This design comes from an exercise in tuning for small area on the open sky130 flow, not from production work.
At most, simulation tests tie the RTL to the original design; equivalence was not proved.
Some runs may be left out. An edit can pass the tests and still lose a function that they never use.
For runs 5 and 6, only the layout was checked, not whether the RTL still works.

### Port wiring, run 1

Drawn at 2 px/µm.
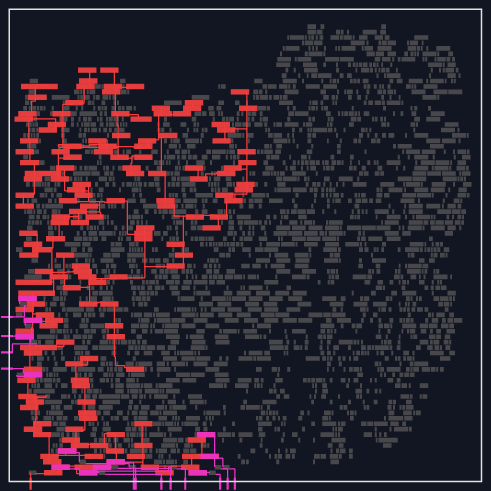
### Path with the least slack, run 1

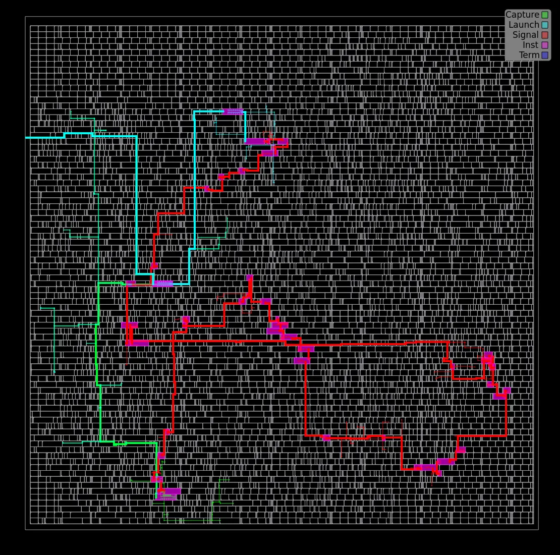
### Selected gate families, run 1

Drawn at 1.5 px/µm.
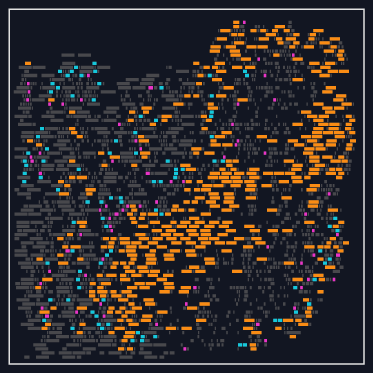
==> flow/design.v, too long to show whole: its modules and the start of the top module <==
// module BTN_IF: 26 lines
// module SamplingCtrl: 64 lines
// module Oscillator: 27 lines
// module SharedMul: 1918 lines
// module Interpolator: 38 lines
// module dds_core: 44 lines
module dds_core (
    input   wire        clk,         
    input   wire        rst_n,       
    input   wire        btn,         
    output  wire [11:0] dac_out,     
    output  wire [2:0]  mode         
);
  // ...
==> flow/run.sh <==
#!/bin/bash
# synth_recipe.tcl (not shown) runs the flow's synth.tcl, then flattens the netlist and writes it again
# the make line also repeats each setting of config.mk as NAME=value (left out here)
make -C /OpenROAD-flow-scripts/flow DESIGN_CONFIG=/design/flow/config.mk WORK_HOME=/design/flow/orfs CLKGATE_MAP_FILE= SYNTH_SCRIPT=/design/flow/synth_recipe.tcl finish
==> flow/config.mk <==
export PLATFORM = sky130hd
export DESIGN_NAME = dds_core
export DESIGN_NICKNAME = dds_core
export VERILOG_FILES = /design/flow/design.v
export SDC_FILE = /design/flow/constraint.sdc
export NUM_CORES = 4
export LEC_CHECK = 0
export CAP_MARGIN = 20
export CORE_MARGIN = 2
export CORE_UTILIZATION = 40
export PLACE_DENSITY = 0.6
export SLEW_MARGIN = 20
==> flow/constraint.sdc <==
create_clock -name core_clock -period 15.0 [get_ports {clk}]
set_input_delay 3.0000 -clock core_clock [delete_from_list [all_inputs] [get_ports {clk}]]
set_output_delay 3.0000 -clock core_clock [all_outputs]
set_load 0.01 [all_outputs]
==> results.rst, run 1 <==
.. list-table::
   :header-rows: 1

   * - Metric
     - Value
   * - Starting Density
     - 40.61%
   * - List of most frequent post-synthesis cells
     - 300 x nor2_1, 272 x fa_1, 269 x inv_1, 179 x nand2_1, 167 x a21oi_1
   * - Area of all placed cells without fillers
     - around 0.023 mm²
   * - Number of buffers created by CTS
     - 17
   * - Setup violation total in the final timing report
     - 0
   * - Initial antenna violation count
     - 0
   * - Mapped Nets
     - 2891
   * - Final net count
     - roughly 2900
   * - Critical setup path kind
     - reg2reg
   * - Number of unique standard cell types used by synthesis
     - slightly above 80
   * - Library cell with the highest instance count after synthesis
     - nor2_1
   * - Root cell of the clock tree
     - clkbuf_16
   * - Boundary pin count
     - 18
   * - Resize count post-CTS
     - 0
   * - Synth Flop Type
     - dfrtp_1
   * - Placeable core area
     - roughly 0.053 mm²
   * - Routability congestion estimate
     - 1.015
   * - TritonCTS clock tree
     - done
   * - Share of the synthesized area in the top cell type
     - 25.42%
   * - Worst-skew pair later-pin latency
     - 0.45 ns
   * - Async set or reset register ratio after synthesis
     - 100.0%
   * - First-pass DRT Iterations
     - 6
   * - Via count of the first global-routing pass
     - roughly 19000
   * - Number of flops mapped to enable cells by yosys
     - 0
   * - Critical Path AT
     - 13.68 ns
   * - Vias per cell
     - 6.188
   * - Crit path top cell by count
     - fa_1
   * - Highest attainable clock frequency
     - 74.78 MHz
   * - Post-CTS Setup Repair Bufs
     - 0
   * - Largest net degree at the start of global routing
     - 73
   * - Min-Delay Path Depth
     - 0
   * - Clock Skews
     - 0.01001 ns
   * - CTS Hold Bufs
     - 0
   * - Sum of routed wire length over all layers
     - just over 80000 µm
   * - Data required time of the critical path
     - roughly 15 ns
   * - Remaining design rule violation count
     - 0
   * - Number of placement rows
     - 84
   * - Final worst path period share
     - between 80 and 90%
   * - Crit. End Element
     - flip-flop
   * - Crit start category
     - flip-flop
   * - Remaining number of nets flagged by the antenna check after routing
     - 0
   * - Max Buffers Root-to-Sink
     - 2
   * - Pre-CTS setup slack
     - 1.864 ns
   * - Maximum level of the CTS H-tree
     - 4
   * - Cell type with the largest total area after synthesis
     - fa_1
   * - Iteration-0 DRC Markers
     - 2419
   * - Number of warnings issued by yosys
     - 4
   * - Synthesized instance count
     - between 2000 and 2500
   * - Relative slew slack
     - a little under a fifth
   * - Die height
     - 235.4 µm
   * - Unrepaired setup endpoints after global routing
     - no
   * - Cell at the slowest stage of the critical path
     - a2111oi_0
   * - Mean cell area of the mapped netlist
     - 8.723 µm²
   * - Number of hold-slack violations in the final timing report
     - 0
   * - Number of I/O port buffers
     - 17
   * - Clock tree sinks
     - 164
   * - Outcome
     - complete, no violations
-- 'Port wiring' (at the start) --
Key: magenta = dac_out [bits 12, direction output, end cells 12, wire 315 µm]; red = rst_n [bits 1, direction input, end cells 164, wire 1330 µm]

-- 'Path with the least slack' (at the start) --
post-route minimum period: 13.37 ns
summed negative setup slack over all endpoints: 0 ns
smallest setup slack after layout: 1.628 ns
core occupancy in the finished layout: 43.50%

-- 'Selected gate families' (at the start) --
Key: cyan = XOR/XNOR gates [cells 95, most used xnor2_1, where widely spread]; orange = adder and majority cells [cells 435, most used fa_1, where widely spread]; magenta = AND and OR gates [cells 69, most used and2_1, where widely spread]
most frequent standard cell in the layout excluding fill and tap cells: nor2_1
post-layout instance count excluding filler cells: 3116
fraction of area in multi-input gates: 68.82%

[run 1: worst max-delay path: cells and delay by family (launching register included)]
kind	cells	cell delay [ns]
AND/OR/NAND/NOR	6	1.08
buffers and inverters	4	0.36
multiplexers	1	0.46
flip-flops	1	0.40
AO/OA/AOI/OAI	17	5.04
XOR/XNOR	2	0.64
adder cells (fa/ha/maj)	13	5.25
[run 1: cell type report]
type                            count  area [µm²]
Fill cell                        5325       29810
Clock buffer                       20       456.7
Clock inverter                     12       127.6
Tap cell                          688       860.8
Multi-Input combinational cell   1886       15790
Timing Repair Buffer               67       546.8
Sequential cell                   164        4115
Inverter                          279        1050
[run 1: stage by stage]
stage	hold slack, ns	std cells
6_report	0.3444	3116
5_1_grt	0.3578	3116
4_1_cts	0.3487	3116
3_5_place_dp	0.3347	3084
3_3_place_gp	0.3325	3084
2_1_floorplan	0.3312	2456
[run 1: kinds of logic (layout without fill, tap and decap cells)]
logic type / count (synthesis) / after routing / share of synthesized area [%]
buffers and inverters: 406 / 378 / 7.207
AND/OR/NAND/NOR: 717 / 717 / 15.01
multiplexers: 27 / 27 / 1.402
flip-flops: 164 / 164 / 19.18
adder cells (fa/ha/maj): 435 / 435 / 34.91
AO/OA/AOI/OAI: 612 / 612 / 18.41
XOR/XNOR: 95 / 95 / 3.884
[run 1: metal layers]
layer / routed length, µm / track usage [%]
met1: 35840 / 43.69
met2: 35250 / 44.42
met3: 7854 / 5.077
met4: 3030 / 10.52
met5: 70 / 0.8658
[run 1: cells in the final DEF (no fill, tap or decap), types with 21 or more instances in the layout]
| cell | instances |
|---|---|
| a2111oi_0 | 29 |
| a211oi_1 | 29 |
| a21o_1 | 28 |
| a21oi_1 | 165 |
| a221oi_1 | 24 |
| and2_1 | 21 |
| buf_4 | 50 |
| dfrtp_1 | 157 |
| fa_1 | 272 |
| ha_1 | 160 |
| inv_1 | 268 |
| mux2i_1 | 21 |
| nand2_1 | 177 |
| nand3_1 | 27 |
| nor2_1 | 300 |
| nor3_1 | 59 |
| nor4_1 | 37 |
| o21a_1 | 21 |
| o21ai_0 | 131 |
| o22ai_1 | 60 |
| xnor2_1 | 48 |
| xor2_1 | 47 |
--- run 2 (diff from run 1) ---
--- a/flow/design.v
+++ b/flow/design.v
@@ -36,3 +36,3 @@
     reg [2:0]  rDDSMode;
-    reg [2:0]  rModeD;       
+    reg        rModeChg;     
     reg [13:0] rCnt;
@@ -40,6 +40,6 @@
     reg        rPulse_In;
-    reg        begin_ready;
-    reg        rDDSReady;
     reg [6:0]  rCnt_Ready;
     wire btn_ev = |oIntBtn;
+    wire mode_step = (btn_ev && rDDSMode == 3'd0) || (rDDSEnable && rPulse_In);
+    wire [2:0] rModeD = !rModeChg ? rDDSMode : (rDDSMode == 3'd0) ? 3'd4 : rDDSMode - 3'd1;
     reg [13:0] rValue;
@@ -56,3 +56,2 @@
     assign DDSModeD  = rModeD;
-    assign DDSReady  = rDDSReady;
     assign DDSEnable = rDDSEnable;
@@ -61,3 +60,3 @@
             rCnt       <= 14'd0;
-            rModeD     <= 3'd0;
+            rModeChg   <= 1'b0;
             rDDSEnable <= 1'b0;
@@ -67,5 +66,5 @@
             rCnt       <= (rValue == 14'd0 || rCnt == rValue) ? 14'd0 : rCnt + 14'd1;
-            rModeD     <= rDDSMode;
+            rModeChg   <= mode_step;
             rDDSEnable <= (rCnt == rValue);
-            if ((btn_ev && rDDSMode == 3'd0) || (rDDSEnable && rPulse_In))
+            if (mode_step)
                 rDDSMode <= (rDDSMode < 3'd4) ? rDDSMode + 3'd1 : 3'd0;
@@ -77,13 +76,8 @@
     end
+    assign DDSReady = (rCnt_Ready == 7'd81);
     always @(posedge Fg_CLK or negedge Fg_RESETn) begin
-        if (~Fg_RESETn) begin
-            begin_ready <= 1'b1;
-            rCnt_Ready  <= 7'd0;
-            rDDSReady   <= 1'b0;
-        end else begin
-            begin_ready <= (rCnt_Ready < 7'd80) && begin_ready;
-            if (begin_ready)
-                rCnt_Ready <= (rCnt_Ready < 7'd80) ? rCnt_Ready + 7'd1 : 7'd0;
-            rDDSReady <= !(rCnt_Ready < 7'd80);
-        end
+        if (~Fg_RESETn)
+            rCnt_Ready <= 7'd0;
+        else if (rCnt_Ready != 7'd82)
+            rCnt_Ready <= rCnt_Ready + 7'd1;
     end
@@ -108,8 +102,9 @@
             r_out_2 <= 32'd0;
-        end else if (DDSReady) begin
-            r_out_1 <= init_1;
-            r_out_2 <= 32'd0;
-        end else if (DDSEnable) begin
-            r_out_1 <= r_out;
-            r_out_2 <= r_out_1;
+        end else begin
+            if (DDSReady)
+                r_out_1 <= init_1;
+            else if (DDSEnable)
+                r_out_1 <= r_out;
+            if (DDSReady | DDSEnable)
+                r_out_2 <= r_out_1;
         end
==> results.rst, run 2 <==
.. list-table::
   :header-rows: 1

   * - Metric
     - Value
   * - Cell count along the critical path
     - 46 (+7.0%)
   * - Cell type with the largest total area after synthesis
     - fa_1
   * - Post-route minimum period
     - 14.07 ns (+0.6991 ns)
   * - Delay-heaviest family, CP
     - compound AO/OA/AOI/OAI gates
   * - Max Buffers Root-to-Sink
     - 2 (unchanged)
   * - Number of flops mapped to enable cells by yosys
     - 0 (unchanged)
   * - Sum of routed wire length over all layers
     - 77700 µm (-5.3%)
   * - Remaining number of nets flagged by the antenna check after routing
     - 0 (unchanged)
   * - Boundary pin count
     - 18 (unchanged)
   * - Unrepaired setup endpoints after global routing
     - no
   * - Relative slew slack
     - 22.16% (+3.5 points)
   * - Via count of the first global-routing pass
     - 18840 (-2.5%)
   * - Die height
     - 233.8 µm (-0.69%)
   * - Synth Flop Type
     - dfrtp_1
   * - Number of hold-slack violations in the final timing report
     - 0 (unchanged)
   * - Synthesized instance count
     - 2365 (-3.7%)
   * - Library cell with the highest instance count after synthesis
     - nor2_1
   * - Resize count post-CTS
     - 0 (unchanged)
   * - Critical setup path kind
     - reg2reg
   * - Largest net degree at the start of global routing
     - 89 (+22%)
   * - Setup violation total in the final timing report
     - 0 (unchanged)
   * - Number of buffer and inverter stages on the critical path
     - 4 (unchanged)
   * - Maximum level of the CTS H-tree
     - 4 (unchanged)
   * - Final worst path period share
     - 93.81% (+4.7 points)
   * - Root cell of the clock tree
     - clkbuf_16
   * - Remaining design rule violation count
     - 0 (unchanged)
   * - Number of warnings issued by yosys
     - 4 (unchanged)
   * - Iteration-0 DRC Markers
     - 2526 (+4.4%)
   * - Crit. End Element
     - flip-flop
   * - Crit start category
     - flip-flop
   * - Highest-count cells in the layout ignoring fill and taps
     - 313 x nor2_1, 272 x fa_1, 262 x inv_1, 164 x ha_1, 156 x dfrtp_1
   * - Most frequent standard cell in the layout excluding fill and tap cells
     - nor2_1
   * - Number of unique standard cell types used by synthesis
     - 81 (-1.2%)
   * - Initial antenna violation count
     - 0 (unchanged)
   * - Critical Path AT
     - 14.35 ns (+0.67 ns)
   * - Cell at the slowest stage of the critical path
     - a2111oi_0
   * - Number of buffers created by CTS
     - 17 (unchanged)
   * - Placeable core area
     - 0.05234 mm² (-0.80%)
   * - Vias per cell
     - 6.068 (-1.9%)
   * - Mean cell area of the mapped netlist
     - 8.932 µm² (+2.4%)
   * - Outcome
     - complete, no violations
   * - Routability congestion estimate
     - 1.033 (+1.8%)
   * - Data required time of the critical path
     - 15.28 ns (-0.03 ns)
   * - Core occupancy in the finished layout
     - 43.32% (-0.18 points)
   * - Number of I/O port buffers
     - 17 (unchanged)
   * - Mapped Nets
     - 2804 (-3.0%)
   * - Number of placement rows
     - 84 (unchanged)
   * - Final net count
     - 2775 (-2.6%)
   * - Summed negative setup slack over all endpoints
     - 0 ns (unchanged)
   * - Share of the synthesized area in the top cell type
     - 25.78% (+0.36 points)
   * - Highest attainable clock frequency
     - 71.07 MHz (-5.0%)
   * - Clock Skews
     - 0.008873 ns (-0.001135 ns)
   * - First-pass DRT Iterations
     - 8 (+2)
   * - Crit path top cell by count
     - fa_1
-- run 2: cell types whose count changed after synthesis, sizes merged, moves of 13 or more --
cell    previous run  this run
nor2             300       315
o22ai             60        40
clkbuf           105        82
nand2            179       150
a21oi            168       142
mux2i             23        10
o21ai            145       121
mux2               4        36
-- run 2: area by class of cell --
cell class                 instances  area, µm²
clock inverter                     9      111.4
clock buffer                      21      460.4
multi-input combinational       1828      15720
sequential                       160       4011
tap                              688      860.8
timing repair buffer              61      501.7
inverter                         268       1006
fill                            5196      29660
-- run 2: worst register-to-register path, delay by kind of cell, from the launching register on --
kind,cells,cell delay (ns)
AO/OA/AOI/OAI,19,5.60
flip-flops,1,0.41
XOR/XNOR,2,0.80
multiplexers,1,0.55
buffers and inverters,4,0.41
AND/OR/NAND/NOR,8,1.45
adder cells (fa/ha/maj),12,4.69
-- run 2: metrics by stage --
step           hold slack [ns]  instances  worst slack [ns]  area, µm²
5_1_grt                 0.3492       3035            0.2862      22680
6_report                0.3461       3035            0.9288      22680
3_3_place_gp            0.3338       3005             1.420      22100
3_5_place_dp            0.3347       3005             1.128      22100
4_1_cts                 0.3464       3035             1.089      22670
2_1_floorplan           0.3312       2365             3.374      21120
-- run 2: logic make-up (layout without fill, tap and decap cells) --
family	count (synthesis)	count (layout)	share of synthesized area (%)
AND/OR/NAND/NOR	711	711	15.34
AO/OA/AOI/OAI	538	538	17.04
adder cells (fa/ha/maj)	437	437	35.54
buffers and inverters	377	359	6.729
flip-flops	160	160	18.97
XOR/XNOR	96	96	3.980
multiplexers	46	46	2.393
-- run 2: routing by layer --
metal	routed length [µm]	up-vias	GRT usage [%]
met5	0	-	0
met4	3373	0	11.19
met3	7166	230	4.937
met2	33070	1060	43.77
met1	34090	9043	42.57
li1	-	8084	-
### Cell density map, run 2

Drawn at 1.5 px/µm. 23 x 23 tiles, from dark blue (low) to red (high), 0 to 100% covered.
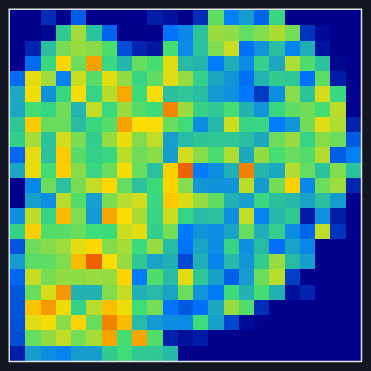
5.9% of the tiles are over 75% full. The mean over all tiles is 40%. The fullest tile reaches 89%. 16% of the tiles are nearly empty. The emptiest ninth of the die: bottom right.

### Selected gate families, run 2

Drawn at 1.5 px/µm.
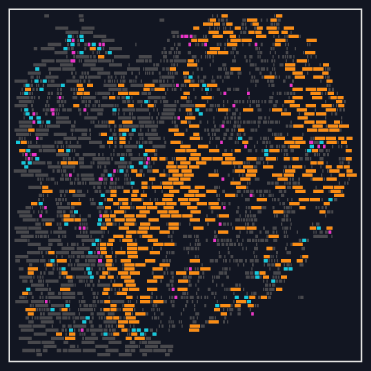
Key: orange = adder and majority cells [cells 437, most used fa_1, where widely spread]; cyan = XOR/XNOR gates [cells 96, where widely spread]; magenta = AND and OR gates [cells 59, most used and3_1, where widely spread]
post-layout instance count excluding filler cells: 3035
fraction of area in multi-input gates: 69.34%

--- run 3 (diff from run 2) ---
--- a/flow/design.v
+++ b/flow/design.v
@@ -103,6 +103,4 @@
         end else begin
-            if (DDSReady)
-                r_out_1 <= init_1;
-            else if (DDSEnable)
-                r_out_1 <= r_out;
+            if (DDSReady | DDSEnable)
+                r_out_1 <= r_out | ({32{DDSReady}} & init_1);
             if (DDSReady | DDSEnable)
--- a/flow/config.mk
+++ b/flow/config.mk
@@ -10,2 +10,3 @@
 export CORE_UTILIZATION = 40
+export CTS_BUF_LIST = sky130_fd_sc_hd__clkbuf_4 sky130_fd_sc_hd__clkbuf_8
 export PLACE_DENSITY = 0.6
==> results.rst, run 3 <==
.. list-table::
   :header-rows: 1

   * - Metric
     - Value
   * - Outcome
     - complete, no violations
   * - Maximum level of the CTS H-tree
     - 4 (unchanged)
   * - Main combinational cell family by area after synthesis
     - adder cells
   * - Drt wl/cell
     - 26.02 µm
   * - Syn-to-layout area delta
     - 6.180%
   * - Mean cell area of the mapped netlist
     - 9.001 µm² (+0.77%)
   * - Library cell with the highest instance count after synthesis
     - nor2_1
   * - Remaining number of nets flagged by the antenna check after routing
     - 0 (unchanged)
   * - Highest attainable clock frequency
     - 70.37 MHz (-0.98%)
   * - Synthesized instance count
     - 2335 (-1.3%)
   * - Total gr overflow
     - 0
   * - Mapped Nets
     - 2774 (-1.1%)
   * - Routability congestion estimate
     - 1.003 (-3.0%)
   * - Cell at the slowest stage of the critical path
     - xor2_1
   * - Starting Density
     - 40.23%
   * - Number of warnings issued by yosys
     - 4 (unchanged)
   * - Simple-gate area share of the yosys netlist
     - 13.91% (-1.4 points)
   * - Final-report max-slew violation count
     - 0
   * - Root cell of the clock tree
     - clkbuf_8
   * - Final worst path period share
     - 94.74% (+0.93 points)
   * - Half-perimeter wire length after detailed placement
     - 61440 µm
   * - First-pass DRT Iterations
     - 8 (unchanged)
   * - Critical Path AT
     - 14.55 ns (+0.20 ns)
   * - XOR/XNOR share of the synthesized area
     - 4.459% (+0.48 points)
   * - Share of the synthesized area in the top cell type
     - 25.91% (+0.13 points)
   * - Clock-pin slew on the worst setup and hold paths
     - 0.10 ns
   * - Cell count along the critical path
     - 47 (+2.2%)
   * - Crit. End Element
     - flip-flop
   * - Unrepaired setup endpoints after global routing
     - no
   * - Placed Cells
     - 2972 (-1.1%)
   * - Crit start category
     - flip-flop
   * - Critical setup path kind
     - reg2reg
   * - Crit path top cell by count
     - fa_1
   * - Number of placement rows
     - 84 (unchanged)
   * - Multiplexer area fraction after synthesis
     - 2.977% (+0.58 points)
   * - Data required time of the critical path
     - 15.33 ns (+0.05 ns)
   * - Hold_ws
     - 0.3513 ns (+0.005214 ns)
   * - Post-place instance area
     - 0.02195 mm² (-0.67%)
   * - Relative slew slack
     - 19.55% (-2.6 points)
   * - Post-layout instance count excluding filler cells
     - 3004 (-1.0%)
   * - Delay-heaviest family, CP
     - compound AO/OA/AOI/OAI gates
   * - Global-route total usage across every layer
     - about 29%
   * - Max Buffers Root-to-Sink
     - 2 (unchanged)
   * - Async set or reset register ratio after synthesis
     - 100.0%
   * - Initial antenna violation count
     - 0 (unchanged)
   * - Iteration-0 DRC Markers
     - 2299 (-9.0%)
   * - Number of I/O port buffers
     - 17 (unchanged)
   * - Setup violation total in the final timing report
     - 0 (unchanged)
   * - TritonCTS clock tree
     - done
   * - Via count of the first global-routing pass
     - 18740 (-0.54%)
   * - Worst-skew pair later-pin latency
     - just under 0.5 ns
   * - Vias after detailed routing
     - 18610
   * - Highest-count cells in the layout ignoring fill and taps
     - 287 x nor2_1, 272 x fa_1, 252 x inv_1, 164 x ha_1, 156 x dfrtp_1
   * - Maximum single-stage delay on the critical path
     - 0.87 ns
   * - Resize count post-CTS
     - 0 (unchanged)
   * - Number of unique standard cell types used by synthesis
     - 76 (-6.2%)
   * - Most frequent standard cell in the layout excluding fill and tap cells
     - nor2_1
   * - Remaining design rule violation count
     - 0 (unchanged)
   * - Clock Skews
     - 0.01905 ns (+0.01018 ns)
   * - Number of flops mapped to enable cells by yosys
     - 0 (unchanged)
   * - Cell type with the largest total area after synthesis
     - fa_1
   * - Sequential share of the synthesized area
     - 19.07%
   * - Final net count
     - 2742 (-1.2%)
   * - Post-synthesis adder-cell area fraction
     - 35.72% (+0.18 points)
   * - Number of buffers created by CTS
     - 17 (unchanged)
   * - Boundary pin count
     - 18 (unchanged)
   * - Min-Delay Path Depth
     - 0
   * - Die X
     - 233.2 µm
   * - Area of all placed cells without fillers
     - 0.02232 mm² (-1.6%)
   * - Summed negative setup slack over all endpoints
     - 0 ns (unchanged)
   * - Highest net fanout along the worst path
     - 9
   * - Fraction of the mapped netlist area in compound gates
     - 17.10% (+0.063 points)
   * - Sum of routed wire length over all layers
     - 78170 µm (+0.60%)
   * - Largest net degree at the start of global routing
     - 90 (+1.1%)
   * - Full die area
     - 0.05439 mm²
   * - Synth Flop Type
     - dfrtp_1
   * - Clock tree sinks
     - 160
   * - Post-route minimum period
     - 14.21 ns (+0.1393 ns)
   * - Die height
     - 233.2 µm (-0.25%)
   * - Number of hold-slack violations in the final timing report
     - 0 (unchanged)
   * - Number of buffer and inverter stages on the critical path
     - 6 (+2)
   * - Vias per cell
     - 6.194 (+2.1%)
## run 3: changes by cell type in the layout (fill, tap and decap cells not counted), sizes merged, moves of 5 or more
cell | before | now
nor2 | 315 | 289
a211oi | 24 | 36
a21oi | 142 | 153
nand2 | 150 | 140
o211ai | 17 | 7
xnor2 | 48 | 57
clkinv | 6 | 14
mux2 | 36 | 44
o21ai | 121 | 128
inv | 267 | 261
a211o | 9 | 4
nor2b | 13 | 8
## run 3: cell type report
type / count / area, µm²
clock buffers: 19 / 255.2
repair buffers: 57 / 467.9
multi-input cells: 1802 / 15620
well taps: 688 / 860.8
inverters: 265 / 994.7
clock inverters: 13 / 105.1
fillers: 5079 / 29920
flip-flops and latches: 160 / 4011
## run 3: through the flow
| stage | worst slack, ns | util (%) |
|---|---|---|
| after floorplan | 3.703 | - |
| after global placement | 1.384 | 42.02 |
| after detailed placement | 1.224 | 42.03 |
| after CTS | 1.159 | 42.72 |
| after global routing | 0.1763 | 42.72 |
| final | 0.7896 | 42.72 |
## run 3: logic make-up after synthesis
group,count (synthesis)
buffers and inverters,373
XOR/XNOR,107
AND/OR/NAND/NOR,650
adder cells (fa/ha/maj),437
AO/OA/AOI/OAI,551
multiplexers,57
flip-flops,160
## run 3: layer usage
layer / track usage [%] / part of all wire [%] / wire length, µm / up-vias
li1: - / - / - / 8010
met1: 41.09 / 42 / 33120 / 9251
met2: 44.49 / 44 / 34190 / 1103
met3: 6.592 / 9.6 / 7511 / 244
met4: 10.81 / 4.3 / 3348 / 0
met5: 0 / 0 / 0 / -
### Port wiring, run 3

Drawn at 2 px/µm.
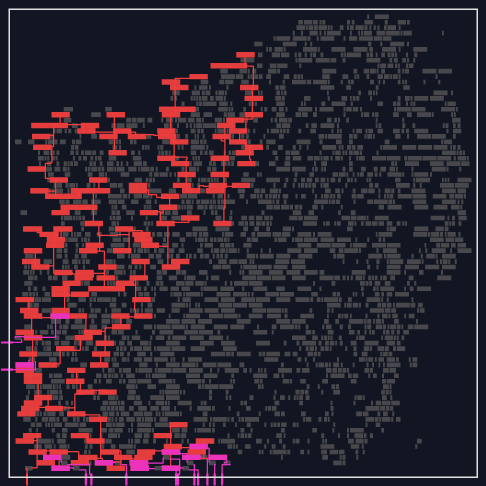
Key: magenta = dac_out [bits 12, direction output, end cells 12, wire 203 µm]; red = rst_n [bits 1, direction input, end cells 160, wire 1160 µm]

### Cell density map, run 3

Drawn at 1.5 px/µm. 23 x 23 tiles, from dark blue (low) to red (high), 0 to 100% covered.
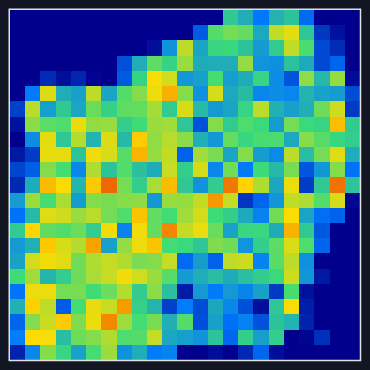
16% of the tiles are nearly empty. The fullest tile reaches 88%. The mean over all tiles is 39%. 4.5% of the tiles are over 75% full. The emptiest ninth of the die: top left.
core occupancy in the finished layout: 42.72%
placeable core area: 0.05224 mm²

--- run 4 (diff from run 3) ---
--- a/flow/config.mk
+++ b/flow/config.mk
@@ -11,2 +11,4 @@
 export CTS_BUF_LIST = sky130_fd_sc_hd__clkbuf_4 sky130_fd_sc_hd__clkbuf_8
+export CTS_CLUSTER_DIAMETER = 80
+export CTS_CLUSTER_SIZE = 40
 export PLACE_DENSITY = 0.6
### Selected gate families, run 4

Drawn at 1.5 px/µm.
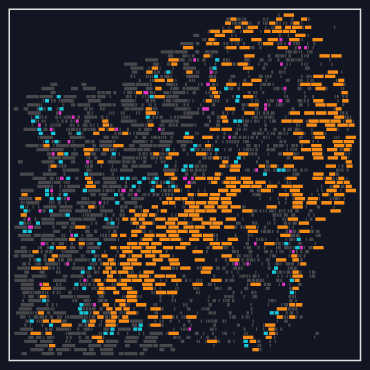
Key: magenta = AND and OR gates [cells 52, most used and3_1]; orange = adder and majority cells [cells 437, most used fa_1, where widely spread]; cyan = XOR/XNOR gates [cells 107, most used xnor2_1, where widely spread]
post-layout instance count excluding filler cells: 3004
fraction of area in multi-input gates: 70.00%

### Layout detail, run 4

Region (38, 38) to (78, 78) µm. Cells in grey, sequential cells in the stronger grey; small squares are vias.
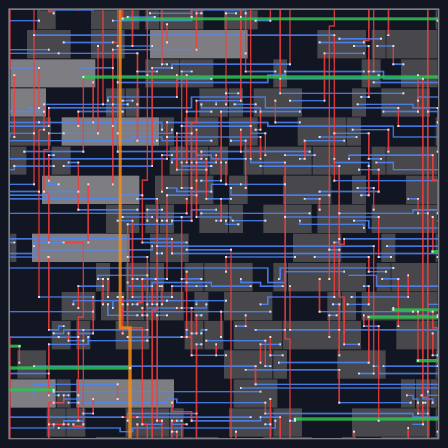
Key: green = met3; red = met2; blue = met1; orange = met4
Sequential cells in the window: 6. 101 logic cells have their middle in the window. Most frequent: inv_1 (17), ha_1 (16).

==> results.rst, run 4 <==
.. list-table::
   :header-rows: 1

   * - Metric
     - Value
   * - Via count of the first global-routing pass
     - 18740 (unchanged)
   * - Root cell of the clock tree
     - clkbuf_8
   * - Final worst path period share
     - 94.74% (unchanged)
   * - Number of unique standard cell types used by synthesis
     - 76 (unchanged)
   * - Crit. End Element
     - flip-flop
   * - Remaining design rule violation count
     - 0 (unchanged)
   * - Number of placement rows
     - 84 (unchanged)
   * - Routability congestion estimate
     - 1.003 (unchanged)
   * - Half-perimeter wire length after detailed placement
     - 61440 µm (unchanged)
   * - Cell type with the largest total area after synthesis
     - fa_1
   * - Synth Flop Type
     - dfrtp_1
   * - Most frequent standard cell in the layout excluding fill and tap cells
     - nor2_1
   * - Cell at the slowest stage of the critical path
     - xor2_1
   * - Vias per cell
     - 6.194 (unchanged)
   * - Outcome
     - complete, no violations
   * - Final-report max-slew violation count
     - 0 (unchanged)
   * - Max Buffers Root-to-Sink
     - 2 (unchanged)
   * - Starting Density
     - 40.23% (unchanged)
   * - Critical Path AT
     - 14.55 ns (about the same)
   * - Share of the synthesized area in the top cell type
     - 25.91% (unchanged)
   * - Clock-pin slew on the worst setup and hold paths
     - 0.10 ns (about the same)
   * - Simple-gate area share of the yosys netlist
     - 13.91% (unchanged)
   * - Number of hold-slack violations in the final timing report
     - 0 (unchanged)
   * - Multiplexer area fraction after synthesis
     - 2.977% (unchanged)
   * - Drt wl/cell
     - 26.02 µm (unchanged)
   * - Synthesized instance count
     - 2335 (unchanged)
   * - Remaining number of nets flagged by the antenna check after routing
     - 0 (unchanged)
   * - Relative slew slack
     - 19.55% (unchanged)
   * - Full die area
     - 0.05439 mm² (unchanged)
   * - Largest net degree at the start of global routing
     - 90 (unchanged)
   * - Reported max-cap violation count
     - 0
   * - Initial antenna violation count
     - 0 (unchanged)
   * - Min-Delay Path Depth
     - 0 (unchanged)
   * - Highest attainable clock frequency
     - 70.37 MHz (unchanged)
   * - Sequential share of the synthesized area
     - 19.07% (unchanged)
   * - Clock tree sinks
     - 160 (unchanged)
   * - Crit path top cell by count
     - fa_1
   * - Vias after detailed routing
     - 18610 (unchanged)
   * - Critical setup path kind
     - reg2reg
   * - Fraction of the mapped netlist area in compound gates
     - 17.10% (unchanged)
   * - Data required time of the critical path
     - 15.33 ns (about the same)
   * - Crit start category
     - flip-flop
   * - Iteration-0 DRC Markers
     - 2299 (unchanged)
   * - Post-route minimum period
     - 14.21 ns (unchanged)
   * - Worst-skew pair later-pin latency
     - 0.49 ns (about the same)
   * - Mapped Nets
     - 2774 (unchanged)
   * - Layout filler cell count
     - 5079 (unchanged)
   * - XOR/XNOR share of the synthesized area
     - 4.459% (unchanged)
   * - Clock Skews
     - 0.01905 ns (unchanged)
   * - Placeable core area
     - 0.05224 mm² (unchanged)
   * - Number of warnings issued by yosys
     - 4 (unchanged)
   * - Highest-count cells in the layout ignoring fill and taps
     - 287 x nor2_1, 272 x fa_1, 252 x inv_1, 164 x ha_1, 156 x dfrtp_1
   * - Number of flops mapped to enable cells by yosys
     - 0 (unchanged)
   * - Total gr overflow
     - 0 (unchanged)
   * - Boundary pin count
     - 18 (unchanged)
   * - First-pass DRT Iterations
     - 8 (unchanged)
   * - Mean cell area of the mapped netlist
     - 9.001 µm² (unchanged)
   * - Unrepaired setup endpoints after global routing
     - no
   * - Maximum level of the CTS H-tree
     - 4 (unchanged)
   * - Area taken by flip-flops and latches
     - 0.004011 mm² (unchanged)
   * - Die height
     - 233.2 µm (unchanged)
   * - Library cell with the highest instance count after synthesis
     - nor2_1
   * - TritonCTS clock tree
     - done
   * - Summed negative setup slack over all endpoints
     - 0 ns (unchanged)
   * - Number of I/O port buffers
     - 17 (unchanged)
   * - Highest net fanout along the worst path
     - 9 (unchanged)
   * - Setup violation total in the final timing report
     - 0 (unchanged)
   * - Main combinational cell family by area after synthesis
     - adder cells
   * - Die X
     - 233.2 µm (unchanged)
   * - Number of buffers created by CTS
     - 17 (unchanged)
   * - Async set or reset register ratio after synthesis
     - 100.0% (unchanged)
   * - Footprint of the multi-input gates
     - 0.01562 mm² (unchanged)
   * - Syn-to-layout area delta
     - 6.180% (unchanged)
   * - Post-synthesis adder-cell area fraction
     - 35.72% (unchanged)
   * - Final net count
     - 2742 (unchanged)
   * - Placed Cells
     - 2972 (unchanged)
   * - Global-route total usage across every layer
     - 29.40% (unchanged)
   * - Maximum single-stage delay on the critical path
     - 0.87 ns (about the same)
   * - Resize count post-CTS
     - 0 (unchanged)
   * - Sum of routed wire length over all layers
     - 78170 µm (unchanged)
## run 4: cell counts after synthesis
No cell type changed its count.
## run 4: cells by family after synthesis
| kind of cell | count (synthesis) |
|---|---|
| compound gates | 551 |
| simple gates | 650 |
| flops | 160 |
| xor+xnor | 107 |
| fa+ha+maj | 437 |
| mux | 57 |
| buf+inv | 373 |
## run 4: critical path: cells and delay by family (launching register included)
kind	cells	cell delay, ns
flops	1	0.39
fa+ha+maj	11	4.61
buf+inv	6	0.86
xor+xnor	2	1.08
mux	1	0.28
simple gates	6	1.19
compound gates	21	5.65
## run 4: final cells by class
| cell class | instances | share of cell area [%] |
|---|---|---|
| Clock buffer | 19 | 1.144 |
| Clock inverter | 13 | 0.4710 |
| Inverter | 265 | 4.458 |
| Multi-Input combinational cell | 1802 | 70.00 |
| Sequential cell | 160 | 17.98 |
| Tap cell | 688 | 3.858 |
| Timing Repair Buffer | 57 | 2.097 |
## run 4: stage by stage
| stage | utilization, % | hold WS, ns | area [µm²] | setup slack (ns) |
|---|---|---|---|---|
| after floorplan | - | 0.3312 | 21020 | 3.703 |
| after global placement | 42.02 | 0.3333 | 21950 | 1.384 |
| after detailed placement | 42.03 | 0.3356 | 21950 | 1.224 |
| after CTS | 42.72 | 0.3514 | 22310 | 1.159 |
| after global routing | 42.72 | 0.3434 | 22320 | 0.1763 |
| final | 42.72 | 0.3513 | 22320 | 0.7896 |
## run 4: metal layers
metal / track usage (%) / up-vias / part of all wire (%)
met5: 0 / - / 0
met3: 6.592 / 244 / 9.6
met2: 44.49 / 1103 / 44
li1: - / 8010 / -
met4: 10.81 / 0 / 4.3
met1: 41.09 / 9251 / 42
### Path with the least slack, run 4

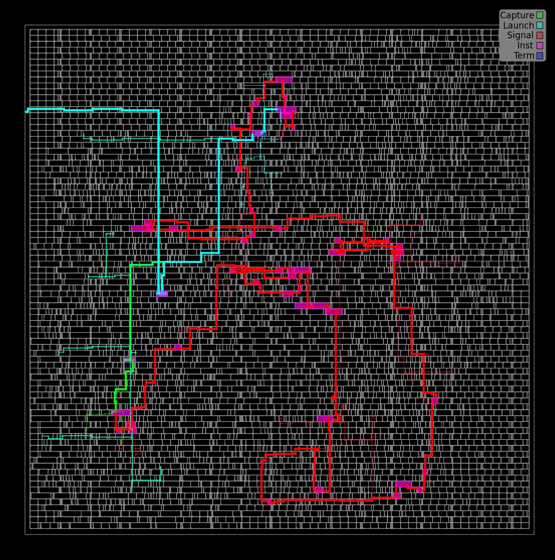

--- run 5 (diff from run 4) ---
--- a/flow/design.v
+++ b/flow/design.v
@@ -216,84 +216,130 @@
     wire dsub_P16 = dsub_p31 & dsub_p30;
-    wire dsub_G17 = dsub_G2 | (dsub_P2 & dsub_G1);
-    wire dsub_P17 = dsub_P2 & dsub_P1;
-    wire dsub_G18 = dsub_G4 | (dsub_P4 & dsub_G3);
-    wire dsub_P18 = dsub_P4 & dsub_P3;
-    wire dsub_G19 = dsub_G6 | (dsub_P6 & dsub_G5);
-    wire dsub_P19 = dsub_P6 & dsub_P5;
-    wire dsub_G20 = dsub_G8 | (dsub_P8 & dsub_G7);
-    wire dsub_P20 = dsub_P8 & dsub_P7;
-    wire dsub_G21 = dsub_G10 | (dsub_P10 & dsub_G9);
-    wire dsub_P21 = dsub_P10 & dsub_P9;
-    wire dsub_G22 = dsub_G12 | (dsub_P12 & dsub_G11);
-    wire dsub_P22 = dsub_P12 & dsub_P11;
-    wire dsub_G23 = dsub_G14 | (dsub_P14 & dsub_G13);
-    wire dsub_P23 = dsub_P14 & dsub_P13;
-    wire dsub_G24 = dsub_G16 | (dsub_P16 & dsub_G15);
-    wire dsub_P24 = dsub_P16 & dsub_P15;
-    wire dsub_G25 = dsub_G18 | (dsub_P18 & dsub_G17);
-    wire dsub_P25 = dsub_P18 & dsub_P17;
-    wire dsub_G26 = dsub_G20 | (dsub_P20 & dsub_G19);
-    wire dsub_P26 = dsub_P20 & dsub_P19;
-    wire dsub_G27 = dsub_G22 | (dsub_P22 & dsub_G21);
-    wire dsub_P27 = dsub_P22 & dsub_P21;
-    wire dsub_G28 = dsub_G24 | (dsub_P24 & dsub_G23);
-    wire dsub_P28 = dsub_P24 & dsub_P23;
-    wire dsub_G29 = dsub_G26 | (dsub_P26 & dsub_G25);
-    wire dsub_P29 = dsub_P26 & dsub_P25;
-    wire dsub_G30 = dsub_G28 | (dsub_P28 & dsub_G27);
-    wire dsub_P30 = dsub_P28 & dsub_P27;
-    wire dsub_G31 = dsub_G30 | (dsub_P30 & dsub_G29);
-    wire dsub_P31 = dsub_P30 & dsub_P29;
-    wire dsub_G32 = dsub_G27 | (dsub_P27 & dsub_G29);
-    wire dsub_P32 = dsub_P27 & dsub_P29;
-    wire dsub_G33 = dsub_G19 | (dsub_P19 & dsub_G25);
-    wire dsub_P33 = dsub_P19 & dsub_P25;
-    wire dsub_G34 = dsub_G21 | (dsub_P21 & dsub_G29);
-    wire dsub_P34 = dsub_P21 & dsub_P29;
-    wire dsub_G35 = dsub_G23 | (dsub_P23 & dsub_G32);
-    wire dsub_P35 = dsub_P23 & dsub_P32;
-    wire dsub_G36 = dsub_G3 | (dsub_P3 & dsub_G17);
-    wire dsub_P36 = dsub_P3 & dsub_P17;
-    wire dsub_G37 = dsub_G5 | (dsub_P5 & dsub_G25);
-    wire dsub_P37 = dsub_P5 & dsub_P25;
-    wire dsub_G38 = dsub_G7 | (dsub_P7 & dsub_G33);
-    wire dsub_P38 = dsub_P7 & dsub_P33;
-    wire dsub_G39 = dsub_G9 | (dsub_P9 & dsub_G29);
-    wire dsub_P39 = dsub_P9 & dsub_P29;
-    wire dsub_G40 = dsub_G11 | (dsub_P11 & dsub_G34);
-    wire dsub_P40 = dsub_P11 & dsub_P34;
-    wire dsub_G41 = dsub_G13 | (dsub_P13 & dsub_G32);
-    wire dsub_P41 = dsub_P13 & dsub_P32;
-    wire dsub_G42 = dsub_G15 | (dsub_P15 & dsub_G35);
-    wire dsub_P42 = dsub_P15 & dsub_P35;
-    wire dsub_G43 = dsub_g2 | (dsub_p2 & dsub_G1);
-    wire dsub_P43 = dsub_p2 & dsub_P1;
-    wire dsub_G44 = dsub_g4 | (dsub_p4 & dsub_G17);
-    wire dsub_P44 = dsub_p4 & dsub_P17;
-    wire dsub_G45 = dsub_g6 | (dsub_p6 & dsub_G36);
-    wire dsub_P45 = dsub_p6 & dsub_P36;
-    wire dsub_G46 = dsub_g8 | (dsub_p8 & dsub_G25);
-    wire dsub_P46 = dsub_p8 & dsub_P25;
-    wire dsub_G47 = dsub_g10 | (dsub_p10 & dsub_G37);
-    wire dsub_P47 = dsub_p10 & dsub_P37;
-    wire dsub_G48 = dsub_g12 | (dsub_p12 & dsub_G33);
-    wire dsub_P48 = dsub_p12 & dsub_P33;
-    wire dsub_G49 = dsub_g14 | (dsub_p14 & dsub_G38);
-    wire dsub_P49 = dsub_p14 & dsub_P38;
-    wire dsub_G50 = dsub_g16 | (dsub_p16 & dsub_G29);
-    wire dsub_P50 = dsub_p16 & dsub_P29;
-    wire dsub_G51 = dsub_g18 | (dsub_p18 & dsub_G39);
-    wire dsub_P51 = dsub_p18 & dsub_P39;
-    wire dsub_G52 = dsub_g20 | (dsub_p20 & dsub_G34);
-    wire dsub_P52 = dsub_p20 & dsub_P34;
-    wire dsub_G53 = dsub_g22 | (dsub_p22 & dsub_G40);
-    wire dsub_P53 = dsub_p22 & dsub_P40;
-    wire dsub_G54 = dsub_g24 | (dsub_p24 & dsub_G32);
-    wire dsub_P54 = dsub_p24 & dsub_P32;
-    wire dsub_G55 = dsub_g26 | (dsub_p26 & dsub_G41);
-    wire dsub_P55 = dsub_p26 & dsub_P41;
-    wire dsub_G56 = dsub_g28 | (dsub_p28 & dsub_G35);
-    wire dsub_P56 = dsub_p28 & dsub_P35;
-    wire dsub_G57 = dsub_g30 | (dsub_p30 & dsub_G42);
-    wire dsub_P57 = dsub_p30 & dsub_P42;
+    wire dsub_G17 = dsub_g2 | (dsub_p2 & dsub_G1);
+    wire dsub_P17 = dsub_p2 & dsub_P1;
+    wire dsub_G18 = dsub_G2 | (dsub_P2 & dsub_G1);
+    wire dsub_P18 = dsub_P2 & dsub_P1;
+    wire dsub_G19 = dsub_g6 | (dsub_p6 & dsub_G3);
+    wire dsub_P19 = dsub_p6 & dsub_P3;
+    wire dsub_G20 = dsub_G4 | (dsub_P4 & dsub_G3);
+    wire dsub_P20 = dsub_P4 & dsub_P3;
+    wire dsub_G21 = dsub_g10 | (dsub_p10 & dsub_G5);
+    wire dsub_P21 = dsub_p10 & dsub_P5;
+    wire dsub_G22 = dsub_G6 | (dsub_P6 & dsub_G5);
+    wire dsub_P22 = dsub_P6 & dsub_P5;
+    wire dsub_G23 = dsub_g14 | (dsub_p14 & dsub_G7);
+    wire dsub_P23 = dsub_p14 & dsub_P7;
+    wire dsub_G24 = dsub_G8 | (dsub_P8 & dsub_G7);
+    wire dsub_P24 = dsub_P8 & dsub_P7;
+    wire dsub_G25 = dsub_g18 | (dsub_p18 & dsub_G9);
+    wire dsub_P25 = dsub_p18 & dsub_P9;
+    wire dsub_G26 = dsub_G10 | (dsub_P10 & dsub_G9);
+    wire dsub_P26 = dsub_P10 & dsub_P9;
+    wire dsub_G27 = dsub_g22 | (dsub_p22 & dsub_G11);
+    wire dsub_P27 = dsub_p22 & dsub_P11;
+    wire dsub_G28 = dsub_G12 | (dsub_P12 & dsub_G11);
+    wire dsub_P28 = dsub_P12 & dsub_P11;
+    wire dsub_G29 = dsub_g26 | (dsub_p26 & dsub_G13);
+    wire dsub_P29 = dsub_p26 & dsub_P13;
+    wire dsub_G30 = dsub_G14 | (dsub_P14 & dsub_G13);
+    wire dsub_P30 = dsub_P14 & dsub_P13;
+    wire dsub_G31 = dsub_g30 | (dsub_p30 & dsub_G15);
+    wire dsub_P31 = dsub_p30 & dsub_P15;
+    wire dsub_G32 = dsub_G16 | (dsub_P16 & dsub_G15);
+    wire dsub_P32 = dsub_P16 & dsub_P15;
+    wire dsub_G33 = dsub_g4 | (dsub_p4 & dsub_G18);
+    wire dsub_P33 = dsub_p4 & dsub_P18;
+    wire dsub_G34 = dsub_G3 | (dsub_P3 & dsub_G18);
+    wire dsub_P34 = dsub_P3 & dsub_P18;
+    wire dsub_G35 = dsub_G19 | (dsub_P19 & dsub_G18);
+    wire dsub_P35 = dsub_P19 & dsub_P18;
+    wire dsub_G36 = dsub_G20 | (dsub_P20 & dsub_G18);
+    wire dsub_P36 = dsub_P20 & dsub_P18;
+    wire dsub_G37 = dsub_g12 | (dsub_p12 & dsub_G22);
+    wire dsub_P37 = dsub_p12 & dsub_P22;
+    wire dsub_G38 = dsub_G7 | (dsub_P7 & dsub_G22);
+    wire dsub_P38 = dsub_P7 & dsub_P22;
+    wire dsub_G39 = dsub_G23 | (dsub_P23 & dsub_G22);
+    wire dsub_P39 = dsub_P23 & dsub_P22;
+    wire dsub_G40 = dsub_G24 | (dsub_P24 & dsub_G22);
+    wire dsub_P40 = dsub_P24 & dsub_P22;
+    wire dsub_G41 = dsub_g20 | (dsub_p20 & dsub_G26);
+    wire dsub_P41 = dsub_p20 & dsub_P26;
+    wire dsub_G42 = dsub_G11 | (dsub_P11 & dsub_G26);
+    wire dsub_P42 = dsub_P11 & dsub_P26;
+    wire dsub_G43 = dsub_G27 | (dsub_P27 & dsub_G26);
+    wire dsub_P43 = dsub_P27 & dsub_P26;
+    wire dsub_G44 = dsub_G28 | (dsub_P28 & dsub_G26);
+    wire dsub_P44 = dsub_P28 & dsub_P26;
+    wire dsub_G45 = dsub_g28 | (dsub_p28 & dsub_G30);
+    wire dsub_P45 = dsub_p28 & dsub_P30;
+    wire dsub_G46 = dsub_G15 | (dsub_P15 & dsub_G30);
+    wire dsub_P46 = dsub_P15 & dsub_P30;
+    wire dsub_G47 = dsub_G31 | (dsub_P31 & dsub_G30);
+    wire dsub_P47 = dsub_P31 & dsub_P30;
+    wire dsub_G48 = dsub_G32 | (dsub_P32 & dsub_G30);
+    wire dsub_P48 = dsub_P32 & dsub_P30;
+    wire dsub_G49 = dsub_g8 | (dsub_p8 & dsub_G36);
+    wire dsub_P49 = dsub_p8 & dsub_P36;
+    wire dsub_G50 = dsub_G5 | (dsub_P5 & dsub_G36);
+    wire dsub_P50 = dsub_P5 & dsub_P36;
+    wire dsub_G51 = dsub_G21 | (dsub_P21 & dsub_G36);
+    wire dsub_P51 = dsub_P21 & dsub_P36;
+    wire dsub_G52 = dsub_G22 | (dsub_P22 & dsub_G36);
+    wire dsub_P52 = dsub_P22 & dsub_P36;
+    wire dsub_G53 = dsub_G37 | (dsub_P37 & dsub_G36);
+    wire dsub_P53 = dsub_P37 & dsub_P36;
+    wire dsub_G54 = dsub_G38 | (dsub_P38 & dsub_G36);
+    wire dsub_P54 = dsub_P38 & dsub_P36;
+    wire dsub_G55 = dsub_G39 | (dsub_P39 & dsub_G36);
+    wire dsub_P55 = dsub_P39 & dsub_P36;
+    wire dsub_G56 = dsub_G40 | (dsub_P40 & dsub_G36);
+    wire dsub_P56 = dsub_P40 & dsub_P36;
+    wire dsub_G57 = dsub_g24 | (dsub_p24 & dsub_G44);
+    wire dsub_P57 = dsub_p24 & dsub_P44;
+    wire dsub_G58 = dsub_G13 | (dsub_P13 & dsub_G44);
+    wire dsub_P58 = dsub_P13 & dsub_P44;
+    wire dsub_G59 = dsub_G29 | (dsub_P29 & dsub_G44);
+    wire dsub_P59 = dsub_P29 & dsub_P44;
+    wire dsub_G60 = dsub_G30 | (dsub_P30 & dsub_G44);
+    wire dsub_P60 = dsub_P30 & dsub_P44;
+    wire dsub_G61 = dsub_G45 | (dsub_P45 & dsub_G44);
+    wire dsub_P61 = dsub_P45 & dsub_P44;
+    wire dsub_G62 = dsub_G46 | (dsub_P46 & dsub_G44);
+    wire dsub_P62 = dsub_P46 & dsub_P44;
+    wire dsub_G63 = dsub_G47 | (dsub_P47 & dsub_G44);
+    wire dsub_P63 = dsub_P47 & dsub_P44;
+    wire dsub_G64 = dsub_G48 | (dsub_P48 & dsub_G44);
+    wire dsub_P64 = dsub_P48 & dsub_P44;
+    wire dsub_G65 = dsub_g16 | (dsub_p16 & dsub_G56);
+    wire dsub_P65 = dsub_p16 & dsub_P56;
+    wire dsub_G66 = dsub_G9 | (dsub_P9 & dsub_G56);
+    wire dsub_P66 = dsub_P9 & dsub_P56;
+    wire dsub_G67 = dsub_G25 | (dsub_P25 & dsub_G56);
+    wire dsub_P67 = dsub_P25 & dsub_P56;
+    wire dsub_G68 = dsub_G26 | (dsub_P26 & dsub_G56);
+    wire dsub_P68 = dsub_P26 & dsub_P56;
+    wire dsub_G69 = dsub_G41 | (dsub_P41 & dsub_G56);
+    wire dsub_P69 = dsub_P41 & dsub_P56;
+    wire dsub_G70 = dsub_G42 | (dsub_P42 & dsub_G56);
+    wire dsub_P70 = dsub_P42 & dsub_P56;
+    wire dsub_G71 = dsub_G43 | (dsub_P43 & dsub_G56);
+    wire dsub_P71 = dsub_P43 & dsub_P56;
+    wire dsub_G72 = dsub_G44 | (dsub_P44 & dsub_G56);
+    wire dsub_P72 = dsub_P44 & dsub_P56;
+    wire dsub_G73 = dsub_G57 | (dsub_P57 & dsub_G56);
+    wire dsub_P73 = dsub_P57 & dsub_P56;
+    wire dsub_G74 = dsub_G58 | (dsub_P58 & dsub_G56);
+    wire dsub_P74 = dsub_P58 & dsub_P56;
+    wire dsub_G75 = dsub_G59 | (dsub_P59 & dsub_G56);
+    wire dsub_P75 = dsub_P59 & dsub_P56;
+    wire dsub_G76 = dsub_G60 | (dsub_P60 & dsub_G56);
+    wire dsub_P76 = dsub_P60 & dsub_P56;
+    wire dsub_G77 = dsub_G61 | (dsub_P61 & dsub_G56);
+    wire dsub_P77 = dsub_P61 & dsub_P56;
+    wire dsub_G78 = dsub_G62 | (dsub_P62 & dsub_G56);
+    wire dsub_P78 = dsub_P62 & dsub_P56;
+    wire dsub_G79 = dsub_G63 | (dsub_P63 & dsub_G56);
+    wire dsub_P79 = dsub_P63 & dsub_P56;
+    wire dsub_G80 = dsub_G64 | (dsub_P64 & dsub_G56);
+    wire dsub_P80 = dsub_P64 & dsub_P56;
     wire dsub_s0 = dsub_p0 ^ 1'b1;
@@ -301,31 +347,31 @@
     wire dsub_s2 = dsub_p2 ^ dsub_G1;
-    wire dsub_s3 = dsub_p3 ^ dsub_G43;
-    wire dsub_s4 = dsub_p4 ^ dsub_G17;
-    wire dsub_s5 = dsub_p5 ^ dsub_G44;
-    wire dsub_s6 = dsub_p6 ^ dsub_G36;
-    wire dsub_s7 = dsub_p7 ^ dsub_G45;
-    wire dsub_s8 = dsub_p8 ^ dsub_G25;
-    wire dsub_s9 = dsub_p9 ^ dsub_G46;
-    wire dsub_s10 = dsub_p10 ^ dsub_G37;
-    wire dsub_s11 = dsub_p11 ^ dsub_G47;
-    wire dsub_s12 = dsub_p12 ^ dsub_G33;
-    wire dsub_s13 = dsub_p13 ^ dsub_G48;
-    wire dsub_s14 = dsub_p14 ^ dsub_G38;
-    wire dsub_s15 = dsub_p15 ^ dsub_G49;
-    wire dsub_s16 = dsub_p16 ^ dsub_G29;
-    wire dsub_s17 = dsub_p17 ^ dsub_G50;
-    wire dsub_s18 = dsub_p18 ^ dsub_G39;
-    wire dsub_s19 = dsub_p19 ^ dsub_G51;
-    wire dsub_s20 = dsub_p20 ^ dsub_G34;
-    wire dsub_s21 = dsub_p21 ^ dsub_G52;
-    wire dsub_s22 = dsub_p22 ^ dsub_G40;
-    wire dsub_s23 = dsub_p23 ^ dsub_G53;
-    wire dsub_s24 = dsub_p24 ^ dsub_G32;
-    wire dsub_s25 = dsub_p25 ^ dsub_G54;
-    wire dsub_s26 = dsub_p26 ^ dsub_G41;
-    wire dsub_s27 = dsub_p27 ^ dsub_G55;
-    wire dsub_s28 = dsub_p28 ^ dsub_G35;
-    wire dsub_s29 = dsub_p29 ^ dsub_G56;
-    wire dsub_s30 = dsub_p30 ^ dsub_G42;
-    wire dsub_s31 = dsub_p31 ^ dsub_G57;
+    wire dsub_s3 = dsub_p3 ^ dsub_G17;
+    wire dsub_s4 = dsub_p4 ^ dsub_G18;
+    wire dsub_s5 = dsub_p5 ^ dsub_G33;
+    wire dsub_s6 = dsub_p6 ^ dsub_G34;
+    wire dsub_s7 = dsub_p7 ^ dsub_G35;
+    wire dsub_s8 = dsub_p8 ^ dsub_G36;
+    wire dsub_s9 = dsub_p9 ^ dsub_G49;
+    wire dsub_s10 = dsub_p10 ^ dsub_G50;
+    wire dsub_s11 = dsub_p11 ^ dsub_G51;
+    wire dsub_s12 = dsub_p12 ^ dsub_G52;
+    wire dsub_s13 = dsub_p13 ^ dsub_G53;
+    wire dsub_s14 = dsub_p14 ^ dsub_G54;
+    wire dsub_s15 = dsub_p15 ^ dsub_G55;
+    wire dsub_s16 = dsub_p16 ^ dsub_G56;
+    wire dsub_s17 = dsub_p17 ^ dsub_G65;
+    wire dsub_s18 = dsub_p18 ^ dsub_G66;
+    wire dsub_s19 = dsub_p19 ^ dsub_G67;
+    wire dsub_s20 = dsub_p20 ^ dsub_G68;
+    wire dsub_s21 = dsub_p21 ^ dsub_G69;
+    wire dsub_s22 = dsub_p22 ^ dsub_G70;
+    wire dsub_s23 = dsub_p23 ^ dsub_G71;
+    wire dsub_s24 = dsub_p24 ^ dsub_G72;
+    wire dsub_s25 = dsub_p25 ^ dsub_G73;
+    wire dsub_s26 = dsub_p26 ^ dsub_G74;
+    wire dsub_s27 = dsub_p27 ^ dsub_G75;
+    wire dsub_s28 = dsub_p28 ^ dsub_G76;
+    wire dsub_s29 = dsub_p29 ^ dsub_G77;
+    wire dsub_s30 = dsub_p30 ^ dsub_G78;
+    wire dsub_s31 = dsub_p31 ^ dsub_G79;
     wire [31:0] d = {dsub_s31, dsub_s30, dsub_s29, dsub_s28, dsub_s27, dsub_s26, dsub_s25, dsub_s24, dsub_s23, dsub_s22, dsub_s21, dsub_s20, dsub_s19, dsub_s18, dsub_s17, dsub_s16, dsub_s15, dsub_s14, dsub_s13, dsub_s12, dsub_s11, dsub_s10, dsub_s9, dsub_s8, dsub_s7, dsub_s6, dsub_s5, dsub_s4, dsub_s3, dsub_s2, dsub_s1, dsub_s0};
--- a/flow/config.mk
+++ b/flow/config.mk
@@ -11,4 +11,2 @@
 export CTS_BUF_LIST = sky130_fd_sc_hd__clkbuf_4 sky130_fd_sc_hd__clkbuf_8
-export CTS_CLUSTER_DIAMETER = 80
-export CTS_CLUSTER_SIZE = 40
 export PLACE_DENSITY = 0.6
### Path with the least slack, run 5

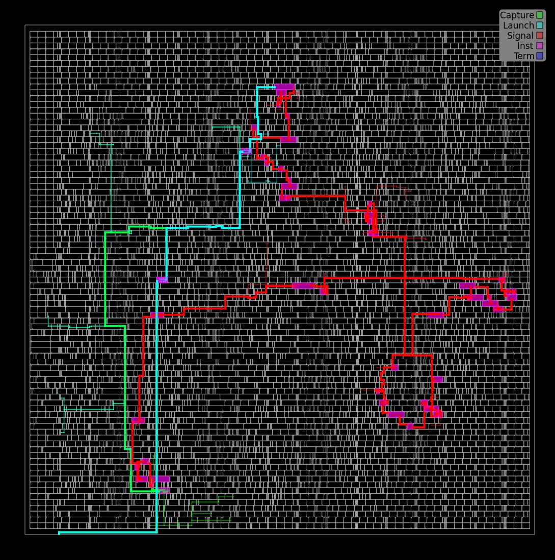
post-layout instance count excluding filler cells: 3052
smallest setup slack after layout: 1.733 ns
core occupancy in the finished layout: 42.98%
post-route minimum period: 13.27 ns

### Selected gate families, run 5

Drawn at 1.5 px/µm.
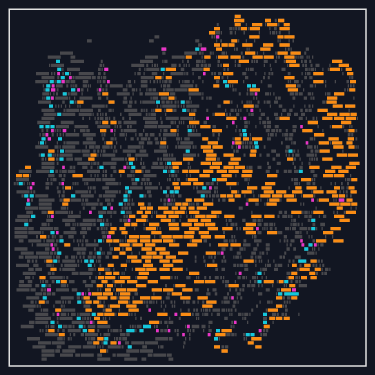
Key: orange = adder and majority cells [cells 430, most used fa_1, where widely spread]; magenta = AND and OR gates [cells 70, most used and3_1, where widely spread]; cyan = XOR/XNOR gates [cells 114, most used xnor2_1, where widely spread]

==> results.rst, run 5 <==
.. list-table::
   :header-rows: 1

   * - Metric
     - Value
   * - Outcome
     - complete, no violations
   * - Critical setup path kind
     - reg2reg
   * - Initial antenna violation count
     - 1 (+1)
   * - Unrepaired setup endpoints after global routing
     - no
   * - Die X
     - 236.8 µm (+1.6%)
   * - Number of I/O port buffers
     - 17 (unchanged)
   * - Highest attainable clock frequency
     - 75.38 MHz (+7.1%)
   * - Boundary pin count
     - 18 (unchanged)
   * - Remaining design rule violation count
     - 0 (unchanged)
   * - Placeable core area
     - 0.05371 mm² (+2.8%)
   * - Min-Delay Path Depth
     - 0 (unchanged)
   * - Data required time of the critical path
     - 15.35 ns (+0.02 ns)
   * - Synthesized instance count
     - 2382 (+2.0%)
   * - Critical Path AT
     - 13.62 ns (-0.93 ns)
   * - Crit start category
     - flip-flop
   * - Number of flops mapped to enable cells by yosys
     - 0 (unchanged)
   * - Maximum level of the CTS H-tree
     - 4 (unchanged)
   * - Post-place instance area
     - 0.02262 mm² (+3.0%)
   * - Die height
     - 236.8 µm (+1.6%)
   * - Share of the synthesized area in the top cell type
     - 24.28% (-1.6 points)
   * - Area taken by flip-flops and latches
     - 0.004011 mm² (unchanged)
   * - Highest metal layer used by the detailed router
     - met4
   * - Layout filler cell count
     - 5255 (+3.5%)
   * - Clock tree sinks
     - 160 (unchanged)
   * - Vias per cell
     - 6.184 (-0.16%)
   * - Hold_ws
     - 0.3505 ns (-0.0008400 ns)
   * - Number of placement rows
     - 85 (+1.2%)
   * - Crit path top cell by count
     - fa_1
   * - Drt wl/cell
     - 26.11 µm (+0.35%)
   * - Number of hold-slack violations in the final timing report
     - 0 (unchanged)
   * - Global-route total usage across every layer
     - 29.15% (-0.25 points)
   * - Highest-count cells in the layout ignoring fill and taps
     - 263 x fa_1, 257 x inv_1, 236 x nor2_1, 164 x ha_1, 156 x dfrtp_1
   * - Number of buffers created by CTS
     - 17 (unchanged)
   * - Final net count
     - 2771 (+1.1%)
   * - Final worst path period share
     - 88.44% (-6.3 points)
   * - Relative slew slack
     - 20.67% (+1.1 points)
   * - Most frequent standard cell in the layout excluding fill and tap cells
     - fa_1
   * - Worst-skew pair later-pin latency
     - 0.49 ns (about the same)
   * - Cell at the slowest stage of the critical path
     - a2111oi_0
   * - Met3 Routed Length
     - 7317 µm (-2.6%)
   * - Sum of routed wire length over all layers
     - 79690 µm (+2.0%)
   * - Mapped Nets
     - 2812 (+1.4%)
   * - Highest net fanout along the worst path
     - 11 (+2)
   * - Half-perimeter wire length after detailed placement
     - 61830 µm (+0.63%)
   * - Summed negative setup slack over all endpoints
     - 0 ns (unchanged)
   * - Starting Density
     - 40.38% (+0.15 points)
   * - Number of unique standard cell types used by synthesis
     - 103 (+36%)
   * - Area of all placed cells without fillers
     - 0.02308 mm² (+3.4%)
   * - Full die area
     - 0.05610 mm² (+3.1%)
   * - Crit. End Element
     - flip-flop
   * - Metal2 WL
     - 35350 µm (+3.4%)
   * - First-pass DRT Iterations
     - 6 (-2)
   * - TritonCTS clock tree
     - done
   * - Sequential share of the synthesized area
     - 18.48% (-0.59 points)
   * - Pre-CTS setup slack
     - 2.097 ns (+0.8733 ns)
   * - Maximum single-stage delay on the critical path
     - 0.91 ns (+0.04 ns)
   * - Cell type with the largest total area after synthesis
     - fa_1
   * - Reported max-cap violation count
     - 0 (unchanged)
   * - Clock Skews
     - 0.01025 ns (-0.008799 ns)
   * - Library cell with the highest instance count after synthesis
     - fa_1
   * - Remaining number of nets flagged by the antenna check after routing
     - 0 (unchanged)
   * - Routability congestion estimate
     - 1.025 (+2.2%)
   * - M1 wire length
     - 33000 µm (-0.36%)
   * - Total gr overflow
     - 0 (unchanged)
   * - Vias after detailed routing
     - 18880 (+1.4%)
[run 5: final cells by class]
class | instances | area share (%)
Clock inverter | 12 | 0.7752
Clock buffer | 20 | 1.193
Multi-Input combinational cell | 1834 | 70.31
Sequential cell | 160 | 17.38
Tap cell | 696 | 3.773
Timing Repair Buffer | 61 | 2.174
Antenna cell | 2 | 0.02168
Inverter | 267 | 4.374
[run 5: cell families (layout without fill, tap and decap cells)]
logic type	count (synthesis)	in the layout	synth area share [%]
AO/OA/AOI/OAI	620	620	20.16
flip-flops	160	160	18.48
XOR/XNOR	114	114	4.760
buffers and inverters	388	360	6.848
AND/OR/NAND/NOR	617	617	13.19
multiplexers	53	53	2.677
adder cells (fa/ha/maj)	430	430	33.88
other	0	2	0
[run 5: through the flow]
stage | utilization (%)
after global routing | 42.97
after detailed placement | 42.12
after CTS | 42.97
after floorplan | -
after global placement | 42.11
final | 42.98
[run 5: critical path: cells and delay by family (launching register included)]
| family | cells | cell delay, ns |
|---|---|---|
| compound gates | 19 | 6.36 |
| xor+xnor | 3 | 0.52 |
| fa+ha+maj | 12 | 4.46 |
| buf+inv | 3 | 0.23 |
| flops | 1 | 0.41 |
| simple gates | 9 | 1.11 |
[run 5: per-layer routing]
metal / vias to the layer above / track usage (%)
li1: 8232 / -
met1: 9337 / 39.34
met2: 1048 / 45.37
met3: 258 / 5.736
met4: 0 / 13.20
met5: - / 0
### Layout detail, run 5

Region (39, 39) to (79, 79) µm. Cells in grey, sequential cells in the stronger grey; small squares are vias.
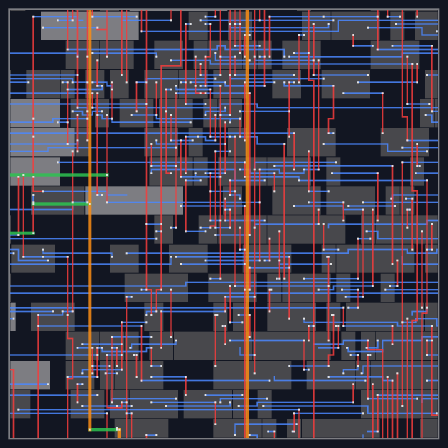

## Run 6: large edit since run 5, in outline
flow/design.v: 2156 -> 2110 lines; modules unchanged: 5
  SharedMul: edited, 1964 -> 1918 lines
### Layout detail, run 6

Region (39, 39) to (79, 79) µm. Cells in grey, sequential cells in the stronger grey; small squares are vias.
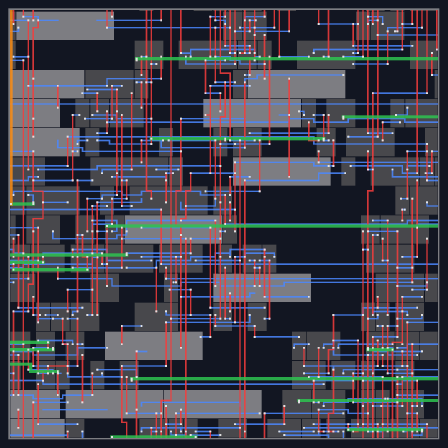
Key: red = met2; green = met3; orange = met4; blue = met1
Sequential cells in the window: 14. 110 logic cells have their middle in the window. Most frequent: nand2_1 (14), dfrtp_1 (14), inv_1 (10).

### Port wiring, run 6

Drawn at 2 px/µm.
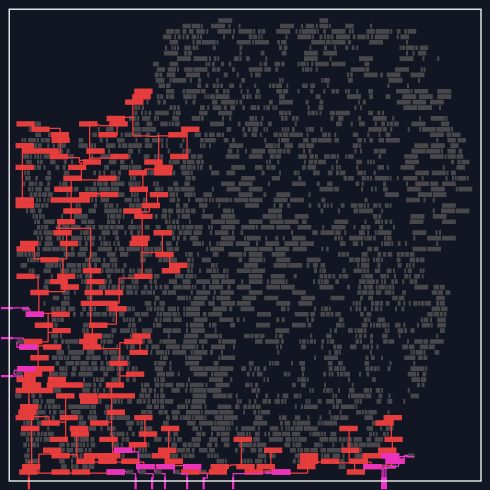
Key: magenta = dac_out [bits 12, direction output, end cells 12, wire 208 µm]; red = rst_n [bits 1, direction input, end cells 160, wire 1280 µm]
number of I/O port buffers: 17
boundary pin count: 18

==> results.rst, run 6 <==
.. list-table::
   :header-rows: 1

   * - Metric
     - Value
   * - Outcome
     - complete, no violations
   * - Mapped Nets
     - 2834 (+0.78%)
   * - Highest net fanout along the worst path
     - 9 (-2)
   * - Remaining design rule violation count
     - 0 (unchanged)
   * - Critical setup path kind
     - reg2reg
   * - Starting Density
     - 40.57% (+0.19 points)
   * - Vias per cell
     - 6.193 (+0.14%)
   * - Share of the synthesized area in the top cell type
     - 25.49% (+1.2 points)
   * - Post-layout instance count excluding filler cells
     - 3059 (+0.23%)
   * - Number of hold-slack violations in the final timing report
     - 0 (unchanged)
   * - Number of placement rows
     - 84 (-1.2%)
   * - Relative slew slack
     - 19.32% (-1.3 points)
   * - Clock Skews
     - 0.02476 ns (+0.01451 ns)
   * - Remaining number of nets flagged by the antenna check after routing
     - 0 (unchanged)
   * - Routability congestion estimate
     - 1.022 (-0.34%)
   * - Post-synthesis adder-cell area fraction
     - 35.23% (+1.4 points)
   * - Number of buffers created by CTS
     - 17 (unchanged)
   * - Combined area of all synthesized cells
     - approximately 0.021 mm²
   * - XOR/XNOR share of the synthesized area
     - 4.305% (-0.45 points)
   * - Cell at the slowest stage of the critical path
     - fa_1
   * - Pre-CTS setup slack
     - 1.084 ns (-1.013 ns)
   * - Drt wl/cell
     - 27.11 µm (+3.8%)
   * - Synthesized instance count
     - 2395 (+0.55%)
   * - Sequential share of the synthesized area
     - 18.76% (+0.28 points)
   * - Post-route minimum period
     - 13.95 ns (+0.6874 ns)
   * - Number of unique standard cell types used by synthesis
     - 86 (-17%)
   * - Antenna diode count
     - 0 (-2)
   * - Final net count
     - 2797 (+0.94%)
   * - Library cell with the highest instance count after synthesis
     - nor2_1
   * - Cell type with the largest total area after synthesis
     - fa_1
   * - Die height
     - 235.1 µm (-0.74%)
   * - Number of buffer and inverter stages on the critical path
     - 5 (+2)
   * - Smallest setup slack after layout
     - 1.046 ns (-0.6874 ns)
   * - Most frequent standard cell in the layout excluding fill and tap cells
     - nor2_1
   * - Crit path top cell by count
     - a21o_1
   * - TritonCTS clock tree
     - done
   * - Placeable core area
     - 0.05266 mm² (-2.0%)
   * - Data required time of the critical path
     - 15.37 ns (+0.02 ns)
   * - Sum of routed wire length over all layers
     - 82930 µm (+4.1%)
   * - Total gr overflow
     - 0 (unchanged)
   * - Fraction of the mapped netlist area in compound gates
     - 17.75% (-2.4 points)
   * - Critical Path AT
     - 14.33 ns (+0.71 ns)
   * - Main combinational cell family by area after synthesis
     - adder cells
   * - Reported max-cap violation count
     - 0 (unchanged)
   * - Summed negative setup slack over all endpoints
     - 0 ns (unchanged)
   * - Crit. End Element
     - flip-flop
   * - Unrepaired setup endpoints after global routing
     - no
   * - Highest-count cells in the layout ignoring fill and taps
     - 286 x nor2_1, 272 x fa_1, 263 x inv_1, 164 x ha_1, 156 x dfrtp_1
   * - Crit start category
     - flip-flop
   * - Global-route total usage across every layer
     - 30.31% (+1.2 points)
   * - Number of flops mapped to enable cells by yosys
     - 0 (unchanged)
   * - Highest attainable clock frequency
     - 71.66 MHz (-4.9%)
   * - Final worst path period share
     - 93.03% (+4.6 points)
   * - Half-perimeter wire length after detailed placement
     - 65400 µm (+5.8%)
   * - Maximum level of the CTS H-tree
     - 4 (unchanged)
   * - Min-Delay Path Depth
     - 0 (unchanged)
   * - Fraction of layout cells with a size suffix above 1
     - under 10%
   * - Synth Flop Type
     - dfrtp_1
   * - Clock tree sinks
     - 160 (unchanged)
   * - First-pass DRT Iterations
     - 8 (+2)
run 6: changes by cell type after synthesis, sizes merged, moves of 9 or more:
cell / before / now
fa: 263 / 272
a21o: 30 / 46
nor3: 44 / 54
xnor2: 68 / 57
nor2: 240 / 289
nor4: 20 / 32
a21oi: 149 / 130
a2111oi: 59 / 32
a221oi: 38 / 17
run 6: metrics by stage:
stage / instance area [µm²] / util [%] / hold slack [ns]
3_3_place_gp: 22310 / 42.37 / 0.3328
6_report: 22750 / 43.21 / 0.3491
3_5_place_dp: 22320 / 42.38 / 0.3347
2_1_floorplan: 21360 / - / 0.3312
4_1_cts: 22750 / 43.20 / 0.3559
5_1_grt: 22750 / 43.21 / 0.3695
run 6: layout make-up:
class / instances / area (µm²)
fillers: 5143 / 29900
multi-input cells: 1845 / 15920
flip-flops and latches: 160 / 4011
inverters: 272 / 1021
well taps: 688 / 860.8
repair buffers: 62 / 505.5
clock buffers: 17 / 234.0
clock inverters: 15 / 197.7
run 6: metal layers:
metal  up-vias  global-route usage [%]  routed length (µm)
met4         0                   10.11                2946
met2      1074                   43.06               34390
met5         -                       0                   0
li1       8190                       -                   -
met1      9484                   44.38               36540
met3       197                   8.150                9056
run 6: worst register-to-register path, delay by kind of cell (launching register included):
family,cells,cell delay (ns)
AO/OA/AOI/OAI,24,5.78
adder cells (fa/ha/maj),12,5.24
AND/OR/NAND/NOR,7,0.92
buffers and inverters,5,0.72
multiplexers,1,0.53
flip-flops,1,0.41
XOR/XNOR,1,0.26
run 6: logic make-up (layout without fill, tap and decap cells):
kind of cell,after synthesis,after routing
and+or+nand+nor,666,666
AOI/OAI and AO/OA,579,579
adders and majority gates,439,439
buffers and inverters,390,366
DFF,160,160
xor gates and xnor gates,105,105
muxes,56,56

[afterwards: timing with drivers on the ports]
The flow's constraints put no driver on any port. The routed layouts listed below were extracted and timed again, unchanged, in two steps.
Step 1 (the two cells are an assumption about what drives the block):
set clk [get_ports {clk}]
set_driving_cell -lib_cell sky130_fd_sc_hd__clkbuf_16 $clk
set_driving_cell -lib_cell sky130_fd_sc_hd__buf_2 [delete_from_list [all_inputs] $clk]
Step 2 times the ports against the registers' clock, not the clock port: input delays grow and output delays shrink by t, the midpoint of the rising clock arrivals with the driver on.
Slacks: no drivers / after step 1 / after step 2; pairs: no drivers / after step 1.
run | t, ns | slack for setup (ns) | pins driven straight from the clock port
run 1 | 0.493 | 1.628 / 1.628 / 1.628 | 1
run 2 | 0.483 | 0.929 / 0.929 / 0.929 | 1
run 3 | 0.528 | 0.790 / 0.790 / 0.790 | 1
run 4 | 0.528 | 0.790 / 0.790 / 0.790 | 1
run 5 | 0.530 | 1.733 / 1.733 / 1.733 | 1
run 6 | 0.547 | 1.046 / 1.046 / 1.046 | 1
After both steps every run listed still meets setup and hold.
